This is an optimization exercise on Yosys and OpenROAD, whose aim is a short achievable clock period and few clock cycles, not a production implementation.
Where RTL was checked, it was by simulation tests only, not by an equivalence proof against the original.
The series may have gaps, and a smaller design here may also do less where the tests do not look.
The RTL of run 2 was laid out without a check of its function.

==> design.v <==
`timescale 1ns / 1ps
module processor(
    input clk,
    input reset,
    output [4:0] mem_addr,
    output [15:0] mem_wdata,
    output mem_we,
    input [15:0] mem_rdata,
    output [15:0] result
);
    reg [15:0] RA, RB, RC, RD, RE, RF, RG, RH;
    reg carry_flag, zero_flag;
    reg [4:0] addr_q;        
    reg fetch_q;             
    reg [4:0] resume_q;      
    reg we_q;
    reg [15:0] wdata_q;
    reg load_q;              
    reg [2:0] load_rd_q;
    reg ex_valid;            
    reg [2:0] ex_rd;
    reg [15:0] opa, opb;
    reg cin;                 
    reg inv_c;               
    reg rrc;                 
    reg rrc_c;
    assign mem_addr = addr_q;
    assign mem_we = we_q;
    assign mem_wdata = wdata_q;
    assign result = RD;
    wire [16:0] sum = {1'b0, opa} + {1'b0, opb} + {16'b0, cin};
    wire [15:0] ex_res = sum[15:0];
    wire ex_c = rrc ? rrc_c : (sum[16] ^ inv_c);
    wire [15:0] zk = {opa[14:0] | opb[14:0], cin};
    wire ex_z = &(~(opa ^ opb ^ zk));
    wire cur_c = ex_valid ? ex_c : carry_flag;
    wire cur_z = ex_valid ? ex_z : zero_flag;
    wire [15:0] ins = mem_rdata;
    wire [2:0] cls = ins[15:13];
    wire is_load  = fetch_q & (cls == 3'b000);
    wire is_store = fetch_q & (cls == 3'b001);
    wire is_arith = fetch_q & (cls == 3'b010);
    wire is_unary = fetch_q & (cls == 3'b011);
    wire is_jmp   = fetch_q & (cls == 3'b100);
    wire is_jcc   = fetch_q & (cls == 3'b101);
    wire op_sub  = is_arith & (ins[12:11] == 2'b01);
    wire op_add  = is_arith & ~op_sub;
    wire op_incr = is_unary & (ins[12:11] == 2'b00);
    wire op_decr = is_unary & (ins[12:11] == 2'b01);
    wire op_shl  = is_unary & (ins[12:11] == 2'b10);
    wire op_rrc  = is_unary & (ins[12:11] == 2'b11);
    wire [2:0] src_a = is_arith ? ins[4:2] : ins[10:8];
    wire [2:0] src_b = ins[7:5];
    function [15:0] rf_read;
        input [2:0] idx;
        input [15:0] ra, rb, rc, rd, re, rf, rg, rh;
        case (idx)
            3'd0: rf_read = ra;
            3'd1: rf_read = rb;
            3'd2: rf_read = rc;
            3'd3: rf_read = rd;
            3'd4: rf_read = re;
            3'd5: rf_read = rf;
            3'd6: rf_read = rg;
            default: rf_read = rh;
        endcase
    endfunction
    wire [15:0] rf_a = rf_read(src_a, RA, RB, RC, RD, RE, RF, RG, RH);
    wire [15:0] rf_b = rf_read(src_b, RA, RB, RC, RD, RE, RF, RG, RH);
    wire fwd_a = ex_valid & (ex_rd == src_a);
    wire fwd_b = ex_valid & (ex_rd == src_b);
    wire [15:0] val_a = fwd_a ? ex_res : rf_a;
    wire [15:0] val_b = fwd_b ? ex_res : rf_b;
    reg cond;
    always @(*) begin
        case (ins[12:11])
            2'b00: cond = ~cur_c;    
            2'b01: cond = cur_z;     
            2'b10: cond = ~cur_z;    
            default: cond = cur_c;   
        endcase
    end
    wire taken = is_jmp | (is_jcc & cond);
    wire [4:0] addr_inc = addr_q + 5'd1;
    always @(posedge clk) begin
        if (reset) begin
            addr_q <= 5'd0;
            fetch_q <= 1'b1;
            resume_q <= 5'd0;
            we_q <= 1'b0;
            wdata_q <= 16'h0000;
            load_q <= 1'b0;
            load_rd_q <= 3'd0;
        end else if (fetch_q) begin
            if (is_load | is_store) begin
                addr_q <= ins[4:0];
                fetch_q <= 1'b0;
            end else begin
                addr_q <= taken ? ins[4:0] : addr_inc;
            end
            resume_q <= addr_inc;
            we_q <= is_store;
            wdata_q <= val_b;
            load_q <= is_load;
            load_rd_q <= ins[10:8];
        end else begin
            addr_q <= resume_q;
            fetch_q <= 1'b1;
            we_q <= 1'b0;
            load_q <= 1'b0;
        end
    end
    always @(posedge clk) begin
        if (reset) begin
            ex_valid <= 1'b0;
            ex_rd <= 3'd0;
            opa <= 16'h0000;
            opb <= 16'h0000;
            cin <= 1'b0;
            inv_c <= 1'b0;
            rrc <= 1'b0;
            rrc_c <= 1'b0;
        end else begin
            ex_valid <= is_arith | is_unary;
            ex_rd <= ins[10:8];
            opa <= op_rrc ? {cur_c, val_a[15:1]} : val_a;
            opb <= op_add ? val_b :
                   op_sub ? ~val_b :
                   op_shl ? val_a :
                   op_decr ? 16'hFFFF : 16'h0000;
            cin <= op_sub | op_incr;
            inv_c <= op_sub | op_decr;
            rrc <= op_rrc;
            rrc_c <= val_a[0];
        end
    end
    always @(posedge clk) begin
        if (reset) begin
            carry_flag <= 1'b0;
            zero_flag <= 1'b0;
        end else if (ex_valid) begin
            carry_flag <= ex_c;
            zero_flag <= ex_z;
        end
    end
    wire wr_ex = ex_valid;
    wire wr_ld = load_q;
    wire [2:0] wr_idx = wr_ld ? load_rd_q : ex_rd;
    wire [15:0] wr_val = wr_ld ? mem_rdata : ex_res;
    always @(posedge clk) begin
        if (reset) begin
            RA <= 16'h0000; RB <= 16'h0000; RC <= 16'h0000; RD <= 16'h0000;
            RE <= 16'h0000; RF <= 16'h0000; RG <= 16'h0000; RH <= 16'h0000;
        end else if (wr_ex | wr_ld) begin
            case (wr_idx)
                3'd0: RA <= wr_val;
                3'd1: RB <= wr_val;
                3'd2: RC <= wr_val;
                3'd3: RD <= wr_val;
                3'd4: RE <= wr_val;
                3'd5: RF <= wr_val;
                3'd6: RG <= wr_val;
                default: RH <= wr_val;
            endcase
        end
    end
endmodule
==> run.sh <==
#!/bin/bash
# synth_recipe.tcl (not shown) runs the flow's synth.tcl, then flattens the netlist and writes it again
# the make line also repeats each setting of config.mk as NAME=value (left out here)
make -C /OpenROAD-flow-scripts/flow DESIGN_CONFIG=/design/flow/config.mk WORK_HOME=/design/flow/orfs CLKGATE_MAP_FILE= SYNTH_SCRIPT=/design/flow/synth_recipe.tcl finish
==> config.mk <==
export PLATFORM = sky130hd
export DESIGN_NAME = processor
export DESIGN_NICKNAME = processor
export VERILOG_FILES = /design/flow/design.v
export SDC_FILE = /design/flow/constraint.sdc
export NUM_CORES = 4
export LEC_CHECK = 0
export ABC_CLOCK_PERIOD_IN_PS = 2000
export CAP_MARGIN = 20
export CORE_MARGIN = 2
export CORE_UTILIZATION = 40
export SETUP_SLACK_MARGIN = 3.3
export SLEW_MARGIN = 20
==> constraint.sdc <==
create_clock -name core_clock -period 5.5 [get_ports {clk}]
set_input_delay 1.1000 -clock core_clock [delete_from_list [all_inputs] [get_ports {clk}]]
set_output_delay 1.1000 -clock core_clock [all_outputs]
set_load 0.01 [all_outputs]
==> flow_summary.toml, run 1 <==
[outcome]
outcome = "complete, no violations"

[worst_setup_path]
r2r_setup_slack_ns = 2.33
reg2reg_to = "addr_q[4]$_SDFF_PP0_"
critical_path_required_ns = 5.96
worst_setup_path_start_kind = "flip-flop"
cp_max_fo = 7
crit_type = "reg -> reg"
crit_path_end = "addr_q[4]$_SDFF_PP0_"
cp.arrival_ns = 3.63
reg2reg_depth = 12

[layout]
area_delta_synth_final_pct = 42.3
drive_gt1_share_pct = 38.7
diodes = 0
multi_input_area_um2 = 8540
stdcell_count = 1909
seq_area_um2 = 4110
nets = 1568

[min_path]
hold_path_end = "resume_q[2]$_SDFFE_PP0P_"
hp-start = "resume_q[2]$_SDFFE_PP0P_"
hold_depth = 2
hp-class = "reg -> reg"

[yosys]
ys_types = 74
synth.most_common_cell = "nor2_1"
synth_area_leaders = "dfxtp_1 (36%), a211oi_1 (9.2%), nor2_1 (8.5%)"
yosysWarningCount = 1
synth_seq_area_share_pct = 35.7
ys_top_cells_by_count = "nor2_1 (257), dfxtp_1 (202), a211oi_1 (139)"

[die]
fp.coreArea_um2 = 27900
die_y_um = 172
start_util_pct = 40.7
row_count = 61

[route]
remaining_drc_errors = 0
met2WireLength_um = 19900
vias = 11637

[placement]
gp_congestion = 0.958

[global_routing]
gr-total-overflow = 0
grt_pass1_vias = 10755
globalRouteMet2Util_pct = 45.0
grt_max_degree = 105
grt_first_pass_wirelength_um = 65200

[sta]
clock_skew_ns = 0.0121
fin_hold_ws_ns = 0.473
worst_slew_pin_slew_ns = 1.04
max_slew_margin_pct = 28.5
fin_tns_setup_ns = 0
hold_violations = 0
report.final.slew_viol_count = 0

[clocking]
cts_made_buffers = 23
cts_tree = "done"
cts_root_buf = "clkbuf_16"

[run]
cap_violations = 0
Testbench counts for the RTL of run 1, summed over its fixed seeds: cycles 20,048.
-- run 1: layout by cell type, fill, tap and decap left out, drive strengths merged, types with 8 or more instances in the layout --
master  instances
and2           10
clkbuf         39
a211oi        141
nand3          21
nor3           26
dfxtp         202
a21o            8
inv            51
o211ai          8
nor2b          10
mux2           25
nor2          258
nand2          65
ha             31
o221ai          9
a22oi          23
a21oi          86
o21ai          70
nand2b         13
a221oi         13
xor2           11
buf           192
mux2i          54
xnor2          32
o22ai          16
a31oi          10
-- run 1: worst max-delay path, cell delays in order, from the launching register on --
cell and delay (ns):
dfxtp_2 0.32, fa_2 0.39, inv_2 0.07, fa_2 0.23
nor2b_4 0.06, o31ai_4 0.30, o221ai_4 0.18, o2111a_1 0.30
a211oi_4 0.24, mux2i_1 0.10, or4_4 0.50, mux2_4 0.33
nor2_2 0.07
-- run 1: layout make-up --
class,instances,area share [%]
Clock buffer,34,4.07
Timing Repair Buffer,209,12.6
Multi-Input combinational cell,1030,52.9
Sequential cell,202,25.5
Inverter,51,1.26
Clock inverter,5,0.713
Tap cell,378,2.93
-- run 1: stage by stage --
step / instance area [um2] / util (%)
after floorplan: 11900 / -
after global placement: 12500 / 44.7
after detailed placement: 12500 / 44.7
after CTS: 15300 / 55.1
after global routing: 16100 / 57.9
final: 16100 / 57.9
-- run 1: repair_timing --
action                                  4_1_cts  5_1_grt
hold buffers                                  0        0
endpoints found under the setup margin      216      202
pin swaps                                    86       64
gates resized for setup                     453      161
gates cloned                                  7        1
buffers inserted                            100       22
endpoints found under the hold margin         0        0
-- run 1: kinds of logic (layout without fill, tap and decap cells) --
| kind of cell | Yosys count | in the layout | synth area share [%] |
|---|---|---|---|
| xor gates and xnor gates | 43 | 43 | 3.32 |
| adders and majority gates | 33 | 33 | 3.77 |
| buffers and inverters | 164 | 299 | 6.30 |
| DFF | 202 | 202 | 35.7 |
| muxes | 80 | 84 | 7.88 |
| AOI/OAI and AO/OA | 430 | 430 | 26.0 |
| and+or+nand+nor | 439 | 440 | 17.1 |
### Routing congestion, run 1

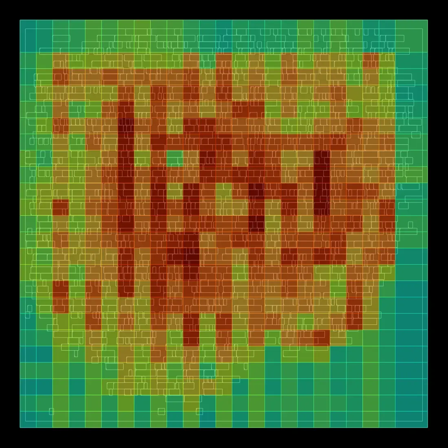
GRT Util Overall: 28.6%
Avg WL per Cell: 23.2 um
utilization after layout: 57.9%
global routing's busiest layer: met2
GR met3 Demand/Resource: 5.72%

### Clock wires, drivers and flops, run 1

Scale bar: 50 um.
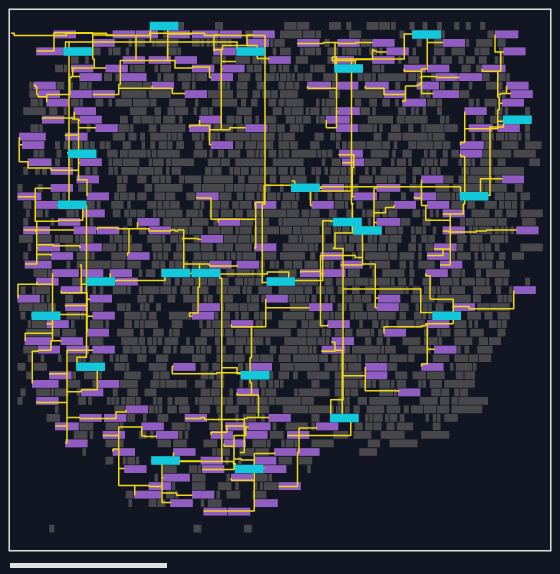
clock drivers: drawn in cyan, count 23. flip-flops: drawn in purple, count 202. clock wires: drawn in yellow, length 2820 um.
Position of the flops: spread over the die. There are 24 routed clock nets.

### I/O nets highlighted, run 1

Scale bar: 50 um.
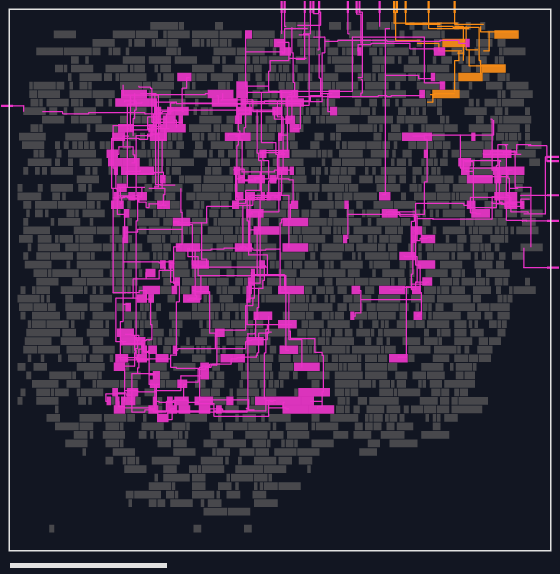
`mem_addr`: drawn in orange, bits 5, direction output, end cells 5, buffers 5, wire 226 um. `mem_rdata`: drawn in magenta, bits 16, direction input, end cells 191, buffers 31, wire 3960 um.

### Local utilization, run 1

17 x 17 tiles, from white (low) to dark blue (high), 0 to 100% covered.
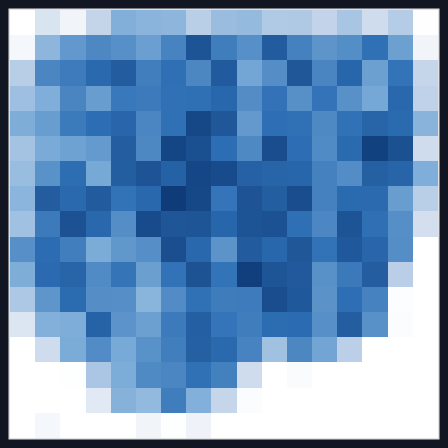
The densest ninth of the die: center. The emptiest ninth of the die: lower right. 16% of the tiles are nearly empty. The fullest tile reaches 95%.

--- run 2 (changed files replaced; the others as in run 1) ---
==> design.v <==
`timescale 1ns / 1ps
module ALU(
    input [15:0] A,
    input [15:0] B,
    input [2:0] AL_S,
    input C_in,            
    output reg [15:0] R,
    output reg C,          
    output reg Z           
);
    always @(*) begin
        case (AL_S)
            3'b000: begin   
                {C, R} = A + B;
            end
            3'b001: begin   
                {C, R} = A - B;
            end
            3'b010: begin   
                {C, R} = A + 16'h0001;
            end
            3'b011: begin   
                {C, R} = A - 16'h0001;
            end
            3'b100: begin   
                {C, R} = {A[15], A[14:0], 1'b0};
            end
            3'b101: begin   
                C = A[0];           
                R = {C_in, A[15:1]};  
            end
            default: begin
                R = 16'h0000;
                C = 1'b0;
            end
        endcase
        Z = (R == 16'h0000) ? 1'b1 : 1'b0;
    end
endmodule
`timescale 1ns / 1ps
module ID(
    input [15:0] instruction,
    output [4:0] opcode,
    output [2:0] rd,
    output [2:0] rs1, 
    output [2:0] rs2,
    output [4:0] address,
    output is_arithmetic,
    output is_immediate,
    output is_load,
    output is_store,
    output is_jump_unconditional,
    output is_jump_conditional
    );
    assign opcode = instruction[15:11];
    assign rd = instruction[10:8];   
    assign rs1 = instruction[4:2];   
    assign rs2 = instruction[7:5];   
    assign address = instruction[4:0];
    assign is_arithmetic = (instruction[15:13] == 3'b010);
    assign is_immediate = (instruction[15:13] == 3'b011);
    assign is_load = (instruction[15:13] == 3'b000);
    assign is_store = (instruction[15:13] == 3'b001);
    assign is_jump_unconditional = (instruction[15:13] == 3'b100);
    assign is_jump_conditional = (instruction[15:13] == 3'b101);
endmodule
`timescale 1ns / 1ps
module IR(
    input clk,
    input reset,
    input [15:0] data_in,
    input IR_L,
    output reg [15:0] data_out
    );
    always @(posedge clk) begin
        if (reset)
            data_out <= 16'h0000;
        else if (IR_L)
            data_out <= data_in;
   end
endmodule
`timescale 1ns / 1ps
module PC(
    input clk,
    input reset,
    input [4:0] data_in,
    input PC_L,
    input PC_I,
    output reg [4:0] A
    );
    always @(posedge clk) begin
        if (reset)
            A <= 5'b00000; 
        else if (PC_L) 
            A <= data_in;
        else if (PC_I) 
            A <= A + 1;
    end 
endmodule
`timescale 1ns / 1ps
module TR1(
    input clk,
    input reset,
    input [15:0] data_in,
    input TR1_L,
    output reg [15:0] data_out
    );
    always @(posedge clk) begin
        if (reset)
            data_out <= 16'h0000;
        else if (TR1_L)
            data_out <= data_in;
   end
endmodule
`timescale 1ns / 1ps
module TR2(
    input clk,
    input reset,
    input [15:0] data_in,
    input TR2_L,
    output reg [15:0] data_out
    );
    always @(posedge clk) begin
        if (reset)
            data_out <= 16'h0000;
        else if (TR2_L)
            data_out <= data_in;
   end
endmodule
`timescale 1ns / 1ps
module address_mux(
    input [4:0] pc_addr,         
    input [4:0] instr_addr,      
    input mem_addr_sel,          
    output [4:0] mem_addr        
);
    assign mem_addr = (mem_addr_sel) ? instr_addr : pc_addr;
endmodule
`timescale 1ns / 1ps
module data_bus_mux(
    input [15:0] alu_data,       
    input [15:0] memory_data,    
    input [15:0] rf_data,        
    input [1:0] data_bus_sel,    
    output [15:0] data_bus       
);
    assign data_bus = (data_bus_sel == 2'b00) ? alu_data :
                      (data_bus_sel == 2'b01) ? memory_data :
                      (data_bus_sel == 2'b10) ? rf_data :
                      16'h0000;  
endmodule
`timescale 1ns / 1ps
module flag_register(
    input clk,
    input reset,
    input flag_load,         
    input carry_in,          
    input zero_in,           
    output reg carry_flag,   
    output reg zero_flag     
);
    always @(posedge clk) begin
        if (reset) begin
            carry_flag <= 1'b0;
            zero_flag <= 1'b0;
        end
        else if (flag_load) begin
            carry_flag <= carry_in;
            zero_flag <= zero_in;
        end
    end
endmodule
`timescale 1ns / 1ps
module register_file(
    input clk,
    input reset,
    input [2:0] rf_addr,
    input R_L,          
    input R_E,          
    input [15:0] data_in,
    output [15:0] data_out,
    output [15:0] result
);
    reg [15:0] RA, RB, RC, RD, RE, RF, RG, RH;
    assign result = RD;
    always @(posedge clk) begin
        if (reset) begin
            RA <= 16'h0000;
            RB <= 16'h0000;
            RC <= 16'h0000;
            RD <= 16'h0000;
            RE <= 16'h0000;
            RF <= 16'h0000;
            RG <= 16'h0000;
            RH <= 16'h0000;
        end else if (R_L) begin  
            case (rf_addr)
                3'b000: RA <= data_in;
                3'b001: RB <= data_in;
                3'b010: RC <= data_in;
                3'b011: RD <= data_in;
                3'b100: RE <= data_in;
                3'b101: RF <= data_in;
                3'b110: RG <= data_in;
                3'b111: RH <= data_in;
            endcase
        end
    end
    assign data_out = (R_E) ? (
        (rf_addr == 3'b000) ? RA :
        (rf_addr == 3'b001) ? RB :
        (rf_addr == 3'b010) ? RC :
        (rf_addr == 3'b011) ? RD :
        (rf_addr == 3'b100) ? RE :
        (rf_addr == 3'b101) ? RF :
        (rf_addr == 3'b110) ? RG :
        (rf_addr == 3'b111) ? RH :
        16'h0000  
    ) : 16'h0000;  
endmodule
`timescale 1ns / 1ps
module controller(
    input clk,
    input reset,
    input [4:0] opcode,
    input [2:0] rd,
    input [2:0] rs1,
    input [2:0] rs2,
    input is_arithmetic,
    input is_immediate,
    input is_load,
    input is_store,
    input is_jump_unconditional,
    input is_jump_conditional,
    input zero_flag,
    input carry_flag,
    output reg mem_write,
    output reg mem_addr_sel,     
    output reg PC_L,     
    output reg PC_I,     
    output reg IR_L,     
    output reg [2:0] rf_addr,    
    output reg R_L,              
    output reg R_E,              
    output reg [2:0] AL_S,
    output reg TR1_L,
    output reg TR2_L,
    output reg flag_load,
    output reg [1:0] data_bus_sel    
);
    localparam FETCH        = 4'b0000,
               DECODE       = 4'b0001,
               ARITH_READ1  = 4'b0010,   
               ARITH_READ2  = 4'b0011,   
               ARITH_EXEC   = 4'b0100,   
               IMM_READ     = 4'b0101,   
               IMM_EXEC     = 4'b0110,   
               LOAD_WRITE   = 4'b0111,   
               STORE_EXEC   = 4'b1000,   
               JUMP_EXEC    = 4'b1001;   
    reg [3:0] state, next_state;
    always @(posedge clk) begin
        if (reset)
            state <= FETCH;
        else
            state <= next_state;
    end
    always @(*) begin
        case (state)
            FETCH: 
                next_state = DECODE;
            DECODE: begin
                if (is_arithmetic)
                    next_state = ARITH_READ1;
                else if (is_immediate)
                    next_state = IMM_READ;
                else if (is_load)
                    next_state = LOAD_WRITE;
                else if (is_store)
                    next_state = STORE_EXEC;
                else if (is_jump_unconditional || is_jump_conditional)
                    next_state = JUMP_EXEC;
                else
                    next_state = FETCH;  
            end
            ARITH_READ1:
                next_state = ARITH_READ2;
            ARITH_READ2:
                next_state = ARITH_EXEC;
            ARITH_EXEC:
                next_state = FETCH;
            IMM_READ:
                next_state = IMM_EXEC;
            IMM_EXEC:
                next_state = FETCH;
            LOAD_WRITE:
                next_state = FETCH;
            STORE_EXEC:
                next_state = FETCH;
            JUMP_EXEC:
                next_state = FETCH;
            default:
                next_state = FETCH;
        endcase
    end
    always @(*) begin
        mem_write = 0;
        mem_addr_sel = 0;     
        PC_L = 0;
        PC_I = 0;
        IR_L = 0;
        rf_addr = 3'b000;
        R_L = 0;
        R_E = 0;
        AL_S = 3'b000;
        TR1_L = 0;
        TR2_L = 0;
        flag_load = 0;
        data_bus_sel = 2'b00;  
        case (state)
            FETCH: begin
                mem_addr_sel = 0;       
                IR_L = 1;               
                PC_I = 1;               
                data_bus_sel = 2'b01;   
            end
            DECODE: begin
            end
            ARITH_READ1: begin  
                rf_addr = rs1;
                R_E = 1;
                TR1_L = 1;
                data_bus_sel = 2'b10;   
            end
            ARITH_READ2: begin  
                rf_addr = rs2;
                R_E = 1;
                TR2_L = 1;
                data_bus_sel = 2'b10;   
            end
            ARITH_EXEC: begin  
                if (opcode == 5'b01000)       
                    AL_S = 3'b000;
                else if (opcode == 5'b01001)  
                    AL_S = 3'b001;
                rf_addr = rd;
                R_L = 1;                
                flag_load = 1;          
                data_bus_sel = 2'b00;   
            end
            IMM_READ: begin  
                rf_addr = rd;
                R_E = 1;
                TR1_L = 1;
                data_bus_sel = 2'b10;   
            end
            IMM_EXEC: begin  
                case (opcode)
                    5'b01100: AL_S = 3'b010;  
                    5'b01101: AL_S = 3'b011;  
                    5'b01110: AL_S = 3'b100;  
                    5'b01111: AL_S = 3'b101;  
                    default:  AL_S = 3'b010;  
                endcase
                rf_addr = rd;
                R_L = 1;                
                flag_load = 1;          
                data_bus_sel = 2'b00;   
            end
            LOAD_WRITE: begin  
                mem_addr_sel = 1;       
                rf_addr = rd;
                R_L = 1;                
                data_bus_sel = 2'b01;   
            end
            STORE_EXEC: begin  
                mem_write = 1;           
                mem_addr_sel = 1;       
                rf_addr = rs2;          
                R_E = 1;                
                data_bus_sel = 2'b10;   
            end
            JUMP_EXEC: begin  
                if (is_jump_unconditional) begin
                    PC_L = 1;
                end
                else if (is_jump_conditional) begin
                    case (opcode)
                        5'b10101: begin  
                            if (zero_flag) begin
                                PC_L = 1;
                            end
                        end
                        5'b10110: begin  
                            if (~zero_flag) begin
                                PC_L = 1;
                            end
                        end
                        5'b10111: begin  
                            if (carry_flag) begin
                                PC_L = 1;
                            end
                        end
                        5'b10100: begin  
                            if (~carry_flag) begin
                                PC_L = 1;
                            end
                        end
                        default: begin
                            PC_L = 1'b0;
                        end
                    endcase
                end
            end
            default: begin
            end
        endcase
    end
endmodule
`timescale 1ns / 1ps
module processor(
    input clk,
    input reset,
    output [4:0] mem_addr,
    output [15:0] mem_wdata,
    output mem_we,
    input [15:0] mem_rdata,
    output [15:0] result
);
    wire [4:0] pc_addr;
    wire PC_L, PC_I;
    wire [15:0] mem_data_out;
    wire mem_write, mem_addr_sel;
    wire [15:0] instruction;
    wire [4:0] opcode;
    wire [2:0] rd, rs1, rs2;
    wire [4:0] address;
    wire is_arithmetic, is_immediate, is_load, is_store, is_jump_unconditional, is_jump_conditional;
    wire IR_L;
    wire [2:0] rf_addr;
    wire [15:0] rf_data_out;
    wire R_L, R_E;
    wire [15:0] alu_result;
    wire [2:0] AL_S;
    wire alu_carry, alu_zero;
    wire [15:0] tr1_out, tr2_out;
    wire TR1_L, TR2_L;
    wire zero_flag, carry_flag;
    wire flag_load;
    wire [15:0] data_bus;
    wire [1:0] data_bus_sel;
    PC pc_inst (
        .clk(clk),
        .reset(reset),
        .data_in(address),       
        .PC_L(PC_L),
        .PC_I(PC_I),
        .A(pc_addr)
    );
    address_mux addr_mux (
        .pc_addr(pc_addr),
        .instr_addr(address),
        .mem_addr_sel(mem_addr_sel),
        .mem_addr(mem_addr)
    );
    assign mem_we = mem_write;
    assign mem_wdata = data_bus;
    assign mem_data_out = mem_rdata;
    IR ir_inst (
        .clk(clk),
        .reset(reset),
        .data_in(data_bus),         
        .IR_L(IR_L),
        .data_out(instruction)
    );
    ID id_inst (
        .instruction(instruction),
        .opcode(opcode),
        .rd(rd),
        .rs1(rs1),
        .rs2(rs2),
        .address(address),
        .is_arithmetic(is_arithmetic),
        .is_immediate(is_immediate),
        .is_load(is_load),
        .is_store(is_store),
        .is_jump_unconditional(is_jump_unconditional),
        .is_jump_conditional(is_jump_conditional)
    );
    register_file rf_inst (
        .clk(clk),
        .reset(reset),
        .rf_addr(rf_addr),
        .R_L(R_L),
        .R_E(R_E),
        .data_in(data_bus),        
        .data_out(rf_data_out),
        .result(result)
    );
    TR1 tr1_inst (
        .clk(clk),
        .reset(reset),
        .data_in(data_bus),         
        .TR1_L(TR1_L),
        .data_out(tr1_out)
    );
    TR2 tr2_inst (
        .clk(clk),
        .reset(reset),
        .data_in(data_bus),         
        .TR2_L(TR2_L),
        .data_out(tr2_out)
    );
    ALU alu_inst (
        .A(tr1_out),    
        .B(tr2_out),             
        .AL_S(AL_S),
        .C_in(carry_flag),    
        .R(alu_result),
        .C(alu_carry),        
        .Z(alu_zero)             
    );
    flag_register flag_inst (
        .clk(clk),
        .reset(reset),
        .flag_load(flag_load),
        .carry_in(alu_carry),
        .zero_in(alu_zero),
        .carry_flag(carry_flag),
        .zero_flag(zero_flag)
    );
    data_bus_mux data_mux (
        .alu_data(alu_result),
        .memory_data(mem_data_out),
        .rf_data(rf_data_out),
        .data_bus_sel(data_bus_sel),
        .data_bus(data_bus)
    );
    controller ctrl_inst (
        .clk(clk),
        .reset(reset),
        .opcode(opcode),
        .rd(rd),
        .rs1(rs1),
        .rs2(rs2),
        .is_arithmetic(is_arithmetic),
        .is_immediate(is_immediate),
        .is_load(is_load),
        .is_store(is_store),
        .is_jump_unconditional(is_jump_unconditional),
        .is_jump_conditional(is_jump_conditional),
        .zero_flag(zero_flag),
        .carry_flag(carry_flag),
        .mem_write(mem_write),
        .mem_addr_sel(mem_addr_sel),
        .PC_L(PC_L),
        .PC_I(PC_I),
        .IR_L(IR_L),
        .rf_addr(rf_addr),
        .R_L(R_L),
        .R_E(R_E),
        .AL_S(AL_S),
        .TR1_L(TR1_L),
        .TR2_L(TR2_L),
        .flag_load(flag_load),
        .data_bus_sel(data_bus_sel)
    );
endmodule
==> config.mk <==
export PLATFORM = sky130hd
export DESIGN_NAME = processor
export DESIGN_NICKNAME = processor
export VERILOG_FILES = /design/flow/design.v
export SDC_FILE = /design/flow/constraint.sdc
export NUM_CORES = 4
export LEC_CHECK = 0
export CAP_MARGIN = 20
export CORE_MARGIN = 2
export CORE_UTILIZATION = 40
export SLEW_MARGIN = 20
### I/O nets highlighted, run 2

Scale bar: 50 um.
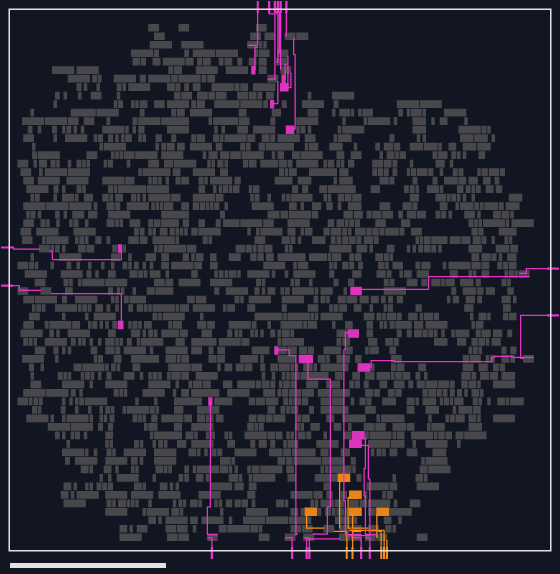
`mem_rdata`: drawn in magenta, bits 16, direction input, end cells 16, buffers 16, wire 783 um. `mem_addr`: drawn in orange, bits 5, direction output, end cells 5, buffers 5, wire 99.3 um.

### Routing congestion, run 2

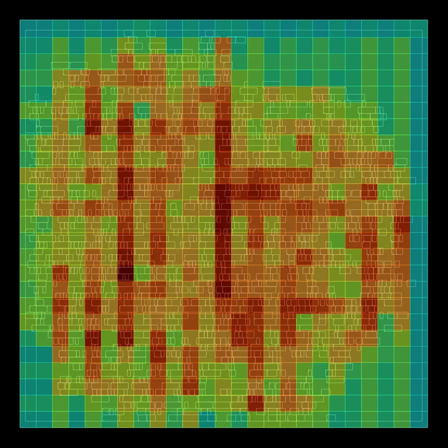
routing usage on met1: 35.0%
utilization after layout: 47.1%

==> run 2 against run 1 <==
  * Die area rose by 0.71%
  * Largest cell class unchanged
  * Via count shrank 2.4%
  * Final cell count grew 1.5%
  * Utilization shrank 11 points
  * Hold slack worse by 0.017 ns
  * Critical path type is now reg -> out
  * Non-clock buffer count is 82 lower
==> flow_summary.toml, run 2 <==
[worst_setup_path]
crit_buf_inv = 4
cp_max_fo = 9
worst_setup_path_start_kind = "flip-flop"
cp.arrival_ns = 4.20
crit_chain = "buf_4 > inv_1 > ha_1 > or4b_1 > or3_1 > nor4_2 > o221ai_1 > a222oi_1 > o21ai_0 > o21ai_1 > inv_1 > clkdlybuf4s50_1"
cpLargestDelayFamily = "simple AND/OR/NAND/NOR gates"
cp_slowest_cell = "or4b_1"
critPathMaxStageDelay_ns = 0.52
crit_type = "reg -> out"

[die]
row_count = 61
fp.coreArea_um2 = 27900
die_y_um = 173
start_util_pct = 40.9

[outcome]
outcome = "complete, no violations"

[sta]
fin_tns_setup_ns = 0
clock_skew_ns = 0.0127
hold_violations = 0
report.final.slew_viol_count = 0

[yosys]
synth-xor-area-share_pct = 1.15
synth.most_common_cell = "nand2_1"
synth_top_family_by_area = "simple AND/OR/NAND/NOR gates"
yosysWarningCount = 8
synth_seq_area_share_pct = 32.8
ys_top_cells_by_count = "nand2_1 (229), nor2_1 (211), dfxtp_1 (187)"
muxShareOfSynthArea_pct = 5.20

[layout]
most-common-layout-cells = "nand2_1 (229), nor2_1 (210), dfxtp_1 (184)"
final_common_cell = "nand2_1"
post-route-cell-area_um2 = 13200
area_delta_synth_final_pct = 15.3

[min_path]
hp-class = "reg -> reg"

[clocking]
cts_tree = "done"
cts_root_buf = "clkbuf_16"
cts_made_buffers = 17

[route]
vias = 11353

[run]
cap_violations = 0

[global_routing]
grt_pass1_vias = 10706
grt_first_pass_wirelength_um = 62100
grt.total_usage_pct = 26.0
[run 2: area by class of cell]
cell class | instances | area, um2
clock buffers | 18 | 429
clock inverters | 14 | 173
fillers | 2797 | 14800
inverters | 44 | 165
multi-input cells | 1169 | 7080
flip-flops and latches | 187 | 3750
well taps | 378 | 473
repair buffers | 127 | 1090
[run 2: per-stage QoR]
| stage | util [%] | hold WS, ns | cells |
|---|---|---|---|
| final | 47.1 | 0.457 | 1937 |
| after global routing | 47.1 | 0.474 | 1937 |
| after CTS | 46.9 | 0.457 | 1934 |
| after detailed placement | 44.7 | 0.447 | 1902 |
| after global placement | 44.7 | 0.442 | 1902 |
| after floorplan | - | 0.433 | 1529 |
[run 2: final timing paths]
kind                                          start                                 to  slack, ns  cells after the start
setup / recovery  tr1_inst.data_out[1]$_SDFFE_PP0P_                      mem_wdata[10]       0.20                     12
hold reg to reg          rf_inst.RE[9]$_SDFFE_PP0P_         rf_inst.RE[9]$_SDFFE_PP0P_       0.46                      2
hold / removal           rf_inst.RE[9]$_SDFFE_PP0P_         rf_inst.RE[9]$_SDFFE_PP0P_       0.46                      2
setup reg to reg      ctrl_inst.state[1]$_SDFF_PP0_  tr2_inst.data_out[6]$_SDFFE_PP0P_       1.63                     12
[run 2: layer usage]
metal,vias to the layer above,routed length (um),GRT usage [%]
li1,5458,-,-
met1,5415,17900,35.0
met4,0,867,7.73
met5,-,0,0
met2,422,18400,42.4
met3,58,2650,4.68
[run 2: what timing repair did]
action | 4_1_cts | 5_1_grt
hold buffers | 0 | 0
resized for setup | 2 | 12
endpoints found under the setup margin | 1 | 9
setup buffers | 0 | 3
pin swaps | 0 | 1
hold endpoints to repair | 0 | 0
[run 2: worst reg2reg max path: cells and delay by family, from the launching register on]
family,cells,cell delay [ns]
AND/OR/NAND/NOR,4,0.85
AO/OA/AOI/OAI,6,1.83
buffers and inverters,2,0.60
flip-flops,1,0.50
## Run 3: files that changed since run 2, shown whole
==> design.v <==
`timescale 1ns / 1ps
module ALU(
    input [15:0] a,
    input s,
    output [15:0] y
);
    assign y = ~(a & {16{s}});
endmodule
module nand3_16(
    input [15:0] a,
    input [15:0] b,
    input [15:0] c,
    output [15:0] y
);
    assign y = ~(a & b & c);
endmodule
module gen_kill(
    input [15:0] a,
    input [15:0] b,
    output [15:0] gn,
    output [15:0] tn
);
    assign gn = ~(a & b);
    assign tn = ~(a | b);
endmodule
module prop_xor(
    input [15:0] a,
    input [15:0] b,
    output [15:0] p
);
    assign p = a ^ b;
endmodule
module ks_level_n #(parameter SPAN = 1) (
    input [15:0] g,
    input [15:0] t,
    output [15:0] gn,
    output [15:0] tn
);
    genvar i;
    generate
        for (i = 0; i < 16; i = i + 1) begin : bits
            if (i >= SPAN) begin : comb
                assign gn[i] = ~(g[i] | (t[i] & g[i-SPAN]));
                assign tn[i] = ~(t[i] & t[i-SPAN]);
            end else begin : pass
                assign gn[i] = ~g[i];
                assign tn[i] = ~t[i];
            end
        end
    endgenerate
endmodule
module ks_level_p #(parameter SPAN = 2) (
    input [15:0] gn,
    input [15:0] tn,
    output [15:0] g,
    output [15:0] t
);
    genvar i;
    generate
        for (i = 0; i < 16; i = i + 1) begin : bits
            if (i >= SPAN) begin : comb
                assign g[i] = ~(gn[i] & (tn[i] | gn[i-SPAN]));
                assign t[i] = ~(tn[i] | tn[i-SPAN]);
            end else begin : pass
                assign g[i] = ~gn[i];
                assign t[i] = ~tn[i];
            end
        end
    endgenerate
endmodule
module ks_carry(
    input [15:0] gn,
    input [15:0] tn,
    output [15:0] con
);
    wire [15:0] g1, t1, g2n, t2n, g3, t3, t4n_unused;
    ks_level_p #(.SPAN(1)) l1 (.gn(gn), .tn(tn), .g(g1), .t(t1));
    ks_level_n #(.SPAN(2)) l2 (.g(g1), .t(t1), .gn(g2n), .tn(t2n));
    ks_level_p #(.SPAN(4)) l3 (.gn(g2n), .tn(t2n), .g(g3), .t(t3));
    ks_level_n #(.SPAN(8)) l4 (.g(g3), .t(t3), .gn(con), .tn(t4n_unused));
endmodule
module zero_carry(
    input [15:0] tn,
    input subn,
    output [15:0] kk
);
    assign kk = ~({tn[14:0], 1'b1} & {16{subn}});
endmodule
module zero_diff(
    input [15:0] p,
    input [15:0] kk,
    output [15:0] diff
);
    assign diff = p ^ kk;
endmodule
module zero_tree(
    input [15:0] diff,
    input rrc_top,
    output z
);
    wire [7:0] l1;
    wire [3:0] l2n;
    wire [1:0] l3;
    zt_nor2 #(.N(8)) t1 (.a(diff[15:8]), .b(diff[7:0]), .y(l1));
    zt_nand2 #(.N(4)) t2 (.a(l1[7:4]), .b(l1[3:0]), .y(l2n));
    zt_nor2 #(.N(2)) t3 (.a(l2n[3:2]), .b(l2n[1:0]), .y(l3));
    wire l4n;
    zt_nand2 #(.N(1)) t4 (.a(l3[1]), .b(l3[0]), .y(l4n));
    zt_nor2 #(.N(1)) t5 (.a(l4n), .b(rrc_top), .y(z));
endmodule
module zt_nor2 #(parameter N = 1) (
    input [N-1:0] a,
    input [N-1:0] b,
    output [N-1:0] y
);
    assign y = ~(a | b);
endmodule
module zt_nand2 #(parameter N = 1) (
    input [N-1:0] a,
    input [N-1:0] b,
    output [N-1:0] y
);
    assign y = ~(a & b);
endmodule
module sum_xor(
    input [15:0] ps,         
    input [15:0] pf,         
    input [15:0] con,
    output [15:0] s,
    output [15:0] sf
);
    assign s = ~(ps ^ {con[14:0], 1'b1});
    assign sf = ~(pf ^ {con[14:0], 1'b1});
endmodule
`timescale 1ns / 1ps
module PC(
    input coutn,             
    input z,
    input [4:0] n00,         
    input [4:0] n01,         
    input [4:0] n10,
    input [4:0] n11,
    output [4:0] addr
);
    wire [4:0] m0, m1;
    mux2_5 mz0 (.s(z), .a(n00), .b(n01), .y(m0));
    mux2_5 mz1 (.s(z), .a(n10), .b(n11), .y(m1));
    mux2_5 mc (.s(coutn), .a(m1), .b(m0), .y(addr));
endmodule
module mux2_5(
    input s,
    input [4:0] a,
    input [4:0] b,
    output [4:0] y
);
    assign y = s ? b : a;
endmodule
`timescale 1ns / 1ps
module flag_register(
    input coutn,             
    input z,
    input c_if1,             
    input c_if0,             
    input z_take,            
    input z_else,            
    output carry_next,
    output zero_next
);
    assign carry_next = coutn ? c_if0 : c_if1;
    assign zero_next = z_take ? z : z_else;
endmodule
`timescale 1ns / 1ps
module register_file(
    input [1:0] idx,
    input [15:0] r0, input [15:0] r1, input [15:0] r2, input [15:0] r3,
    input [15:0] r4, input [15:0] r5, input [15:0] r6, input [15:0] r7,
    output reg [15:0] lo,
    output reg [15:0] hi
);
    always @(*) begin
        case (idx)
            2'd0: begin lo = r0; hi = r4; end
            2'd1: begin lo = r1; hi = r5; end
            2'd2: begin lo = r2; hi = r6; end
            default: begin lo = r3; hi = r7; end
        endcase
    end
endmodule
module rf_read8(
    input [2:0] idx,
    input [15:0] r0, input [15:0] r1, input [15:0] r2, input [15:0] r3,
    input [15:0] r4, input [15:0] r5, input [15:0] r6, input [15:0] r7,
    output reg [15:0] v
);
    always @(*) begin
        case (idx)
            3'd0: v = r0;
            3'd1: v = r1;
            3'd2: v = r2;
            3'd3: v = r3;
            3'd4: v = r4;
            3'd5: v = r5;
            3'd6: v = r6;
            default: v = r7;
        endcase
    end
endmodule
module operand_prep(
    input [15:0] p1,         
    input [15:0] p2,         
    input [15:0] pd,         
    input add, input sub, input unary_a, input shl, input rrc,
    input inc, input dec,
    output [15:0] a,
    output [15:0] b
);
    assign a = (p1 & {16{add}}) | (~p1 & {16{sub}}) | (pd & {16{unary_a}});
    assign b = (p2 & {16{add | sub}}) | (pd & {16{shl}}) |
               ({1'b0, pd[15:1]} & {16{rrc}}) | {{15{dec}}, inc | dec};
endmodule
`timescale 1ns / 1ps
module processor(
    input clk,
    input reset,
    output [4:0] mem_addr,
    output [15:0] mem_wdata,
    output mem_we,
    input [15:0] mem_rdata,
    output [15:0] result
);
    reg [15:0] RA, RB, RC, RD, RE, RF, RG, RH;
    reg carry_flag, zero_flag;
    reg [4:0] addr_q;        
    reg fetch_q;             
    reg [4:0] resume_q;      
    reg we_q;
    reg [15:0] wdata_q;
    reg [7:0] ld_we;         
    reg ex_valid;            
    reg [2:0] ex_rd;
    reg [7:0] ex_we;         
    reg ex_sub, ex_dec, ex_rrc;
    reg [15:0] a_lo, a_hi, b_lo, b_hi;   
    reg sa_lo, sa_hi, sa_f;              
    reg sb_lo, sb_hi, sb_f;              
    reg rrc0_q;              
    reg [15:0] wb_q, res_q, fwd_q;
    reg [7:0] wb_we;
    assign mem_addr = addr_q;
    assign mem_we = we_q;
    assign mem_wdata = wdata_q;
    assign result = RD;
    wire [15:0] a0n, a1n, afn, b0n, b1n, bfn, opa, opb;
    ALU na0 (.a(a_lo), .s(sa_lo), .y(a0n));
    ALU na1 (.a(a_hi), .s(sa_hi), .y(a1n));
    ALU naf (.a(fwd_q), .s(sa_f), .y(afn));
    ALU nb0 (.a(b_lo), .s(sb_lo), .y(b0n));
    ALU nb1 (.a(b_hi), .s(sb_hi), .y(b1n));
    ALU nbf (.a(res_q), .s(sb_f), .y(bfn));
    nand3_16 sela (.a(a0n), .b(a1n), .c(afn), .y(opa));
    nand3_16 selb (.a(b0n), .b(b1n), .c(bfn), .y(opb));
    wire [15:0] gn, tn, p, con;
    gen_kill gk_inst (.a(opa), .b(opb), .gn(gn), .tn(tn));
    prop_xor px_inst (.a(opa), .b(opb), .p(p));
    ks_carry carry_inst (.gn(gn), .tn(tn), .con(con));
    wire rrc_top = ex_rrc & carry_flag;
    wire [15:0] kk, zdiff;
    wire ex_z;
    zero_carry zc_inst (.tn(tn), .subn(~ex_sub), .kk(kk));
    zero_diff zd_inst (.p(p), .kk(kk), .diff(zdiff));
    zero_tree zt_inst (.diff(zdiff), .rrc_top(rrc_top), .z(ex_z));
    wire [15:0] ins = mem_rdata;
    wire [2:0] cls = ins[15:13];
    wire is_load  = fetch_q & (cls == 3'b000);
    wire is_store = fetch_q & (cls == 3'b001);
    wire is_arith = fetch_q & (cls == 3'b010);
    wire is_unary = fetch_q & (cls == 3'b011);
    wire is_jmp   = fetch_q & (cls == 3'b100);
    wire is_jcc   = fetch_q & (cls == 3'b101);
    wire op_sub  = is_arith & (ins[12:11] == 2'b01);
    wire op_add  = is_arith & ~op_sub;
    wire op_incr = is_unary & (ins[12:11] == 2'b00);
    wire op_decr = is_unary & (ins[12:11] == 2'b01);
    wire op_shl  = is_unary & (ins[12:11] == 2'b10);
    wire op_rrc  = is_unary & (ins[12:11] == 2'b11);
    wire fwd_1 = ex_valid & (ex_rd == ins[4:2]);
    wire fwd_2 = ex_valid & (ex_rd == ins[7:5]);
    wire fwd_d = ex_valid & (ex_rd == ins[10:8]);
    wire stall = (op_rrc & fwd_d) | (is_store & fwd_2);
    wire issue_ex = (is_arith | is_unary) & ~stall;
    wire issue_ld = is_load;
    wire issue_st = is_store & ~stall;
    wire [15:0] ra_v = wb_we[0] ? wb_q : RA;
    wire [15:0] rb_v = wb_we[1] ? wb_q : RB;
    wire [15:0] rc_v = wb_we[2] ? wb_q : RC;
    wire [15:0] rd_v = wb_we[3] ? wb_q : RD;
    wire [15:0] re_v = wb_we[4] ? wb_q : RE;
    wire [15:0] rf_v = wb_we[5] ? wb_q : RF;
    wire [15:0] rg_v = wb_we[6] ? wb_q : RG;
    wire [15:0] rh_v = wb_we[7] ? wb_q : RH;
    wire [15:0] r1_lo, r1_hi, r2_lo, r2_hi, rd_lo, rd_hi, store_data;
    register_file read_1 (.idx(ins[3:2]), .r0(ra_v), .r1(rb_v), .r2(rc_v), .r3(rd_v),
        .r4(re_v), .r5(rf_v), .r6(rg_v), .r7(rh_v), .lo(r1_lo), .hi(r1_hi));
    register_file read_2 (.idx(ins[6:5]), .r0(ra_v), .r1(rb_v), .r2(rc_v), .r3(rd_v),
        .r4(re_v), .r5(rf_v), .r6(rg_v), .r7(rh_v), .lo(r2_lo), .hi(r2_hi));
    register_file read_d (.idx(ins[9:8]), .r0(ra_v), .r1(rb_v), .r2(rc_v), .r3(rd_v),
        .r4(re_v), .r5(rf_v), .r6(rg_v), .r7(rh_v), .lo(rd_lo), .hi(rd_hi));
    rf_read8 read_s (.idx(ins[7:5]), .r0(ra_v), .r1(rb_v), .r2(rc_v), .r3(rd_v),
        .r4(re_v), .r5(rf_v), .r6(rg_v), .r7(rh_v), .v(store_data));
    wire [15:0] a_lo_n, a_hi_n, b_lo_n, b_hi_n;
    wire unary_a = op_incr | op_decr | op_shl;
    operand_prep prep_lo (.p1(r1_lo), .p2(r2_lo), .pd(rd_lo),
        .add(op_add), .sub(op_sub), .unary_a(unary_a), .shl(op_shl), .rrc(op_rrc),
        .inc(op_incr), .dec(op_decr), .a(a_lo_n), .b(b_lo_n));
    operand_prep prep_hi (.p1(r1_hi), .p2(r2_hi), .pd(rd_hi),
        .add(op_add), .sub(op_sub), .unary_a(unary_a), .shl(op_shl), .rrc(op_rrc),
        .inc(op_incr), .dec(op_decr), .a(a_hi_n), .b(b_hi_n));
    wire a_hi_sel = is_arith ? ins[4] : ins[10];
    wire b_hi_sel = is_arith ? ins[7] : ins[10];
    wire a_fwd = is_arith ? fwd_1 : (unary_a & fwd_d);
    wire b_fwd = is_arith ? fwd_2 : (op_shl & fwd_d);
    wire [15:0] ps = p ^ {16{ex_sub}} ^ {rrc_top, 15'd0};
    wire [15:0] ex_res, ex_fwd, ex_wb, ex_wb_unused;
    sum_xor sum_inst (.ps(ps), .pf(ps ^ {16{op_sub}}), .con(con), .s(ex_res), .sf(ex_fwd));
    sum_xor sum_wb (.ps(ps), .pf(ps), .con(con), .s(ex_wb), .sf(ex_wb_unused));
    wire rrc_c = ex_rrc & rrc0_q;
    wire carry_next, zero_next;
    flag_register flag_inst (
        .coutn(con[15]), .z(ex_z),
        .c_if1(~reset & c_if1), .c_if0(~reset & c_if0),
        .z_take(~reset & ex_valid), .z_else(~reset & zero_flag),
        .carry_next(carry_next), .zero_next(zero_next)
    );
    wire [4:0] addr_inc = addr_q + 5'd1;
    wire j_c1 = is_jcc & (ins[12:11] == 2'b11);    
    wire j_c0 = is_jcc & (ins[12:11] == 2'b00);    
    wire j_z1 = is_jcc & (ins[12:11] == 2'b01);    
    wire j_z0 = is_jcc & (ins[12:11] == 2'b10);    
    wire c_if1 = ex_valid ? (~ex_dec | rrc_c) : carry_flag;
    wire c_if0 = ex_valid ? (ex_dec | rrc_c) : carry_flag;
    wire z_if1 = ex_valid | zero_flag;
    wire z_if0 = ~ex_valid & zero_flag;
    wire take_fix = is_load | is_store | is_jmp;
    wire take_c1 = take_fix | (j_c1 & c_if1) | (j_c0 & ~c_if1);
    wire take_c0 = take_fix | (j_c1 & c_if0) | (j_c0 & ~c_if0);
    wire take_z1 = (j_z1 & z_if1) | (j_z0 & ~z_if1);
    wire take_z0 = (j_z1 & z_if0) | (j_z0 & ~z_if0);
    wire fixed = reset | ~fetch_q | stall;
    wire [4:0] fixed_addr = reset ? 5'd0 : ~fetch_q ? resume_q : addr_q;
    wire [4:0] n00 = fixed ? fixed_addr : (take_c0 | take_z0) ? ins[4:0] : addr_inc;
    wire [4:0] n01 = fixed ? fixed_addr : (take_c0 | take_z1) ? ins[4:0] : addr_inc;
    wire [4:0] n10 = fixed ? fixed_addr : (take_c1 | take_z0) ? ins[4:0] : addr_inc;
    wire [4:0] n11 = fixed ? fixed_addr : (take_c1 | take_z1) ? ins[4:0] : addr_inc;
    wire [4:0] next_addr;
    PC pc_inst (.coutn(con[15]), .z(ex_z),
        .n00(n00), .n01(n01), .n10(n10), .n11(n11),
        .addr(next_addr));
    always @(posedge clk) begin
        addr_q <= next_addr;
        carry_flag <= carry_next;
        zero_flag <= zero_next;
        res_q <= ex_res;
        wb_q <= ex_wb;
        fwd_q <= ex_fwd;
        resume_q <= fetch_q ? addr_inc : resume_q;
        wdata_q <= store_data;
        a_lo <= a_lo_n;
        a_hi <= a_hi_n;
        b_lo <= b_lo_n;
        b_hi <= b_hi_n;
        sa_lo <= ~a_fwd & ~a_hi_sel;
        sa_hi <= ~a_fwd & a_hi_sel;
        sa_f <= a_fwd;
        sb_lo <= ~b_fwd & ~b_hi_sel;
        sb_hi <= ~b_fwd & b_hi_sel;
        sb_f <= b_fwd;
        rrc0_q <= ins[10] ? rd_hi[0] : rd_lo[0];
        ex_rd <= ins[10:8];
        ex_sub <= op_sub;
        ex_dec <= op_decr;
        ex_rrc <= op_rrc;
    end
    always @(posedge clk) begin
        if (reset) begin
            fetch_q <= 1'b1;
            we_q <= 1'b0;
            ld_we <= 8'd0;
            ex_valid <= 1'b0;
            ex_we <= 8'd0;
            wb_we <= 8'd0;
        end else begin
            fetch_q <= ~(issue_ld | issue_st);
            we_q <= issue_st;
            ld_we <= issue_ld ? (8'd1 << ins[10:8]) : 8'd0;
            ex_valid <= issue_ex;
            ex_we <= issue_ex ? (8'd1 << ins[10:8]) : 8'd0;
            wb_we <= ex_we;
        end
    end
    always @(posedge clk) begin
        if (reset) begin
            RA <= 16'h0000; RB <= 16'h0000; RC <= 16'h0000; RD <= 16'h0000;
            RE <= 16'h0000; RF <= 16'h0000; RG <= 16'h0000; RH <= 16'h0000;
        end else begin
            if (ld_we[0]) RA <= mem_rdata; else if (wb_we[0]) RA <= wb_q;
            if (ld_we[1]) RB <= mem_rdata; else if (wb_we[1]) RB <= wb_q;
            if (ld_we[2]) RC <= mem_rdata; else if (wb_we[2]) RC <= wb_q;
            if (ld_we[3]) RD <= mem_rdata; else if (wb_we[3]) RD <= wb_q;
            if (ld_we[4]) RE <= mem_rdata; else if (wb_we[4]) RE <= wb_q;
            if (ld_we[5]) RF <= mem_rdata; else if (wb_we[5]) RF <= wb_q;
            if (ld_we[6]) RG <= mem_rdata; else if (wb_we[6]) RG <= wb_q;
            if (ld_we[7]) RH <= mem_rdata; else if (wb_we[7]) RH <= wb_q;
        end
    end
endmodule
==> config.mk <==
export PLATFORM = sky130hd
export DESIGN_NAME = processor
export DESIGN_NICKNAME = processor
export VERILOG_FILES = /design/flow/design.v
export SDC_FILE = /design/flow/constraint.sdc
export NUM_CORES = 4
export LEC_CHECK = 0
export ABC_CLOCK_PERIOD_IN_PS = 2000
export CAP_MARGIN = 20
export CORE_MARGIN = 2
export CORE_UTILIZATION = 40
export SETUP_SLACK_MARGIN = 3.3
export SLEW_MARGIN = 20
export SYNTH_HIERARCHICAL = 1
export SYNTH_MINIMUM_KEEP_SIZE = 0
### Wiring by layer, run 3

Scale bar: 50 um.
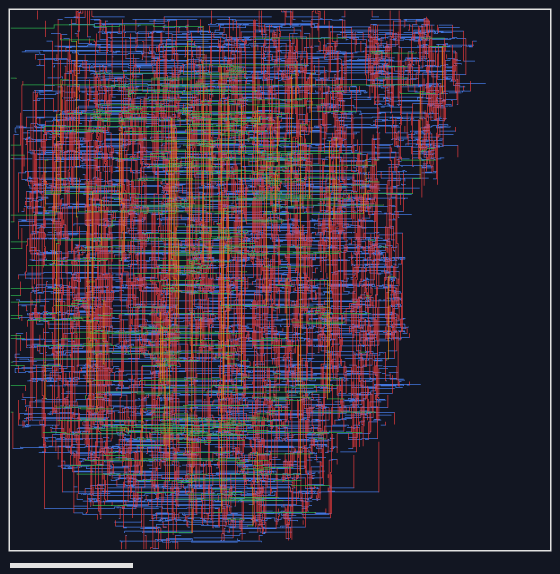
metal 2: drawn in red, wire length 29.9 mm. metal 4: drawn in orange, wire length 2790 um. metal 3: drawn in green, wire length 6390 um. metal 1: drawn in blue, wire length 26.6 mm.

### Clock wires, drivers and flops, run 3

Scale bar: 50 um.
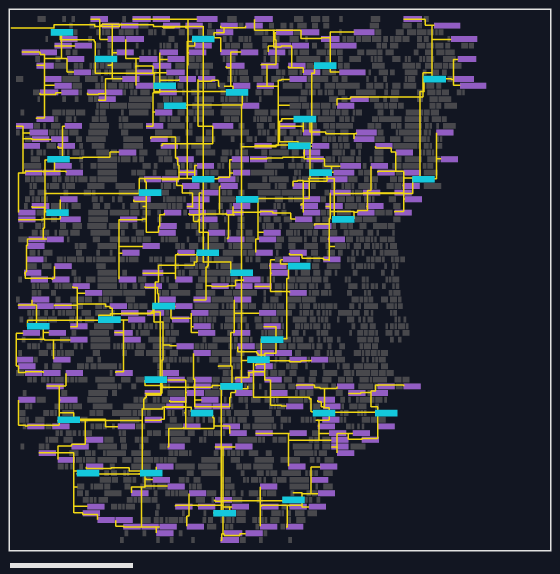
flip-flops: drawn in purple, count 308. clock drivers: drawn in cyan, count 36. clock wires: drawn in yellow, length 4350 um.
There are 37 routed clock nets.

==> run 3 against run 2 <==
  * Via count rose by 39%
  * Clock-buffer cell count rose by 32
  * Synthesized cell count rose by 28%
  * Final cell count rose by 36%
  * Setup slack improved by 2.7 ns
  * First-iteration DRC count rose by 47%
  * Critical path depth fell by 3
==> flow_summary.toml, run 3 <==
[clocking]
cts_root_buf = "clkbuf_16"
clkSinkCount = 308
path_clk_slew_ns = 0.06
cts_tree = "done"
h-tree-depth = 2

[worst_setup_path]
r2r_setup_slack_ns = 2.88
startpoint = "mem_rdata[11]"
reg2reg_to = "addr_q[0]$_DFF_P_"
crit_type = "in -> reg"
cp.depth = 9
cpLargestDelayFamily = "multiplexers"
reg2reg_depth = 13
cp_slowest_cell = "buf_2"
crit_chain = "buf_2 > and2b_2 > a221oi_4 > a211oi_4 > buf_4 > mux2i_1 > o22ai_1 > mux2_2 > mux2_4"
worst_setup_path_start_kind = "input port"
cp.arrival_ns = 3.05
r2r_start = "sa_f$_DFF_P_"
cp_max_fo = 14
crit_buf_inv = 2
critPathMaxStageDelay_ns = 0.30

[global_routing]
grt_first_pass_wirelength_um = 94500
grt_pass1_vias = 14832
grt.total_usage_pct = 26.1

[layout]
fillers = 4298
final_common_cell = "dfxtp_1"
area_delta_synth_final_pct = 17.8
most-common-layout-cells = "dfxtp_1 (273), nor2_1 (182), nand2_1 (178)"
final_util_pct = 47.5

[yosys]
yosysWarningCount = 9
syn-cell-area_um2 = 18600
avgSynthCellArea_um2 = 9.54

[sta]
hold_violations = 0
clock_skew_ns = 0.0193
grt_setup_unrepaired = "true"
fin_tns_setup_ns = 0
report.final.slew_viol_count = 0

[run]
cap_violations = 0

[outcome]
outcome = "complete, no violations"

[route]
vias = 15779

[min_path]
hp-class = "reg -> reg"

[die]
fp.coreArea_um2 = 46300
start_util_pct = 40.3
row_count = 79
die_y_um = 220
Testbench counts for the RTL of run 3, summed over its fixed seeds: cycles 20,108.
run 3: per-layer routing:
metal / track usage, % / up-vias / wire length [um]
li1: - / 7059 / -
met1: 34.5 / 7702 / 26600
met5: 0 / - / 0
met4: 12.1 / 0 / 2790
met3: 5.33 / 158 / 6390
met2: 40.9 / 860 / 29900
run 3: how the worst min path moves through the flow:
stage,start,endpoint,slack [ns],depth (start not counted)
after CTS,ex_we[0]$_SDFF_PP0_,wb_we[0]$_SDFF_PP0_,0.44,1
after detailed placement,ex_we[0]$_SDFF_PP0_,wb_we[0]$_SDFF_PP0_,0.42,1
after global routing,ex_we[1]$_SDFF_PP0_,wb_we[1]$_SDFF_PP0_,0.45,1
after global placement,ex_we[4]$_SDFF_PP0_,wb_we[4]$_SDFF_PP0_,0.42,1
final,ex_we[2]$_SDFF_PP0_,wb_we[2]$_SDFF_PP0_,0.44,1
after floorplan,ex_we[0]$_SDFF_PP0_,wb_we[0]$_SDFF_PP0_,0.41,1
run 3: worst reg2reg max path: cells and delay by family, from the launching register on:
| kind | cells | cell delay, ns |
|---|---|---|
| XOR/XNOR | 2 | 0.38 |
| buffers and inverters | 2 | 0.34 |
| flip-flops | 1 | 0.41 |
| multiplexers | 2 | 0.62 |
| AND/OR/NAND/NOR | 7 | 0.79 |
run 3: repair_timing:
item | CTS | global route
resized for setup | 330 | 90
endpoints found under the setup margin | 202 | 195
gates cloned | 3 | 8
setup buffers | 49 | 15
pin swaps | 26 | 12
run 3: cell type report:
type | count | area (um2) | share of cell area [%]
multi-input combinational | 1456 | 11900 | 54.2
inverter | 33 | 136 | 0.621
timing repair buffer | 161 | 1690 | 7.72
tap | 607 | 759 | 3.46
clock buffer | 50 | 1040 | 4.76
clock inverter | 13 | 134 | 0.610
sequential | 308 | 6280 | 28.6
run 3: through the flow:
| stage | hold WS (ns) | std cells | instance area [um2] |
|---|---|---|---|
| after floorplan | 0.414 | 1955 | 18800 |
| after global placement | 0.416 | 2490 | 19100 |
| after detailed placement | 0.422 | 2490 | 19100 |
| after CTS | 0.436 | 2605 | 21300 |
| after global routing | 0.451 | 2628 | 22000 |
| final | 0.436 | 2628 | 22000 |
--- run 4 (changed files replaced; the others as in run 3) ---
==> design.v <==
`timescale 1ns / 1ps
module ALU(
    input [15:0] a,
    input s,
    output [15:0] y
);
    assign y = ~(a & {16{s}});
endmodule
module nand3_16(
    input [15:0] a,
    input [15:0] b,
    input [15:0] c,
    output [15:0] y
);
    assign y = ~(a & b & c);
endmodule
module gen_kill(
    input [15:0] a,
    input [15:0] b,
    output [15:0] gn,
    output [15:0] tn
);
    assign gn = ~(a & b);
    assign tn = ~(a | b);
endmodule
module prop_xor(
    input [15:0] a,
    input [15:0] b,
    output [15:0] p
);
    assign p = a ^ b;
endmodule
module ks_level_n #(parameter SPAN = 1) (
    input [15:0] g,
    input [15:0] t,
    output [15:0] gn,
    output [15:0] tn
);
    genvar i;
    generate
        for (i = 0; i < 16; i = i + 1) begin : bits
            if (i >= SPAN) begin : comb
                assign gn[i] = ~(g[i] | (t[i] & g[i-SPAN]));
                assign tn[i] = ~(t[i] & t[i-SPAN]);
            end else begin : pass
                assign gn[i] = ~g[i];
                assign tn[i] = ~t[i];
            end
        end
    endgenerate
endmodule
module ks_level_p #(parameter SPAN = 2) (
    input [15:0] gn,
    input [15:0] tn,
    output [15:0] g,
    output [15:0] t
);
    genvar i;
    generate
        for (i = 0; i < 16; i = i + 1) begin : bits
            if (i >= SPAN) begin : comb
                assign g[i] = ~(gn[i] & (tn[i] | gn[i-SPAN]));
                assign t[i] = ~(tn[i] | tn[i-SPAN]);
            end else begin : pass
                assign g[i] = ~gn[i];
                assign t[i] = ~tn[i];
            end
        end
    endgenerate
endmodule
module ks_carry(
    input [15:0] gn,
    input [15:0] tn,
    output [15:0] con
);
    wire [15:0] g1, t1, g2n, t2n, g3, t3, t4n_unused;
    ks_level_p #(.SPAN(1)) l1 (.gn(gn), .tn(tn), .g(g1), .t(t1));
    ks_level_n #(.SPAN(2)) l2 (.g(g1), .t(t1), .gn(g2n), .tn(t2n));
    ks_level_p #(.SPAN(4)) l3 (.gn(g2n), .tn(t2n), .g(g3), .t(t3));
    ks_level_n #(.SPAN(8)) l4 (.g(g3), .t(t3), .gn(con), .tn(t4n_unused));
endmodule
module zero_carry(
    input [15:0] tn,
    input subn,
    output [15:0] kk
);
    assign kk = ~({tn[14:0], 1'b1} & {16{subn}});
endmodule
module zero_diff(
    input [15:0] p,
    input [15:0] kk,
    output [15:0] diff
);
    assign diff = p ^ kk;
endmodule
module zero_tree(
    input [15:0] diff,
    input rrc_top,
    output z
);
    wire [7:0] l1;
    wire [3:0] l2n;
    wire [1:0] l3;
    zt_nor2 #(.N(8)) t1 (.a(diff[15:8]), .b(diff[7:0]), .y(l1));
    zt_nand2 #(.N(4)) t2 (.a(l1[7:4]), .b(l1[3:0]), .y(l2n));
    zt_nor2 #(.N(2)) t3 (.a(l2n[3:2]), .b(l2n[1:0]), .y(l3));
    wire l4n;
    zt_nand2 #(.N(1)) t4 (.a(l3[1]), .b(l3[0]), .y(l4n));
    zt_nor2 #(.N(1)) t5 (.a(l4n), .b(rrc_top), .y(z));
endmodule
module zt_nor2 #(parameter N = 1) (
    input [N-1:0] a,
    input [N-1:0] b,
    output [N-1:0] y
);
    assign y = ~(a | b);
endmodule
module zt_nand2 #(parameter N = 1) (
    input [N-1:0] a,
    input [N-1:0] b,
    output [N-1:0] y
);
    assign y = ~(a & b);
endmodule
module carry_mux(
    input [15:0] con,
    input [15:0] x1,
    input [15:0] x0,
    output [15:0] y
);
    assign y[0] = x0[0];
    genvar i;
    generate
        for (i = 1; i < 16; i = i + 1) begin : bits
            assign y[i] = con[i-1] ? x0[i] : x1[i];
        end
    endgenerate
endmodule
`timescale 1ns / 1ps
module PC(
    input z,
    input coutn,             
    input [4:0] zt,
    input [4:0] zf,
    input [4:0] ct,
    input [4:0] cf,
    output [4:0] addr
);
    wire [4:0] zpart = z ? zt : zf;
    wire [4:0] cpart = coutn ? cf : ct;
    assign addr = zpart | cpart;
endmodule
`timescale 1ns / 1ps
module flag_register(
    input coutn,             
    input z,
    input c_if1,             
    input c_if0,             
    input z_take,            
    input z_else,            
    output carry_next,
    output zero_next
);
    assign carry_next = coutn ? c_if0 : c_if1;
    assign zero_next = z_take ? z : z_else;
endmodule
`timescale 1ns / 1ps
module register_file(
    input [1:0] idx,
    input [15:0] r0, input [15:0] r1, input [15:0] r2, input [15:0] r3,
    input [15:0] r4, input [15:0] r5, input [15:0] r6, input [15:0] r7,
    output reg [15:0] lo,
    output reg [15:0] hi
);
    always @(*) begin
        case (idx)
            2'd0: begin lo = r0; hi = r4; end
            2'd1: begin lo = r1; hi = r5; end
            2'd2: begin lo = r2; hi = r6; end
            default: begin lo = r3; hi = r7; end
        endcase
    end
endmodule
module rf_read8(
    input [2:0] idx,
    input [15:0] r0, input [15:0] r1, input [15:0] r2, input [15:0] r3,
    input [15:0] r4, input [15:0] r5, input [15:0] r6, input [15:0] r7,
    output reg [15:0] v
);
    always @(*) begin
        case (idx)
            3'd0: v = r0;
            3'd1: v = r1;
            3'd2: v = r2;
            3'd3: v = r3;
            3'd4: v = r4;
            3'd5: v = r5;
            3'd6: v = r6;
            default: v = r7;
        endcase
    end
endmodule
module operand_prep(
    input [15:0] p1,         
    input [15:0] p2,         
    input [15:0] pd,         
    input add, input sub, input unary_a, input shl, input rrc,
    input inc, input dec,
    input a_sel,             
    input b_sel,             
    output [15:0] an,        
    output [15:0] bn         
);
    wire [15:0] a = (p1 & {16{add}}) | (~p1 & {16{sub}}) | (pd & {16{unary_a}});
    wire [15:0] b = (p2 & {16{add | sub}}) | (pd & {16{shl}}) |
                    ({1'b0, pd[15:1]} & {16{rrc}}) | {{15{dec}}, inc | dec};
    assign an = ~(a & {16{a_sel}});
    assign bn = ~(b & {16{b_sel}});
endmodule
`timescale 1ns / 1ps
module processor(
    input clk,
    input reset,
    output [4:0] mem_addr,
    output [15:0] mem_wdata,
    output mem_we,
    input [15:0] mem_rdata,
    output [15:0] result
);
    reg [15:0] RA, RB, RC, RD, RE, RF, RG, RH;
    reg carry_flag, zero_flag;
    reg [4:0] addr_q;        
    reg [4:0] mem_addr_q;    
    reg fetch_q;             
    reg [4:0] resume_q;      
    reg we_q;
    reg [15:0] wdata_q;
    reg [7:0] ld_we;         
    reg ex_valid;            
    reg [2:0] ex_rd;
    reg [7:0] ex_we;         
    reg ex_sub, ex_dec, ex_rrc;
    reg rrc0_q;              
    reg [15:0] an_lo, an_hi, bn_lo, bn_hi;
    reg [15:0] fwd_an;       
    reg [15:0] fwd_bn;       
    reg [15:0] wb_q;
    reg [7:0] wb_we;
    assign mem_addr = mem_addr_q;
    assign mem_we = we_q;
    assign mem_wdata = wdata_q;
    assign result = RD;
    wire [15:0] opa, opb;
    nand3_16 sela (.a(an_lo), .b(an_hi), .c(fwd_an), .y(opa));
    nand3_16 selb (.a(bn_lo), .b(bn_hi), .c(fwd_bn), .y(opb));
    wire [15:0] gn, tn, p, con;
    gen_kill gk_inst (.a(opa), .b(opb), .gn(gn), .tn(tn));
    prop_xor px_inst (.a(opa), .b(opb), .p(p));
    ks_carry carry_inst (.gn(gn), .tn(tn), .con(con));
    wire rrc_top = ex_rrc & carry_flag;
    wire [15:0] kk, zdiff;
    wire ex_z;
    zero_carry zc_inst (.tn(tn), .subn(~ex_sub), .kk(kk));
    zero_diff zd_inst (.p(p), .kk(kk), .diff(zdiff));
    zero_tree zt_inst (.diff(zdiff), .rrc_top(rrc_top), .z(ex_z));
    wire [15:0] ps = p ^ {16{ex_sub}} ^ {rrc_top, 15'd0};
    wire [15:0] ins = mem_rdata;
    wire [2:0] cls = ins[15:13];
    wire is_load  = fetch_q & (cls == 3'b000);
    wire is_store = fetch_q & (cls == 3'b001);
    wire is_arith = fetch_q & (cls == 3'b010);
    wire is_unary = fetch_q & (cls == 3'b011);
    wire is_jmp   = fetch_q & (cls == 3'b100);
    wire is_jcc   = fetch_q & (cls == 3'b101);
    wire op_sub  = is_arith & (ins[12:11] == 2'b01);
    wire op_add  = is_arith & ~op_sub;
    wire op_incr = is_unary & (ins[12:11] == 2'b00);
    wire op_decr = is_unary & (ins[12:11] == 2'b01);
    wire op_shl  = is_unary & (ins[12:11] == 2'b10);
    wire op_rrc  = is_unary & (ins[12:11] == 2'b11);
    wire fwd_1 = ex_valid & (ex_rd == ins[4:2]);
    wire fwd_2 = ex_valid & (ex_rd == ins[7:5]);
    wire fwd_d = ex_valid & (ex_rd == ins[10:8]);
    wire stall = (op_rrc & fwd_d) | (is_store & fwd_2);
    wire issue_ex = (is_arith | is_unary) & ~stall;
    wire issue_ld = is_load;
    wire issue_st = is_store & ~stall;
    wire [15:0] ra_v = wb_we[0] ? wb_q : RA;
    wire [15:0] rb_v = wb_we[1] ? wb_q : RB;
    wire [15:0] rc_v = wb_we[2] ? wb_q : RC;
    wire [15:0] rd_v = wb_we[3] ? wb_q : RD;
    wire [15:0] re_v = wb_we[4] ? wb_q : RE;
    wire [15:0] rf_v = wb_we[5] ? wb_q : RF;
    wire [15:0] rg_v = wb_we[6] ? wb_q : RG;
    wire [15:0] rh_v = wb_we[7] ? wb_q : RH;
    wire [15:0] r1_lo, r1_hi, r2_lo, r2_hi, rd_lo, rd_hi, store_data;
    register_file read_1 (.idx(ins[3:2]), .r0(ra_v), .r1(rb_v), .r2(rc_v), .r3(rd_v),
        .r4(re_v), .r5(rf_v), .r6(rg_v), .r7(rh_v), .lo(r1_lo), .hi(r1_hi));
    register_file read_2 (.idx(ins[6:5]), .r0(ra_v), .r1(rb_v), .r2(rc_v), .r3(rd_v),
        .r4(re_v), .r5(rf_v), .r6(rg_v), .r7(rh_v), .lo(r2_lo), .hi(r2_hi));
    register_file read_d (.idx(ins[9:8]), .r0(ra_v), .r1(rb_v), .r2(rc_v), .r3(rd_v),
        .r4(re_v), .r5(rf_v), .r6(rg_v), .r7(rh_v), .lo(rd_lo), .hi(rd_hi));
    rf_read8 read_s (.idx(ins[7:5]), .r0(ra_v), .r1(rb_v), .r2(rc_v), .r3(rd_v),
        .r4(re_v), .r5(rf_v), .r6(rg_v), .r7(rh_v), .v(store_data));
    wire unary_a = op_incr | op_decr | op_shl;
    wire a_hi_sel = is_arith ? ins[4] : ins[10];
    wire b_hi_sel = is_arith ? ins[7] : ins[10];
    wire a_fwd = is_arith ? fwd_1 : (unary_a & fwd_d);
    wire b_fwd = is_arith ? fwd_2 : (op_shl & fwd_d);
    wire [15:0] an_lo_d, an_hi_d, bn_lo_d, bn_hi_d;
    operand_prep prep_lo (.p1(r1_lo), .p2(r2_lo), .pd(rd_lo),
        .add(op_add), .sub(op_sub), .unary_a(unary_a), .shl(op_shl), .rrc(op_rrc),
        .inc(op_incr), .dec(op_decr),
        .a_sel(~a_fwd & ~a_hi_sel), .b_sel(~b_fwd & ~b_hi_sel),
        .an(an_lo_d), .bn(bn_lo_d));
    operand_prep prep_hi (.p1(r1_hi), .p2(r2_hi), .pd(rd_hi),
        .add(op_add), .sub(op_sub), .unary_a(unary_a), .shl(op_shl), .rrc(op_rrc),
        .inc(op_incr), .dec(op_decr),
        .a_sel(~a_fwd & a_hi_sel), .b_sel(~b_fwd & b_hi_sel),
        .an(an_hi_d), .bn(bn_hi_d));
    wire [15:0] pf = ps ^ {16{op_sub}};
    wire [15:0] fwd_an_d, fwd_bn_d, wb_d;
    carry_mux cm_fa (.con(con), .x1(~(~pf & {16{a_fwd}})), .x0(~(pf & {16{a_fwd}})), .y(fwd_an_d));
    carry_mux cm_fb (.con(con), .x1(~(~ps & {16{b_fwd}})), .x0(~(ps & {16{b_fwd}})), .y(fwd_bn_d));
    carry_mux cm_wb (.con(con), .x1(~ps), .x0(ps), .y(wb_d));
    wire rrc_c = ex_rrc & rrc0_q;
    wire exc_1 = ~ex_dec | rrc_c;
    wire exc_0 = ex_dec | rrc_c;
    wire carry_next, zero_next;
    flag_register flag_inst (
        .coutn(con[15]), .z(ex_z),
        .c_if1(~reset & (ex_valid ? exc_1 : carry_flag)),
        .c_if0(~reset & (ex_valid ? exc_0 : carry_flag)),
        .z_take(~reset & ex_valid), .z_else(~reset & zero_flag),
        .carry_next(carry_next), .zero_next(zero_next)
    );
    wire [4:0] addr_inc = addr_q + 5'd1;
    wire [4:0] tgt = ins[4:0];
    wire j_c1 = is_jcc & (ins[12:11] == 2'b11);    
    wire j_c0 = is_jcc & (ins[12:11] == 2'b00);    
    wire j_z1 = is_jcc & (ins[12:11] == 2'b01);    
    wire j_z0 = is_jcc & (ins[12:11] == 2'b10);    
    wire late = ~reset & ex_valid;
    wire late_z = late & (j_z1 | j_z0);
    wire late_c = late & (j_c1 | j_c0);
    wire take_early = is_load | is_store | is_jmp |
                      (j_c1 & carry_flag) | (j_c0 & ~carry_flag) |
                      (j_z1 & zero_flag) | (j_z0 & ~zero_flag);
    wire [4:0] fixed = reset ? 5'd0 :
                       ~fetch_q ? resume_q :
                       stall ? addr_q :
                       take_early ? tgt : addr_inc;
    wire tc1 = j_c1 ? exc_1 : ~exc_1;
    wire tc0 = j_c1 ? exc_0 : ~exc_0;
    wire [4:0] zt = late_z ? (j_z1 ? tgt : addr_inc) : late_c ? 5'd0 : fixed;
    wire [4:0] zf = late_z ? (j_z0 ? tgt : addr_inc) : late_c ? 5'd0 : fixed;
    wire [4:0] ct = late_c ? (tc1 ? tgt : addr_inc) : 5'd0;
    wire [4:0] cf = late_c ? (tc0 ? tgt : addr_inc) : 5'd0;
    wire [4:0] next_addr, next_mem_addr;
    PC pc_inst (.z(ex_z), .coutn(con[15]), .zt(zt), .zf(zf), .ct(ct), .cf(cf),
        .addr(next_addr));
    PC pc_out (.z(ex_z), .coutn(con[15]), .zt(zt), .zf(zf), .ct(ct), .cf(cf),
        .addr(next_mem_addr));
    always @(posedge clk) begin
        addr_q <= next_addr;
        mem_addr_q <= next_mem_addr;
        carry_flag <= carry_next;
        zero_flag <= zero_next;
        wb_q <= wb_d;
        fwd_an <= fwd_an_d;
        fwd_bn <= fwd_bn_d;
        an_lo <= an_lo_d;
        an_hi <= an_hi_d;
        bn_lo <= bn_lo_d;
        bn_hi <= bn_hi_d;
        resume_q <= fetch_q ? addr_inc : resume_q;
        wdata_q <= store_data;
        rrc0_q <= ins[10] ? rd_hi[0] : rd_lo[0];
        ex_rd <= ins[10:8];
        ex_sub <= op_sub;
        ex_dec <= op_decr;
        ex_rrc <= op_rrc;
    end
    always @(posedge clk) begin
        if (reset) begin
            fetch_q <= 1'b1;
            we_q <= 1'b0;
            ld_we <= 8'd0;
            ex_valid <= 1'b0;
            ex_we <= 8'd0;
            wb_we <= 8'd0;
        end else begin
            fetch_q <= ~(issue_ld | issue_st);
            we_q <= issue_st;
            ld_we <= issue_ld ? (8'd1 << ins[10:8]) : 8'd0;
            ex_valid <= issue_ex;
            ex_we <= issue_ex ? (8'd1 << ins[10:8]) : 8'd0;
            wb_we <= ex_we;
        end
    end
    always @(posedge clk) begin
        if (reset) begin
            RA <= 16'h0000; RB <= 16'h0000; RC <= 16'h0000; RD <= 16'h0000;
            RE <= 16'h0000; RF <= 16'h0000; RG <= 16'h0000; RH <= 16'h0000;
        end else begin
            if (ld_we[0]) RA <= mem_rdata; else if (wb_we[0]) RA <= wb_q;
            if (ld_we[1]) RB <= mem_rdata; else if (wb_we[1]) RB <= wb_q;
            if (ld_we[2]) RC <= mem_rdata; else if (wb_we[2]) RC <= wb_q;
            if (ld_we[3]) RD <= mem_rdata; else if (wb_we[3]) RD <= wb_q;
            if (ld_we[4]) RE <= mem_rdata; else if (wb_we[4]) RE <= wb_q;
            if (ld_we[5]) RF <= mem_rdata; else if (wb_we[5]) RF <= wb_q;
            if (ld_we[6]) RG <= mem_rdata; else if (wb_we[6]) RG <= wb_q;
            if (ld_we[7]) RH <= mem_rdata; else if (wb_we[7]) RH <= wb_q;
        end
    end
endmodule
### Routing congestion, run 4

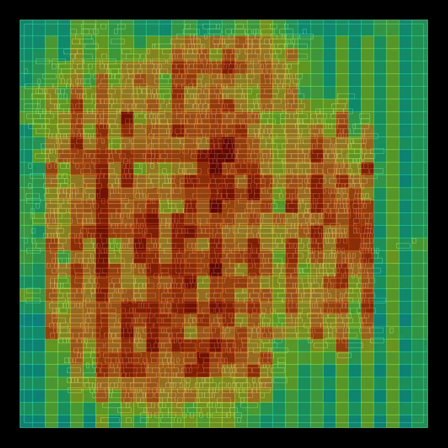
Avg WL per Cell: 26.2 um
GR met3 Demand/Resource: 5.17%
routing usage on met1: 37.5%
utilization after layout: 48.9%

### I/O nets highlighted, run 4

Scale bar: 50 um.
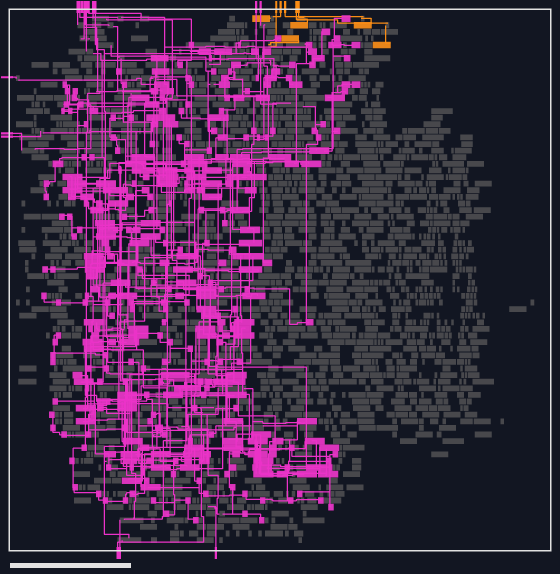
`mem_addr`: drawn in orange, bits 5, direction output, end cells 5, buffers 5, wire 143 um. `mem_rdata`: drawn in magenta, bits 16, direction input, end cells 384, buffers 44, wire 10100 um.

==> run 4 against run 3 <==
  * Still clean on timing, DRC and antenna
  * Flip-flop and latch count is 1 lower
  * Final cell count is 2.2% higher
  * Area after synthesis is 2.5% higher
  * Critical endpoint is now an_lo[9]$_DFF_P_
==> flow_summary.toml, run 4 <==
[sta]
period_minus_slack_ns = 2.30
report.final.slew_viol_count = 0
timing.fmax_mhz = 435
finalSetupViolCount = 0
grt_setup_unrepaired = "true"
fin_tns_setup_ns = 0
fin_hold_ws_ns = 0.433
hold_violations = 0
max_slew_margin_pct = 39.1
clock_skew_ns = 0.0218
finalCritPeriodShare_pct = 41.8

[placement]
port_buffers = 55
gp_congestion = 0.900
place_area_um2 = 19700
post-dp-hpwl_um = 42600

[layout]
post-route-cell-area_um2 = 23200
nets = 2062
drive_gt1_share_pct = 37.1
diodes = 0
final_common_cell = "dfxtp_1"
most-common-layout-cells = "dfxtp_1 (282), nor2_1 (193), mux2_2 (163)"
area_delta_synth_final_pct = 21.6

[global_routing]
antenna_found_initial = 3
grt.total_usage_pct = 27.4
gr-total-overflow = 0
grt_max_degree = 77
grt_pass1_vias = 15390
grt_first_pass_wirelength_um = 102000

[clocking]
cts_made_buffers = 37
clkSinkCount = 307
h-tree-depth = 2
cts_root_buf = "clkbuf_16"
clockBufferDepth = 3
cts_tree = "done"
path_clk_slew_ns = 0.06
holdBufCountCts = 0

[worst_setup_path]
worst_setup_path_start_kind = "input port"
cp_max_fo = 6
endpoint_kind = "flip-flop"
cp.arrival_ns = 2.75
critical_path_required_ns = 5.95
crit_type = "in -> reg"

[die]
pin_count = 56
die_x_um = 223
die_y_um = 223
fp.coreArea_um2 = 47400
die-area_um2 = 49500
start_util_pct = 40.3
row_count = 80

[route]
drt-initial-drc-count = 1974
drtPass1Iterations = 8
vias_per_cell = 6.05
antenna_left = 0
remaining_drc_errors = 0
drt-total-wl_um = 70500
vias = 16250

[yosys]
yosysWarningCount = 9
syn-cell-area_um2 = 19100
avgSynthCellArea_um2 = 9.66
synthCells = 1978

[outcome]
outcome = "complete, no violations"

[run]
cap_violations = 0

[min_path]
hp-class = "reg -> reg"
Testbench counts for the RTL of run 4, summed over its fixed seeds: cycles 20,108.
-- run 4: cell types whose count changed in the layout (fill, tap and decap cells not counted), moves of 28 or more --
cell,delta
a22oi_2,+28
nor3_1,+34
mux2_4,+45
nand2_1,-58
a211oi_1,-34
xnor2_1,-51
and2_1,+29
-- run 4: cell type report --
class                      instances  area, um2
fill                            4349      24200
multi-input combinational       1474      12500
sequential                       307       6260
timing repair buffer             180       2170
clock buffer                      55       1140
tap                              615        769
inverter                          41        178
clock inverter                    12        146
timing repair inverter             2       15.0
-- run 4: final timing paths --
kind | startpoint | to | slack (ns) | depth (start not counted)
max reg2reg | wb_we[3]$_SDFF_PP0_ | bn_lo[1]$_DFF_P_ | 3.24 | 4
min | ex_we[1]$_SDFF_PP0_ | wb_we[1]$_SDFF_PP0_ | 0.43 | 1
min reg2reg | ex_we[1]$_SDFF_PP0_ | wb_we[1]$_SDFF_PP0_ | 0.43 | 1
max | mem_rdata[10] | an_lo[9]$_DFF_P_ | 3.20 | 13
-- run 4: repair_timing --
action,in CTS,in global routing
cloned,17,9
pin swaps,38,27
setup endpoints to repair,261,175
setup buffers,57,15
resized for setup,380,109
-- run 4: layer usage --
layer	GRT usage (%)	share of wire (%)	vias to the layer above
met3	5.17	9.5	184
met2	42.0	44	870
li1	-	-	7206
met4	12.6	4.9	0
met1	37.5	41	7990
met5	0	0	-
-- run 4: worst max-delay path, cell delays in order --
cell and delay, ns:
buf_6 0.09, buf_12 0.12, xnor2_2 0.12, nand4_1 0.09
buf_6 0.12, buf_6 0.10, nand2b_4 0.15, o21ai_4 0.07
buf_12 0.14, buf_8 0.13, nor2b_4 0.25, clkbuf_16 0.20
o21ai_1 0.07
-- run 4: through the flow --
step | instances | worst slack [ns]
after floorplan | 1978 | 2.87
after global placement | 2521 | 1.41
after detailed placement | 2521 | 1.33
after CTS | 2662 | 3.27
after global routing | 2686 | 3.16
final | 2686 | 3.20
==> inputs of run 5 (changes only) <==
--- a/design.v
+++ b/design.v
@@ -7,4 +7,11 @@
     assign y = ~(a & {16{s}});
 endmodule
+module mask_n(
+    input [15:0] a,
+    input s,
+    output [15:0] y
+);
+    assign y = ~(a & {16{s}});
+endmodule
 module nand3_16(
     input [15:0] a,
@@ -15,4 +22,13 @@
     assign y = ~(a & b & c);
 endmodule
+module nand4_16(
+    input [15:0] a,
+    input [15:0] b,
+    input [15:0] c,
+    input [15:0] d,
+    output [15:0] y
+);
+    assign y = ~(a & b & c & d);
+endmodule
 module gen_kill(
     input [15:0] a,
@@ -205,16 +221,18 @@
     input [15:0] p2,         
     input [15:0] pd,         
-    input add, input sub, input unary_a, input shl, input rrc,
-    input inc, input dec,
-    input a_sel,             
-    input b_sel,             
+    input a_1,               
+    input a_1n,              
+    input a_d,               
+    input b_2,               
+    input b_d,               
+    input b_r,               
+    input b_one,             
+    input b_ones,            
     output [15:0] an,        
     output [15:0] bn         
 );
-    wire [15:0] a = (p1 & {16{add}}) | (~p1 & {16{sub}}) | (pd & {16{unary_a}});
-    wire [15:0] b = (p2 & {16{add | sub}}) | (pd & {16{shl}}) |
-                    ({1'b0, pd[15:1]} & {16{rrc}}) | {{15{dec}}, inc | dec};
-    assign an = ~(a & {16{a_sel}});
-    assign bn = ~(b & {16{b_sel}});
+    assign an = ~((p1 & {16{a_1}}) | (~p1 & {16{a_1n}}) | (pd & {16{a_d}}));
+    assign bn = ~((p2 & {16{b_2}}) | (pd & {16{b_d}}) | ({1'b0, pd[15:1]} & {16{b_r}}) |
+                  {{15{b_ones}}, b_one});
 endmodule
 `timescale 1ns / 1ps
@@ -241,10 +259,13 @@
     reg [7:0] ex_we;         
     reg ex_sub, ex_dec, ex_rrc;
+    reg ex_subn_z;           
     reg rrc0_q;              
     reg [15:0] an_lo, an_hi, bn_lo, bn_hi;
     reg [15:0] fwd_an;       
     reg [15:0] fwd_bn;       
+    reg [15:0] fwd_bsn;      
     reg [15:0] wb_q;
     reg [7:0] wb_we;
+    reg rf_clear;            
     assign mem_addr = mem_addr_q;
     assign mem_we = we_q;
@@ -253,5 +274,5 @@
     wire [15:0] opa, opb;
     nand3_16 sela (.a(an_lo), .b(an_hi), .c(fwd_an), .y(opa));
-    nand3_16 selb (.a(bn_lo), .b(bn_hi), .c(fwd_bn), .y(opb));
+    nand4_16 selb (.a(bn_lo), .b(bn_hi), .c(fwd_bn), .d(fwd_bsn), .y(opb));
     wire [15:0] gn, tn, p, con;
     gen_kill gk_inst (.a(opa), .b(opb), .gn(gn), .tn(tn));
@@ -261,5 +282,5 @@
     wire [15:0] kk, zdiff;
     wire ex_z;
-    zero_carry zc_inst (.tn(tn), .subn(~ex_sub), .kk(kk));
+    zero_carry zc_inst (.tn(tn), .subn(ex_subn_z), .kk(kk));
     zero_diff zd_inst (.p(p), .kk(kk), .diff(zdiff));
     zero_tree zt_inst (.diff(zdiff), .rrc_top(rrc_top), .z(ex_z));
@@ -282,16 +303,17 @@
     wire fwd_2 = ex_valid & (ex_rd == ins[7:5]);
     wire fwd_d = ex_valid & (ex_rd == ins[10:8]);
-    wire stall = (op_rrc & fwd_d) | (is_store & fwd_2);
-    wire issue_ex = (is_arith | is_unary) & ~stall;
+    wire st_retry = is_store & fwd_2;
+    wire issue_ex = is_arith | is_unary;
     wire issue_ld = is_load;
-    wire issue_st = is_store & ~stall;
-    wire [15:0] ra_v = wb_we[0] ? wb_q : RA;
-    wire [15:0] rb_v = wb_we[1] ? wb_q : RB;
-    wire [15:0] rc_v = wb_we[2] ? wb_q : RC;
-    wire [15:0] rd_v = wb_we[3] ? wb_q : RD;
-    wire [15:0] re_v = wb_we[4] ? wb_q : RE;
-    wire [15:0] rf_v = wb_we[5] ? wb_q : RF;
-    wire [15:0] rg_v = wb_we[6] ? wb_q : RG;
-    wire [15:0] rh_v = wb_we[7] ? wb_q : RH;
+    wire issue_st = is_store;
+    wire [15:0] rf_on = {16{~rf_clear}};
+    wire [15:0] ra_v = (wb_we[0] ? wb_q : RA) & rf_on;
+    wire [15:0] rb_v = (wb_we[1] ? wb_q : RB) & rf_on;
+    wire [15:0] rc_v = (wb_we[2] ? wb_q : RC) & rf_on;
+    wire [15:0] rd_v = (wb_we[3] ? wb_q : RD) & rf_on;
+    wire [15:0] re_v = (wb_we[4] ? wb_q : RE) & rf_on;
+    wire [15:0] rf_v = (wb_we[5] ? wb_q : RF) & rf_on;
+    wire [15:0] rg_v = (wb_we[6] ? wb_q : RG) & rf_on;
+    wire [15:0] rh_v = (wb_we[7] ? wb_q : RH) & rf_on;
     wire [15:0] r1_lo, r1_hi, r2_lo, r2_hi, rd_lo, rd_hi, store_data;
     register_file read_1 (.idx(ins[3:2]), .r0(ra_v), .r1(rb_v), .r2(rc_v), .r3(rd_v),
@@ -304,24 +326,33 @@
         .r4(re_v), .r5(rf_v), .r6(rg_v), .r7(rh_v), .v(store_data));
     wire unary_a = op_incr | op_decr | op_shl;
-    wire a_hi_sel = is_arith ? ins[4] : ins[10];
-    wire b_hi_sel = is_arith ? ins[7] : ins[10];
-    wire a_fwd = is_arith ? fwd_1 : (unary_a & fwd_d);
-    wire b_fwd = is_arith ? fwd_2 : (op_shl & fwd_d);
+    wire a_fwd = (is_arith & fwd_1) | (unary_a & fwd_d);
+    wire b_fwd = (is_arith & fwd_2) | (op_shl & fwd_d);
+    wire bs_fwd = op_rrc & fwd_d;
+    wire n1 = ~fwd_1, n2 = ~fwd_2, nd = ~fwd_d;
     wire [15:0] an_lo_d, an_hi_d, bn_lo_d, bn_hi_d;
     operand_prep prep_lo (.p1(r1_lo), .p2(r2_lo), .pd(rd_lo),
-        .add(op_add), .sub(op_sub), .unary_a(unary_a), .shl(op_shl), .rrc(op_rrc),
-        .inc(op_incr), .dec(op_decr),
-        .a_sel(~a_fwd & ~a_hi_sel), .b_sel(~b_fwd & ~b_hi_sel),
+        .a_1(op_add & n1 & ~ins[4]), .a_1n(op_sub & n1 & ~ins[4]),
+        .a_d(unary_a & nd & ~ins[10]),
+        .b_2(is_arith & n2 & ~ins[7]), .b_d(op_shl & nd & ~ins[10]),
+        .b_r(op_rrc & nd & ~ins[10]),
+        .b_one(op_incr | op_decr), .b_ones(op_decr),
         .an(an_lo_d), .bn(bn_lo_d));
     operand_prep prep_hi (.p1(r1_hi), .p2(r2_hi), .pd(rd_hi),
-        .add(op_add), .sub(op_sub), .unary_a(unary_a), .shl(op_shl), .rrc(op_rrc),
-        .inc(op_incr), .dec(op_decr),
-        .a_sel(~a_fwd & a_hi_sel), .b_sel(~b_fwd & b_hi_sel),
+        .a_1(op_add & n1 & ins[4]), .a_1n(op_sub & n1 & ins[4]),
+        .a_d(unary_a & nd & ins[10]),
+        .b_2(is_arith & n2 & ins[7]), .b_d(op_shl & nd & ins[10]),
+        .b_r(op_rrc & nd & ins[10]),
+        .b_one(1'b0), .b_ones(1'b0),
         .an(an_hi_d), .bn(bn_hi_d));
     wire [15:0] pf = ps ^ {16{op_sub}};
     wire [15:0] fwd_an_d, fwd_bn_d, wb_d;
-    carry_mux cm_fa (.con(con), .x1(~(~pf & {16{a_fwd}})), .x0(~(pf & {16{a_fwd}})), .y(fwd_an_d));
-    carry_mux cm_fb (.con(con), .x1(~(~ps & {16{b_fwd}})), .x0(~(ps & {16{b_fwd}})), .y(fwd_bn_d));
+    wire [15:0] sum_a, sum_b;
+    carry_mux cm_fa (.con(con), .x1(~pf), .x0(pf), .y(sum_a));
+    carry_mux cm_fb (.con(con), .x1(~ps), .x0(ps), .y(sum_b));
     carry_mux cm_wb (.con(con), .x1(~ps), .x0(ps), .y(wb_d));
+    mask_n fa_mask (.a(sum_a), .s(a_fwd), .y(fwd_an_d));
+    mask_n fb_mask (.a(sum_b), .s(b_fwd), .y(fwd_bn_d));
+    wire [15:0] fwd_bsn_d;
+    mask_n fbs_mask (.a({1'b0, sum_b[15:1]}), .s(bs_fwd), .y(fwd_bsn_d));
     wire rrc_c = ex_rrc & rrc0_q;
     wire exc_1 = ~ex_dec | rrc_c;
@@ -349,5 +380,4 @@
     wire [4:0] fixed = reset ? 5'd0 :
                        ~fetch_q ? resume_q :
-                       stall ? addr_q :
                        take_early ? tgt : addr_inc;
     wire tc1 = j_c1 ? exc_1 : ~exc_1;
@@ -370,13 +400,15 @@
         fwd_an <= fwd_an_d;
         fwd_bn <= fwd_bn_d;
+        fwd_bsn <= fwd_bsn_d;
         an_lo <= an_lo_d;
         an_hi <= an_hi_d;
         bn_lo <= bn_lo_d;
         bn_hi <= bn_hi_d;
-        resume_q <= fetch_q ? addr_inc : resume_q;
+        resume_q <= ~fetch_q ? resume_q : st_retry ? addr_q : addr_inc;
         wdata_q <= store_data;
-        rrc0_q <= ins[10] ? rd_hi[0] : rd_lo[0];
+        rrc0_q <= bs_fwd ? ps[0] : ins[10] ? rd_hi[0] : rd_lo[0];
         ex_rd <= ins[10:8];
         ex_sub <= op_sub;
+        ex_subn_z <= ~op_sub;
         ex_dec <= op_decr;
         ex_rrc <= op_rrc;
@@ -392,5 +424,5 @@
         end else begin
             fetch_q <= ~(issue_ld | issue_st);
-            we_q <= issue_st;
+            we_q <= issue_st & ~st_retry;
             ld_we <= issue_ld ? (8'd1 << ins[10:8]) : 8'd0;
             ex_valid <= issue_ex;
@@ -400,5 +432,6 @@
     end
     always @(posedge clk) begin
-        if (reset) begin
+        rf_clear <= reset;
+        if (rf_clear) begin
             RA <= 16'h0000; RB <= 16'h0000; RC <= 16'h0000; RD <= 16'h0000;
             RE <= 16'h0000; RF <= 16'h0000; RG <= 16'h0000; RH <= 16'h0000;
--- a/config.mk
+++ b/config.mk
@@ -9,6 +9,6 @@
 export CAP_MARGIN = 20
 export CORE_MARGIN = 2
-export CORE_UTILIZATION = 40
-export SETUP_SLACK_MARGIN = 3.3
+export CORE_UTILIZATION = 60
+export SETUP_SLACK_MARGIN = 3.6
 export SLEW_MARGIN = 20
 export SYNTH_HIERARCHICAL = 1
### Local utilization, run 5

18 x 18 tiles, from white (low) to dark blue (high), 0 to 100% covered.
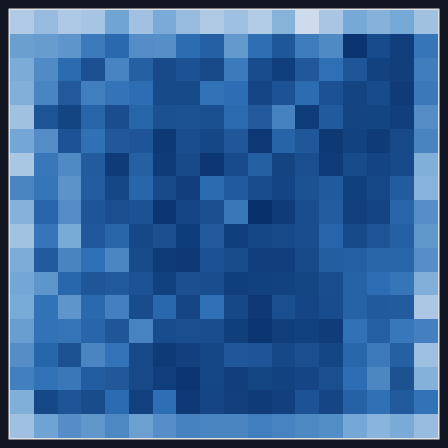
The fullest tile reaches 100%. The mean over all tiles is 77%. 64% of the tiles are over 75% full.

### I/O nets highlighted, run 5

Scale bar: 50 um.
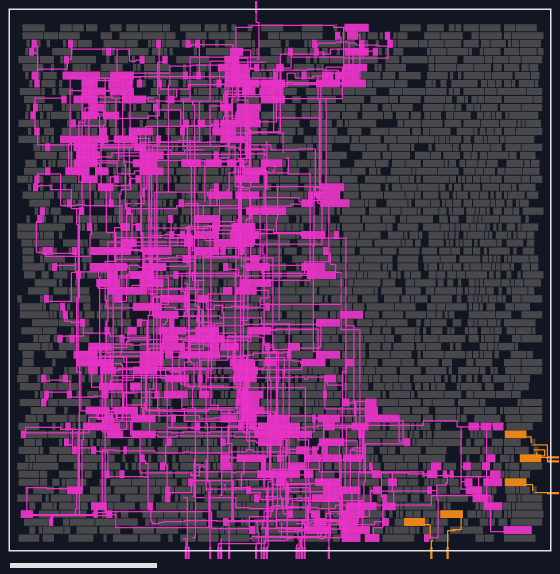
`mem_rdata`: drawn in magenta, bits 16, direction input, end cells 396, buffers 62, wire 11700 um. `mem_addr`: drawn in orange, bits 5, direction output, end cells 5, buffers 5, wire 62.4 um.

==> run 5 against run 4 <==
  * Still clean on timing, DRC and antenna
  * Critical path depth down 1
  * Global-route usage up 17 points
  * Area after synthesis up 2.0%
  * Sequential share of layout area down 2.0 points
  * Die area down 31%
==> flow_summary.toml, run 5 <==
[placement]
port_buffers = 55
place_area_um2 = 20000
gp_congestion = 0.960
post-dp-hpwl_um = 41400

[sta]
timing.fmax_mhz = 431
clock_skew_ns = 0.0309
hold_violations = 0
max_slew_margin_pct = 52.5
period_minus_slack_ns = 2.32
fin_tns_setup_ns = 0
report.final.slew_viol_count = 0
worst_slew_pin_slew_ns = 0.711
fin_hold_ws_ns = 0.436
finalSetupViolCount = 0
grt_setup_unrepaired = "true"
finalCritPeriodShare_pct = 42.2

[die]
pin_count = 56
die_y_um = 184
row_count = 65
start_util_pct = 61.3
die-area_um2 = 33900
die_x_um = 184
fp.coreArea_um2 = 31800

[global_routing]
grt_pass1_vias = 17928
gr-total-overflow = 0
grt.total_usage_pct = 44.9
grt_first_pass_wirelength_um = 112000
antenna_found_initial = 1
grt_max_degree = 73

[yosys]
synthCells = 2143
yosysWarningCount = 9
avgSynthCellArea_um2 = 9.09
syn-cell-area_um2 = 19500

[layout]
final_common_cell = "nor2_1"
post-route-cell-area_um2 = 26600
multi_input_area_um2 = 14100
area_delta_synth_final_pct = 36.7
drive_gt1_share_pct = 42.9
fillers = 1714
seq_area_um2 = 6660
nets = 2320
final_util_pct = 83.8
diodes = 0
most-common-layout-cells = "nor2_1 (423), dfxtp_1 (267), a21oi_1 (154)"

[route]
remaining_drc_errors = 0
wl_per_cell_um = 29.5
antenna_left = 0
drt-initial-drc-count = 2901
drt-total-wl_um = 81500
vias_per_cell = 6.90
drtPass1Iterations = 10
vias = 19080

[worst_setup_path]
critical_path_required_ns = 5.93
endpoint_kind = "flip-flop"
crit_type = "reg -> reg"
worst_setup_path_start_kind = "flip-flop"
cp_max_fo = 7
cp.arrival_ns = 2.75

[clocking]
path_clk_slew_ns = 0.06
cts_root_buf = "clkbuf_16"
h-tree-depth = 2
cts_made_buffers = 38
cts_tree = "done"
clockBufferDepth = 3
clkSinkCount = 325
clk_latency_ns = 0.57

[run]
cap_violations = 0

[min_path]
hp-class = "reg -> reg"

[outcome]
outcome = "complete, no violations"
Testbench counts for the RTL of run 5, summed over its fixed seeds: cycles 20,130.
==> run 5: path summary, 6_finish.rpt <==
kind | end | slack (ns) | cells after the start | startpoint
worst max-delay path | mem_addr_q[1]$_DFF_P_ | 3.18 | 12 | bn_lo[3]$_DFF_P_
worst min-delay path | wb_we[7]$_SDFF_PP0_ | 0.44 | 1 | ex_we[7]$_SDFF_PP0_
worst max register to register | mem_addr_q[1]$_DFF_P_ | 3.18 | 12 | bn_lo[3]$_DFF_P_
worst min register to register | wb_we[7]$_SDFF_PP0_ | 0.44 | 1 | ex_we[7]$_SDFF_PP0_
==> run 5: critical path, cell delays in order, from the launching register on <==
cell     delay, ns
dfxtp_1       0.34
nand4_1       0.26
nor2_4        0.22
nand2_1       0.10
xor2_1        0.20
nor2_1        0.16
nand2_1       0.11
nor2_2        0.12
nand2_2       0.09
nor2_4        0.12
buf_6         0.16
mux2i_1       0.22
nand2_1       0.11
==> run 5: what timing repair did <==
item                       in CTS  in global routing
pin swaps                     147                 70
setup endpoints to repair     239                200
setup buffers                 130                 46
hold buffers                    0                  0
cloned                         33                  4
resized for setup             665                235
==> run 5: routing by layer <==
| layer | part of all wire [%] | vias to the layer above | GRT usage (%) |
|---|---|---|---|
| met2 | 43 | 1595 | 67.6 |
| li1 | - | 7878 | - |
| met5 | 0 | - | 0 |
| met1 | 35 | 9104 | 56.9 |
| met3 | 14 | 503 | 13.3 |
| met4 | 7.8 | 0 | 27.2 |
==> run 5: per-stage QoR <==
| stage | std cells | setup WS, ns |
|---|---|---|
| finish | 2766 | 3.18 |
| global route | 2766 | 3.18 |
| floorplan | 2150 | 3.02 |
| detailed placement | 2483 | 1.53 |
| CTS | 2716 | 3.35 |
| global placement | 2481 | 1.57 |
==> run 5: area by class of cell <==
type	count	area share (%)
well taps	435	2.04
clock buffers	51	4.05
repair buffers	298	14.5
flip-flops and latches	325	25.0
inverters	43	0.644
multi-input cells	1595	52.8
clock inverters	19	0.930
==> inputs of run 6 (changes only) <==
--- a/design.v
+++ b/design.v
@@ -14,4 +14,12 @@
     assign y = ~(a & {16{s}});
 endmodule
+module mask_or_n(
+    input [15:0] a,
+    input s,
+    input [15:0] k,
+    output [15:0] y
+);
+    assign y = ~((a & {16{s}}) | k);
+endmodule
 module nand3_16(
     input [15:0] a,
@@ -167,4 +175,40 @@
     assign addr = zpart | cpart;
 endmodule
+module addr_cand(
+    input [4:0] op,          
+    input fetch,             
+    input reset,
+    input ex_valid,          
+    input carry_flag,
+    input zero_flag,
+    input exc_1,             
+    input exc_0,             
+    input [4:0] tgt,
+    input [4:0] inc,
+    input [4:0] other,       
+    output [4:0] zt,
+    output [4:0] zf,
+    output [4:0] ct,
+    output [4:0] cf
+);
+    wire norm = fetch & ~reset;
+    wire jcc = norm & (op[4:2] == 3'b101);
+    wire j_c1 = jcc & (op[1:0] == 2'b11);    
+    wire j_c0 = jcc & (op[1:0] == 2'b00);    
+    wire j_z1 = jcc & (op[1:0] == 2'b01);    
+    wire j_z0 = jcc & (op[1:0] == 2'b10);    
+    wire late_z = ex_valid & (j_z1 | j_z0);
+    wire late_c = ex_valid & (j_c1 | j_c0);
+    wire take_early = (op[4:2] == 3'b000) | (op[4:2] == 3'b001) | (op[4:2] == 3'b100) |
+                      (j_c1 & carry_flag) | (j_c0 & ~carry_flag) |
+                      (j_z1 & zero_flag) | (j_z0 & ~zero_flag);
+    wire tc1 = j_c1 ? exc_1 : ~exc_1;
+    wire tc0 = j_c1 ? exc_0 : ~exc_0;
+    wire [4:0] fixed = ~norm ? other : take_early ? tgt : inc;
+    assign zt = late_z ? (j_z1 ? tgt : inc) : late_c ? 5'd0 : fixed;
+    assign zf = late_z ? (j_z0 ? tgt : inc) : late_c ? 5'd0 : fixed;
+    assign ct = late_c ? (tc1 ? tgt : inc) : 5'd0;
+    assign cf = late_c ? (tc0 ? tgt : inc) : 5'd0;
+endmodule
 `timescale 1ns / 1ps
 module flag_register(
@@ -198,23 +242,4 @@
     end
 endmodule
-module rf_read8(
-    input [2:0] idx,
-    input [15:0] r0, input [15:0] r1, input [15:0] r2, input [15:0] r3,
-    input [15:0] r4, input [15:0] r5, input [15:0] r6, input [15:0] r7,
-    output reg [15:0] v
-);
-    always @(*) begin
-        case (idx)
-            3'd0: v = r0;
-            3'd1: v = r1;
-            3'd2: v = r2;
-            3'd3: v = r3;
-            3'd4: v = r4;
-            3'd5: v = r5;
-            3'd6: v = r6;
-            default: v = r7;
-        endcase
-    end
-endmodule
 module operand_prep(
     input [15:0] p1,         
@@ -270,5 +295,6 @@
     assign mem_addr = mem_addr_q;
     assign mem_we = we_q;
-    assign mem_wdata = wdata_q;
+    reg [15:0] st_q;
+    assign mem_wdata = wdata_q | st_q;
     assign result = RD;
     wire [15:0] opa, opb;
@@ -303,5 +329,4 @@
     wire fwd_2 = ex_valid & (ex_rd == ins[7:5]);
     wire fwd_d = ex_valid & (ex_rd == ins[10:8]);
-    wire st_retry = is_store & fwd_2;
     wire issue_ex = is_arith | is_unary;
     wire issue_ld = is_load;
@@ -323,6 +348,6 @@
     register_file read_d (.idx(ins[9:8]), .r0(ra_v), .r1(rb_v), .r2(rc_v), .r3(rd_v),
         .r4(re_v), .r5(rf_v), .r6(rg_v), .r7(rh_v), .lo(rd_lo), .hi(rd_hi));
-    rf_read8 read_s (.idx(ins[7:5]), .r0(ra_v), .r1(rb_v), .r2(rc_v), .r3(rd_v),
-        .r4(re_v), .r5(rf_v), .r6(rg_v), .r7(rh_v), .v(store_data));
+    wire st_fwd = is_store & fwd_2;
+    assign store_data = (r2_hi & {16{ins[7] & ~st_fwd}}) | (r2_lo & {16{~ins[7] & ~st_fwd}});
     wire unary_a = op_incr | op_decr | op_shl;
     wire a_fwd = (is_arith & fwd_1) | (unary_a & fwd_d);
@@ -336,5 +361,5 @@
         .b_2(is_arith & n2 & ~ins[7]), .b_d(op_shl & nd & ~ins[10]),
         .b_r(op_rrc & nd & ~ins[10]),
-        .b_one(op_incr | op_decr), .b_ones(op_decr),
+        .b_one(1'b0), .b_ones(1'b0),
         .an(an_lo_d), .bn(bn_lo_d));
     operand_prep prep_hi (.p1(r1_hi), .p2(r2_hi), .pd(rd_hi),
@@ -352,5 +377,8 @@
     carry_mux cm_wb (.con(con), .x1(~ps), .x0(ps), .y(wb_d));
     mask_n fa_mask (.a(sum_a), .s(a_fwd), .y(fwd_an_d));
-    mask_n fb_mask (.a(sum_b), .s(b_fwd), .y(fwd_bn_d));
+    mask_or_n fb_mask (.a(sum_b), .s(b_fwd), .k({{15{op_decr}}, op_incr | op_decr}),
+        .y(fwd_bn_d));
+    wire [15:0] st_d;
+    carry_mux cm_st (.con(con), .x1(~ps & {16{st_fwd}}), .x0(ps & {16{st_fwd}}), .y(st_d));
     wire [15:0] fwd_bsn_d;
     mask_n fbs_mask (.a({1'b0, sum_b[15:1]}), .s(bs_fwd), .y(fwd_bsn_d));
@@ -368,23 +396,10 @@
     wire [4:0] addr_inc = addr_q + 5'd1;
     wire [4:0] tgt = ins[4:0];
-    wire j_c1 = is_jcc & (ins[12:11] == 2'b11);    
-    wire j_c0 = is_jcc & (ins[12:11] == 2'b00);    
-    wire j_z1 = is_jcc & (ins[12:11] == 2'b01);    
-    wire j_z0 = is_jcc & (ins[12:11] == 2'b10);    
-    wire late = ~reset & ex_valid;
-    wire late_z = late & (j_z1 | j_z0);
-    wire late_c = late & (j_c1 | j_c0);
-    wire take_early = is_load | is_store | is_jmp |
-                      (j_c1 & carry_flag) | (j_c0 & ~carry_flag) |
-                      (j_z1 & zero_flag) | (j_z0 & ~zero_flag);
-    wire [4:0] fixed = reset ? 5'd0 :
-                       ~fetch_q ? resume_q :
-                       take_early ? tgt : addr_inc;
-    wire tc1 = j_c1 ? exc_1 : ~exc_1;
-    wire tc0 = j_c1 ? exc_0 : ~exc_0;
-    wire [4:0] zt = late_z ? (j_z1 ? tgt : addr_inc) : late_c ? 5'd0 : fixed;
-    wire [4:0] zf = late_z ? (j_z0 ? tgt : addr_inc) : late_c ? 5'd0 : fixed;
-    wire [4:0] ct = late_c ? (tc1 ? tgt : addr_inc) : 5'd0;
-    wire [4:0] cf = late_c ? (tc0 ? tgt : addr_inc) : 5'd0;
+    wire [4:0] zt, zf, ct, cf;
+    addr_cand cand_inst (.op(ins[15:11]), .fetch(fetch_q), .reset(reset),
+        .ex_valid(ex_valid), .carry_flag(carry_flag), .zero_flag(zero_flag),
+        .exc_1(exc_1), .exc_0(exc_0), .tgt(tgt), .inc(addr_inc),
+        .other(reset ? 5'd0 : resume_q),
+        .zt(zt), .zf(zf), .ct(ct), .cf(cf));
     wire [4:0] next_addr, next_mem_addr;
     PC pc_inst (.z(ex_z), .coutn(con[15]), .zt(zt), .zf(zf), .ct(ct), .cf(cf),
@@ -405,5 +420,7 @@
         bn_lo <= bn_lo_d;
         bn_hi <= bn_hi_d;
-        resume_q <= ~fetch_q ? resume_q : st_retry ? addr_q : addr_inc;
+        if (fetch_q)
+            resume_q <= addr_inc;
+        st_q <= st_d;
         wdata_q <= store_data;
         rrc0_q <= bs_fwd ? ps[0] : ins[10] ? rd_hi[0] : rd_lo[0];
@@ -424,5 +441,5 @@
         end else begin
             fetch_q <= ~(issue_ld | issue_st);
-            we_q <= issue_st & ~st_retry;
+            we_q <= issue_st;
             ld_we <= issue_ld ? (8'd1 << ins[10:8]) : 8'd0;
             ex_valid <= issue_ex;
--- a/config.mk
+++ b/config.mk
@@ -6,9 +6,9 @@
 export NUM_CORES = 4
 export LEC_CHECK = 0
-export ABC_CLOCK_PERIOD_IN_PS = 2000
+export ABC_AREA = 1
 export CAP_MARGIN = 20
 export CORE_MARGIN = 2
-export CORE_UTILIZATION = 60
-export SETUP_SLACK_MARGIN = 3.6
+export CORE_UTILIZATION = 40
+export SETUP_SLACK_MARGIN = 3.3
 export SLEW_MARGIN = 20
 export SYNTH_HIERARCHICAL = 1
### Wiring by layer, run 6

Scale bar: 50 um.
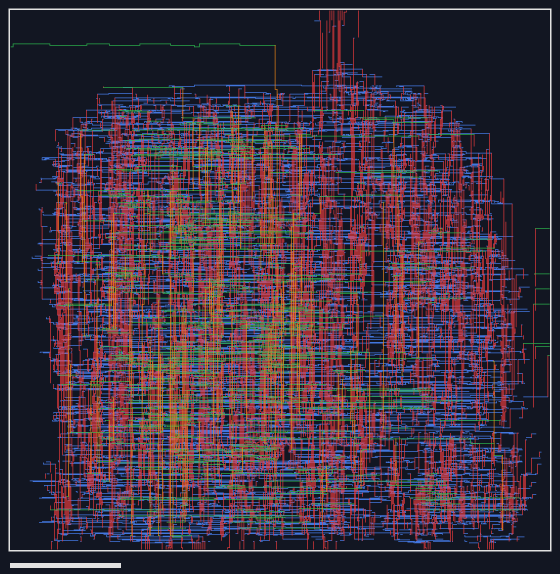
metal 1: drawn in blue, wire length 36.0 mm. metal 3: drawn in green, wire length 8320 um. metal 4: drawn in orange, wire length 4540 um. metal 2: drawn in red, wire length 36.4 mm.

### I/O nets highlighted, run 6

Scale bar: 50 um.
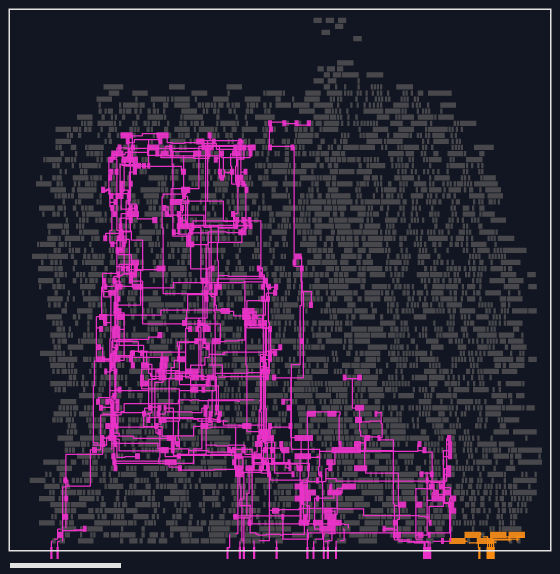
`mem_rdata`: drawn in magenta, bits 16, direction input, end cells 406, buffers 31, wire 7400 um. `mem_addr`: drawn in orange, bits 5, direction output, end cells 5, buffers 5, wire 65.1 um.

==> run 6 against run 5 <==
  * Largest cell class unchanged
  * Critical endpoint is now mem_wdata[13]
  * Hold slack got worse by 0.050 ns
  * Still clean on timing, DRC and antenna
  * Die area increased by 74%
  * Register-to-register slack improved by 0.16 ns
  * Clock skew decreased by 0.016 ns
  * Routed wire length increased by 4.5%
==> flow_summary.toml, run 6 <==
[outcome]
outcome = "complete, no violations"

[min_path]
hp-start = "ex_we[7]$_SDFF_PP0_"
hold_depth = 2
hold_path_end = "wb_we[7]$_SDFF_PP0_"
hp-class = "reg -> reg"

[worst_setup_path]
reg2reg_depth = 7
r2r_start = "rf_clear$_DFF_P_"
crit_chain = "or2_4 > buf_6"
reg2reg_to = "bn_hi[4]$_DFF_P_"
critPathMaxStageDelay_ns = 0.34
r2r_setup_slack_ns = 3.34
cpLargestDelayFamily = "flip-flops"
crit_buf_inv = 1
cp_slowest_cell = "dfxtp_2"
critical_path_required_ns = 4.40
cp_max_fo = 1
crit_type = "reg -> out"
cp.arrival_ns = 1.29
worst_setup_path_start_kind = "flip-flop"

[placement]
pre_cts_slack_ns = 1.67
dp.cells = 4245
gp_congestion = 0.938
post-dp-hpwl_um = 55000
port_buffers = 55

[route]
drt-initial-drc-count = 2813
vias_per_cell = 5.24
drtPass1Iterations = 6
drt-total-wl_um = 85200
wl_per_cell_um = 19.4
remaining_drc_errors = 0
vias = 23002
antenna_left = 0

[clocking]
clockBufferDepth = 3
h-tree-depth = 2
clkSinkCount = 341
cts_made_buffers = 40
cts_root_buf = "clkbuf_16"
path_clk_slew_ns = 0.07
cts_tree = "done"
clk_latency_ns = 0.58

[die]
fp.coreArea_um2 = 56400
die-area_um2 = 58900
die_y_um = 243
die_x_um = 243
row_count = 87
start_util_pct = 40.4
pin_count = 56

[layout]
most-common-layout-cells = "nand2_1 (914), inv_1 (554), nand3_1 (325)"
stdcell_count = 4390
diodes = 0
drive_gt1_share_pct = 18.7
area_delta_synth_final_pct = 15.7
nets = 3627
fillers = 5915
final_common_cell = "nand2_1"

[global_routing]
gr-total-overflow = 0
grt_first_pass_wirelength_um = 126000
antenna_found_initial = 1
grt.total_usage_pct = 27.6
grt_max_degree = 92
grt_pass1_vias = 20635

[yosys]
syn-cell-area_um2 = 22800
avgSynthCellArea_um2 = 6.34
yosysWarningCount = 8

[sta]
finalCritPeriodShare_pct = 43.4
hold_violations = 0
grt_setup_unrepaired = "true"
max_slew_margin_pct = 40.6
finalSetupViolCount = 0
timing.fmax_mhz = 418
worst_slew_pin_slew_ns = 0.892
setup_ws_ns = 3.11
report.final.slew_viol_count = 0
period_minus_slack_ns = 2.39
fin_tns_setup_ns = 0
clock_skew_ns = 0.0149

[run]
cap_violations = 0
Testbench counts for the RTL of run 6, summed over its fixed seeds: cycles 20,048.
==> run 6: timing repair <==
item | 4_1_cts | 5_1_grt
pin swaps | 30 | 45
buffers inserted | 34 | 24
gates resized for setup | 357 | 172
gates cloned | 9 | 10
hold buffers | 0 | 0
setup endpoints to repair | 242 | 178
==> run 6: worst max path at each step <==
stage / from / end / slack [ns] / cells past startpoint
floorplan: mem_rdata[14] / addr_q[0]$_DFF_P_ / 3.21 / 16
global placement: mem_rdata[13] / an_lo[3]$_DFF_P_ / 1.70 / 9
detailed placement: mem_rdata[13] / an_lo[3]$_DFF_P_ / 1.67 / 9
CTS: wdata_q[14]$_DFF_P_ / mem_wdata[14] / 3.09 / 2
global route: st_q[13]$_DFF_P_ / mem_wdata[13] / 3.09 / 2
finish: st_q[13]$_DFF_P_ / mem_wdata[13] / 3.11 / 2
==> run 6: worst reg2reg max path, cell delays in order (launching register included) <==
cell     delay [ns]
dfxtp_4        0.62
buf_16         0.38
nor2_1         0.27
nand3_2        0.10
nand4_1        0.32
nand2_1        0.19
nand2_1        0.11
nor2_1         0.10
==> run 6: per-layer routing <==
| layer | share of wire, % | vias to the layer above | global-route usage, % |
|---|---|---|---|
| met5 | 0 | - | 0 |
| met4 | 5.3 | 0 | 13.4 |
| met3 | 9.8 | 271 | 5.58 |
| met2 | 43 | 1063 | 41.2 |
| met1 | 42 | 10464 | 37.9 |
| li1 | - | 11204 | - |
==> run 6: through the flow <==
step	hold WS [ns]	cell area [um2]	util [%]
global placement	0.381	23300	41.3
finish	0.387	26400	46.8
global route	0.417	26400	46.8
CTS	0.385	25600	45.3
floorplan	0.388	23100	-
detailed placement	0.386	23300	41.3
==> run 6: layout make-up <==
cell class / instances / area, um2 / share of cell area [%]
multi-input cells: 2464 / 13000 / 49.3
flip-flops and latches: 341 / 6960 / 26.4
inverters: 599 / 2370 / 9.00
repair buffers: 161 / 1710 / 6.48
clock buffers: 59 / 1220 / 4.64
well taps: 756 / 946 / 3.59
clock inverters: 9 / 145 / 0.550
repair inverters: 1 / 8.76 / 0.0332
==> inputs of run 7 (changes only) <==
--- a/design.v
+++ b/design.v
@@ -163,4 +163,5 @@
 `timescale 1ns / 1ps
 module PC(
+    input reset,             
     input z,
     input coutn,             
@@ -173,10 +174,9 @@
     wire [4:0] zpart = z ? zt : zf;
     wire [4:0] cpart = coutn ? cf : ct;
-    assign addr = zpart | cpart;
+    assign addr = (zpart | cpart) & {5{~reset}};
 endmodule
 module addr_cand(
     input [4:0] op,          
     input fetch,             
-    input reset,
     input ex_valid,          
     input carry_flag,
@@ -192,5 +192,5 @@
     output [4:0] cf
 );
-    wire norm = fetch & ~reset;
+    wire norm = fetch;
     wire jcc = norm & (op[4:2] == 3'b101);
     wire j_c1 = jcc & (op[1:0] == 2'b11);    
@@ -397,13 +397,13 @@
     wire [4:0] tgt = ins[4:0];
     wire [4:0] zt, zf, ct, cf;
-    addr_cand cand_inst (.op(ins[15:11]), .fetch(fetch_q), .reset(reset),
+    addr_cand cand_inst (.op(ins[15:11]), .fetch(fetch_q),
         .ex_valid(ex_valid), .carry_flag(carry_flag), .zero_flag(zero_flag),
         .exc_1(exc_1), .exc_0(exc_0), .tgt(tgt), .inc(addr_inc),
-        .other(reset ? 5'd0 : resume_q),
+        .other(resume_q),
         .zt(zt), .zf(zf), .ct(ct), .cf(cf));
     wire [4:0] next_addr, next_mem_addr;
-    PC pc_inst (.z(ex_z), .coutn(con[15]), .zt(zt), .zf(zf), .ct(ct), .cf(cf),
+    PC pc_inst (.reset(reset), .z(ex_z), .coutn(con[15]), .zt(zt), .zf(zf), .ct(ct), .cf(cf),
         .addr(next_addr));
-    PC pc_out (.z(ex_z), .coutn(con[15]), .zt(zt), .zf(zf), .ct(ct), .cf(cf),
+    PC pc_out (.reset(reset), .z(ex_z), .coutn(con[15]), .zt(zt), .zf(zf), .ct(ct), .cf(cf),
         .addr(next_mem_addr));
     always @(posedge clk) begin
### Clock wires, drivers and flops, run 7

Scale bar: 50 um.
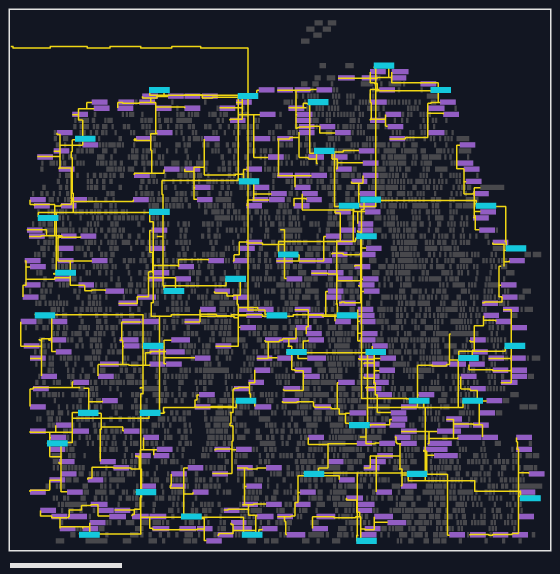
clock drivers: drawn in cyan, count 42. clock wires: drawn in yellow, length 5220 um. flip-flops: drawn in purple, count 341.
There are 43 routed clock nets. Position of the flops: spread over the die.

### Local utilization, run 7

24 x 24 tiles, from white (low) to dark blue (high), 0 to 100% covered.
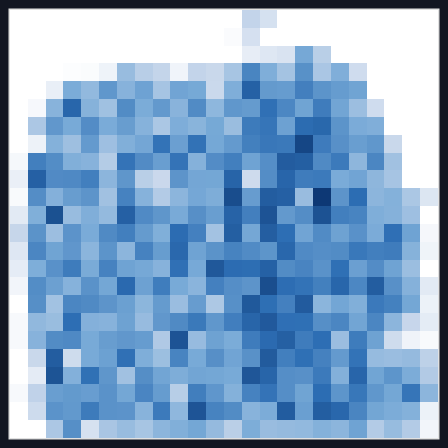
17% of the tiles are nearly empty. The mean over all tiles is 44%. 9.4% of the tiles are over 75% full.

==> run 7 against run 6 <==
  * Clock skew increased by 0.0016 ns
  * Highest routed layer unchanged
  * Utilization increased by 0.93 points
  * Synthesized cell count decreased by 1.1%
  * Still clean
  * Largest cell class unchanged
  * Clock-buffer cell count decreased by 6
  * Global-route usage increased by 1.1 points
  * Register-to-register slack improved by 0.05 ns
==> flow_summary.toml, run 7 <==
[route]
vias_per_cell = 5.32
antenna_left = 0
drtPass1Iterations = 7
remaining_drc_errors = 0
wl_per_cell_um = 19.5
vias = 23153
drt-total-wl_um = 84800
drt-initial-drc-count = 2826

[die]
row_count = 86
pin_count = 56
die_y_um = 241
start_util_pct = 40.6
die_x_um = 241
die-area_um2 = 58100
fp.coreArea_um2 = 55300

[sta]
fin_tns_setup_ns = 0
max_slew_margin_pct = 38.5
period_minus_slack_ns = 2.39
timing.fmax_mhz = 418
worst_slew_pin_slew_ns = 0.923
clock_skew_ns = 0.0166
fin_hold_ws_ns = 0.390
grt_setup_unrepaired = "true"
report.final.slew_viol_count = 0
finalCritPeriodShare_pct = 43.5
finalSetupViolCount = 0
hold_violations = 0

[placement]
gp_congestion = 0.938
port_buffers = 55
place_area_um2 = 23000
post-dp-hpwl_um = 55100

[worst_setup_path]
critPathMaxStageDelay_ns = 0.36
endpoint_kind = "primary output"
critical_path_required_ns = 4.40
cp_max_fo = 1
cp_slowest_cell = "dfxtp_4"
worst_setup_path_start_kind = "flip-flop"
crit_type = "reg -> out"
cp.arrival_ns = 1.29
crit_chain = "or2_4 > buf_6"

[clocking]
clk_latency_ns = 0.58
clkSinkCount = 341
cts_made_buffers = 42
path_clk_slew_ns = 0.06
clockBufferDepth = 3
h-tree-depth = 2
holdBufCountCts = 0
cts_root_buf = "clkbuf_16"
cts_tree = "done"

[layout]
drive_gt1_share_pct = 19.9
diodes = 0
most-common-layout-cells = "nand2_1 (902), inv_1 (504), nand3_1 (312)"
multi_input_area_um2 = 13000
post-route-cell-area_um2 = 26400
final_common_cell = "nand2_1"
fillers = 5707
nets = 3593
seq_area_um2 = 6980
area_delta_synth_final_pct = 17.3

[yosys]
avgSynthCellArea_um2 = 6.33
synthCells = 3553
syn-cell-area_um2 = 22500
yosysWarningCount = 8

[global_routing]
grt.total_usage_pct = 28.7
antenna_found_initial = 2
grt_pass1_vias = 20803
grt_max_degree = 86
gr-total-overflow = 0
grt_first_pass_wirelength_um = 127000

[outcome]
outcome = "complete, no violations"

[min_path]
hp-class = "reg -> reg"

[run]
cap_violations = 0
Testbench counts for the RTL of run 7, summed over its fixed seeds: cycles 20,048.
run 7: cell count changes in the layout (fill, tap and decap cells not counted), sizes merged, moves of 5 or more:
cell,previous run,this run
nor2,376,391
buf,151,157
clkinv,11,16
clkbuf,65,58
inv,588,548
nand2,1063,1053
run 7: layout make-up:
type                    count  share of cell area (%)
multi-input cells        2466                    49.4
flip-flops and latches    341                    26.4
inverters                 555                    8.26
repair buffers            167                    6.68
clock buffers              53                    4.45
well taps                 748                    3.55
clock inverters            22                    1.13
repair inverters            1                  0.0332
run 7: critical path, delay by kind of cell (launching register included):
| family | cells | cell delay (ns) |
|---|---|---|
| and+or+nand+nor | 1 | 0.23 |
| buffers and inverters | 1 | 0.12 |
| DFF | 1 | 0.36 |
run 7: path summary, 6_finish.rpt:
path	startpoint	cells after the start	end	slack [ns]
worst max-delay path	wdata_q[14]$_DFF_P_	2	mem_wdata[14]	3.11
worst min-delay path	ex_we[4]$_SDFF_PP0_	2	wb_we[4]$_SDFF_PP0_	0.39
worst max register to register	rf_clear$_DFF_P_	7	an_hi[6]$_DFF_P_	3.39
worst min register to register	ex_we[4]$_SDFF_PP0_	2	wb_we[4]$_SDFF_PP0_	0.39
run 7: stage by stage:
stage	std cells	setup WS (ns)	util (%)
floorplan	3559	3.23	-
global placement	4195	1.74	41.5
detailed placement	4195	1.68	41.5
CTS	4313	3.09	45.8
global route	4353	3.08	47.7
finish	4353	3.11	47.7
run 7: routing by layer:
metal / vias to the layer above / share of wire [%] / track usage (%)
met5: - / 0 / 0
met4: 0 / 5.3 / 14.0
met3: 272 / 9.4 / 5.10
met2: 1121 / 42 / 43.7
met1: 10623 / 43 / 39.1
li1: 11137 / - / -
run 7: repair_timing:
item                                    4_1_cts  5_1_grt
cloned                                        9        5
pin swaps                                    28       82
buffers inserted                             34       35
resized for setup                           343      233
endpoints found under the setup margin      224      163
==> inputs of run 8 (changes only) <==
--- a/config.mk
+++ b/config.mk
@@ -6,5 +6,5 @@
 export NUM_CORES = 4
 export LEC_CHECK = 0
-export ABC_AREA = 1
+export ABC_CLOCK_PERIOD_IN_PS = 2000
 export CAP_MARGIN = 20
 export CORE_MARGIN = 2
### Local utilization, run 8

23 x 23 tiles, from white (low) to dark blue (high), 0 to 100% covered.
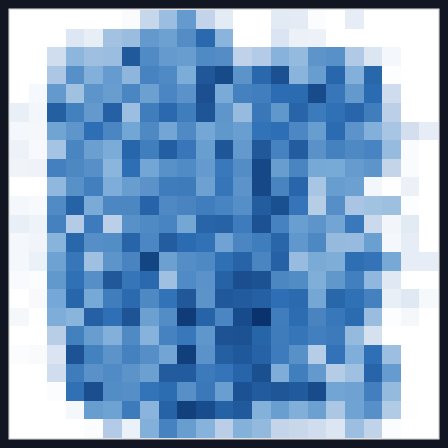
The mean over all tiles is 46%. 16% of the tiles are nearly empty. 17% of the tiles are over 75% full. The fullest tile reaches 99%.

### I/O nets highlighted, run 8

Scale bar: 50 um.
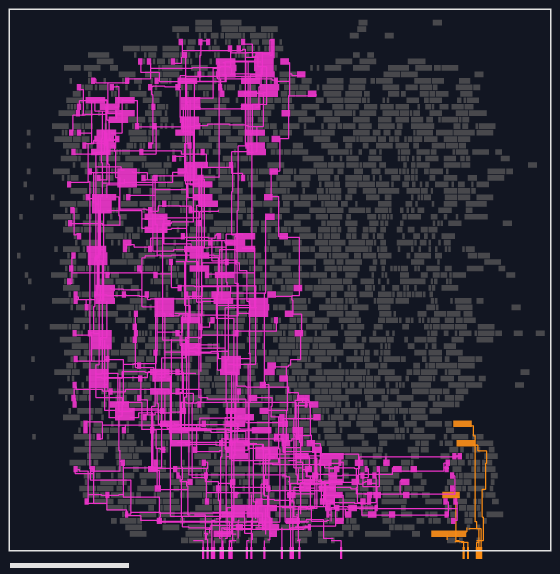
`mem_addr`: drawn in orange, bits 5, direction output, end cells 5, buffers 5, wire 161 um. `mem_rdata`: drawn in magenta, bits 16, direction input, end cells 343, buffers 42, wire 9170 um.

==> run 8 against run 7 <==
  * Still clean
  * Via count shrank 29%
  * Register-to-register slack lost 0.15 ns
  * Area after synthesis shrank 12%
  * Final area shrank 6.4%
  * Highest routed layer unchanged
==> flow_summary.toml, run 8 <==
[outcome]
outcome = "complete, no violations"

[placement]
post-dp-hpwl_um = 41400
gp_congestion = 0.872
port_buffers = 55
pre_cts_slack_ns = 1.45
dp.cells = 2718

[worst_setup_path]
cp.arrival_ns = 1.25
cp_slowest_cell = "dfxtp_1"
endpoint_kind = "primary output"
crit_chain = "or2_4 > buf_6"
critical_path_required_ns = 4.40
critPathMaxStageDelay_ns = 0.30
r2r_setup_slack_ns = 3.24
worst_setup_path_start_kind = "flip-flop"
cpLargestDelayFamily = "flip-flops"
crit_type = "reg -> out"
cp_max_fo = 1
crit_buf_inv = 1

[global_routing]
grt_first_pass_wirelength_um = 95900
grt_max_degree = 64
grt_pass1_vias = 15353
gr-total-overflow = 0
antenna_found_initial = 0
grt.total_usage_pct = 24.5

[die]
die_y_um = 227
row_count = 81
start_util_pct = 40.5
fp.coreArea_um2 = 49100
pin_count = 56
die-area_um2 = 51500
die_x_um = 227

[clocking]
cts_tree = "done"
clk_latency_ns = 0.56
clockBufferDepth = 3
h-tree-depth = 2
cts_root_buf = "clkbuf_16"
clkSinkCount = 341
cts_made_buffers = 39
path_clk_slew_ns = 0.06
holdBufCountCts = 0

[sta]
max_slew_margin_pct = 48.9
setup_ws_ns = 3.15
finalCritPeriodShare_pct = 42.8
period_minus_slack_ns = 2.35
grt_setup_unrepaired = "true"
fin_tns_setup_ns = 0
finalSetupViolCount = 0
timing.fmax_mhz = 425
clock_skew_ns = 0.0138
hold_violations = 0
report.final.slew_viol_count = 0
worst_slew_pin_slew_ns = 0.761

[route]
remaining_drc_errors = 0
wl_per_cell_um = 22.3
drtPass1Iterations = 7
drt-initial-drc-count = 1484
antenna_left = 0
drt-total-wl_um = 64800
vias_per_cell = 5.64
vias = 16351

[layout]
nets = 2229
diodes = 0
final_util_pct = 50.3
stdcell_count = 2900
final_common_cell = "nor2_1"
drive_gt1_share_pct = 32.8
seq_area_um2 = 6920
area_delta_synth_final_pct = 24.1
fillers = 4434
multi_input_area_um2 = 13100
most-common-layout-cells = "nor2_1 (465), dfxtp_1 (312), mux2i_1 (158)"

[yosys]
avgSynthCellArea_um2 = 9.35
synthCells = 2128
syn-cell-area_um2 = 19900
yosysWarningCount = 8

[min_path]
hp-class = "reg -> reg"

[run]
cap_violations = 0
==> run 8: cell type report <==
class                      count  share of cell area [%]
multi-input combinational   1582                    53.0
sequential                   341                    28.0
timing repair buffer         204                    9.56
clock buffer                  58                    4.74
tap                          664                    3.37
inverter                      39                   0.659
clock inverter                 9                   0.461
timing repair inverter         3                   0.203
==> run 8: through the flow <==
stage                     hold WS, ns  instance area [um2]
final                           0.434                24700
after global routing            0.449                24700
after CTS                       0.437                23400
after detailed placement        0.423                20800
after global placement          0.419                20800
after floorplan                 0.414                20500
==> run 8: worst reg2reg max path: stages (launching register included) <==
cell and delay (ns):
dfxtp_1 0.32, nand4_1 0.21, nor2_2 0.25, nand2_1 0.13, xor2_2 0.23, nor2_1 0.11
nand2_1 0.06, nor2_2 0.12, nand2_2 0.09, nor2_4 0.13, buf_12 0.15, mux2i_2 0.25
a21oi_1 0.10
==> run 8: per-layer routing <==
layer,track usage (%),wire (um),up-vias
met3,2.81,4090,132
met4,8.10,2100,0
met1,35.0,29400,7929
met2,38.7,29300,687
li1,-,-,7603
met5,0,0,-
==> run 8: path summary, 6_finish.rpt <==
kind,startpoint,to,depth (start not counted)
max reg2reg,bn_hi[8]$_DFF_P_,addr_q[3]$_DFF_P_,12
min,ex_we[1]$_SDFF_PP0_,wb_we[1]$_SDFF_PP0_,1
max,st_q[13]$_DFF_P_,mem_wdata[13],2
min reg2reg,ex_we[1]$_SDFF_PP0_,wb_we[1]$_SDFF_PP0_,1
==> run 8: timing repair <==
item	in CTS	in global routing
resized for setup	366	200
setup endpoints to repair	226	150
buffers inserted	46	50
gates cloned	15	4
pin swaps	32	45

[static timing again, ports no longer ideal]
How much do the figures lean on ideal ports? The routed layouts below were timed once more, with nothing changed but the port constraints.
Step 1: set_driving_cell puts a clkbuf_16 on clk and a buf_2 on each other input, an assumption about the parent block.
Step 2 times the ports against the registers' clock, not the clock port: input delays grow and output delays shrink by t, the midpoint of the rising clock arrivals with the driver on.
a / b / c = no drivers / after step 1 / after step 2; a / b = the first two.
run | t, ns | setup WS [ns] | clock arrival spread, ns | slew at the worst register clock pin (ns) | worst data-port slew with drivers (ns)
run 1 | 0.578 | 2.333 / 2.333 / 1.878 | 0.012 / 0.012 | 0.07 / 0.07 | 0.07
run 2 | 0.488 | 0.201 / 0.149 / 0.637 | 0.012 / 0.012 | 0.08 / 0.08 | 0.04
run 3 | 0.589 | 2.873 / 2.879 / 2.290 | 0.020 / 0.020 | 0.06 / 0.06 | 0.06
run 4 | 0.616 | 3.200 / 3.116 / 2.500 | 0.024 / 0.024 | 0.07 / 0.07 | 0.19
run 5 | 0.613 | 3.178 / 3.178 / 2.643 | 0.032 / 0.032 | 0.07 / 0.07 | 0.28
run 6 | 0.627 | 3.110 / 3.052 / 2.676 | 0.016 / 0.016 | 0.07 / 0.07 | 0.05
run 7 | 0.632 | 3.107 / 3.048 / 2.684 | 0.018 / 0.018 | 0.06 / 0.06 | 0.06
run 8 | 0.611 | 3.146 / 3.089 / 2.563 | 0.016 / 0.015 | 0.06 / 0.06 | 0.08
After both steps every run listed still meets setup and hold. The setup slack of run 4, which loses most, moves by -0.084 ns with the drivers and by -0.700 ns with both steps.
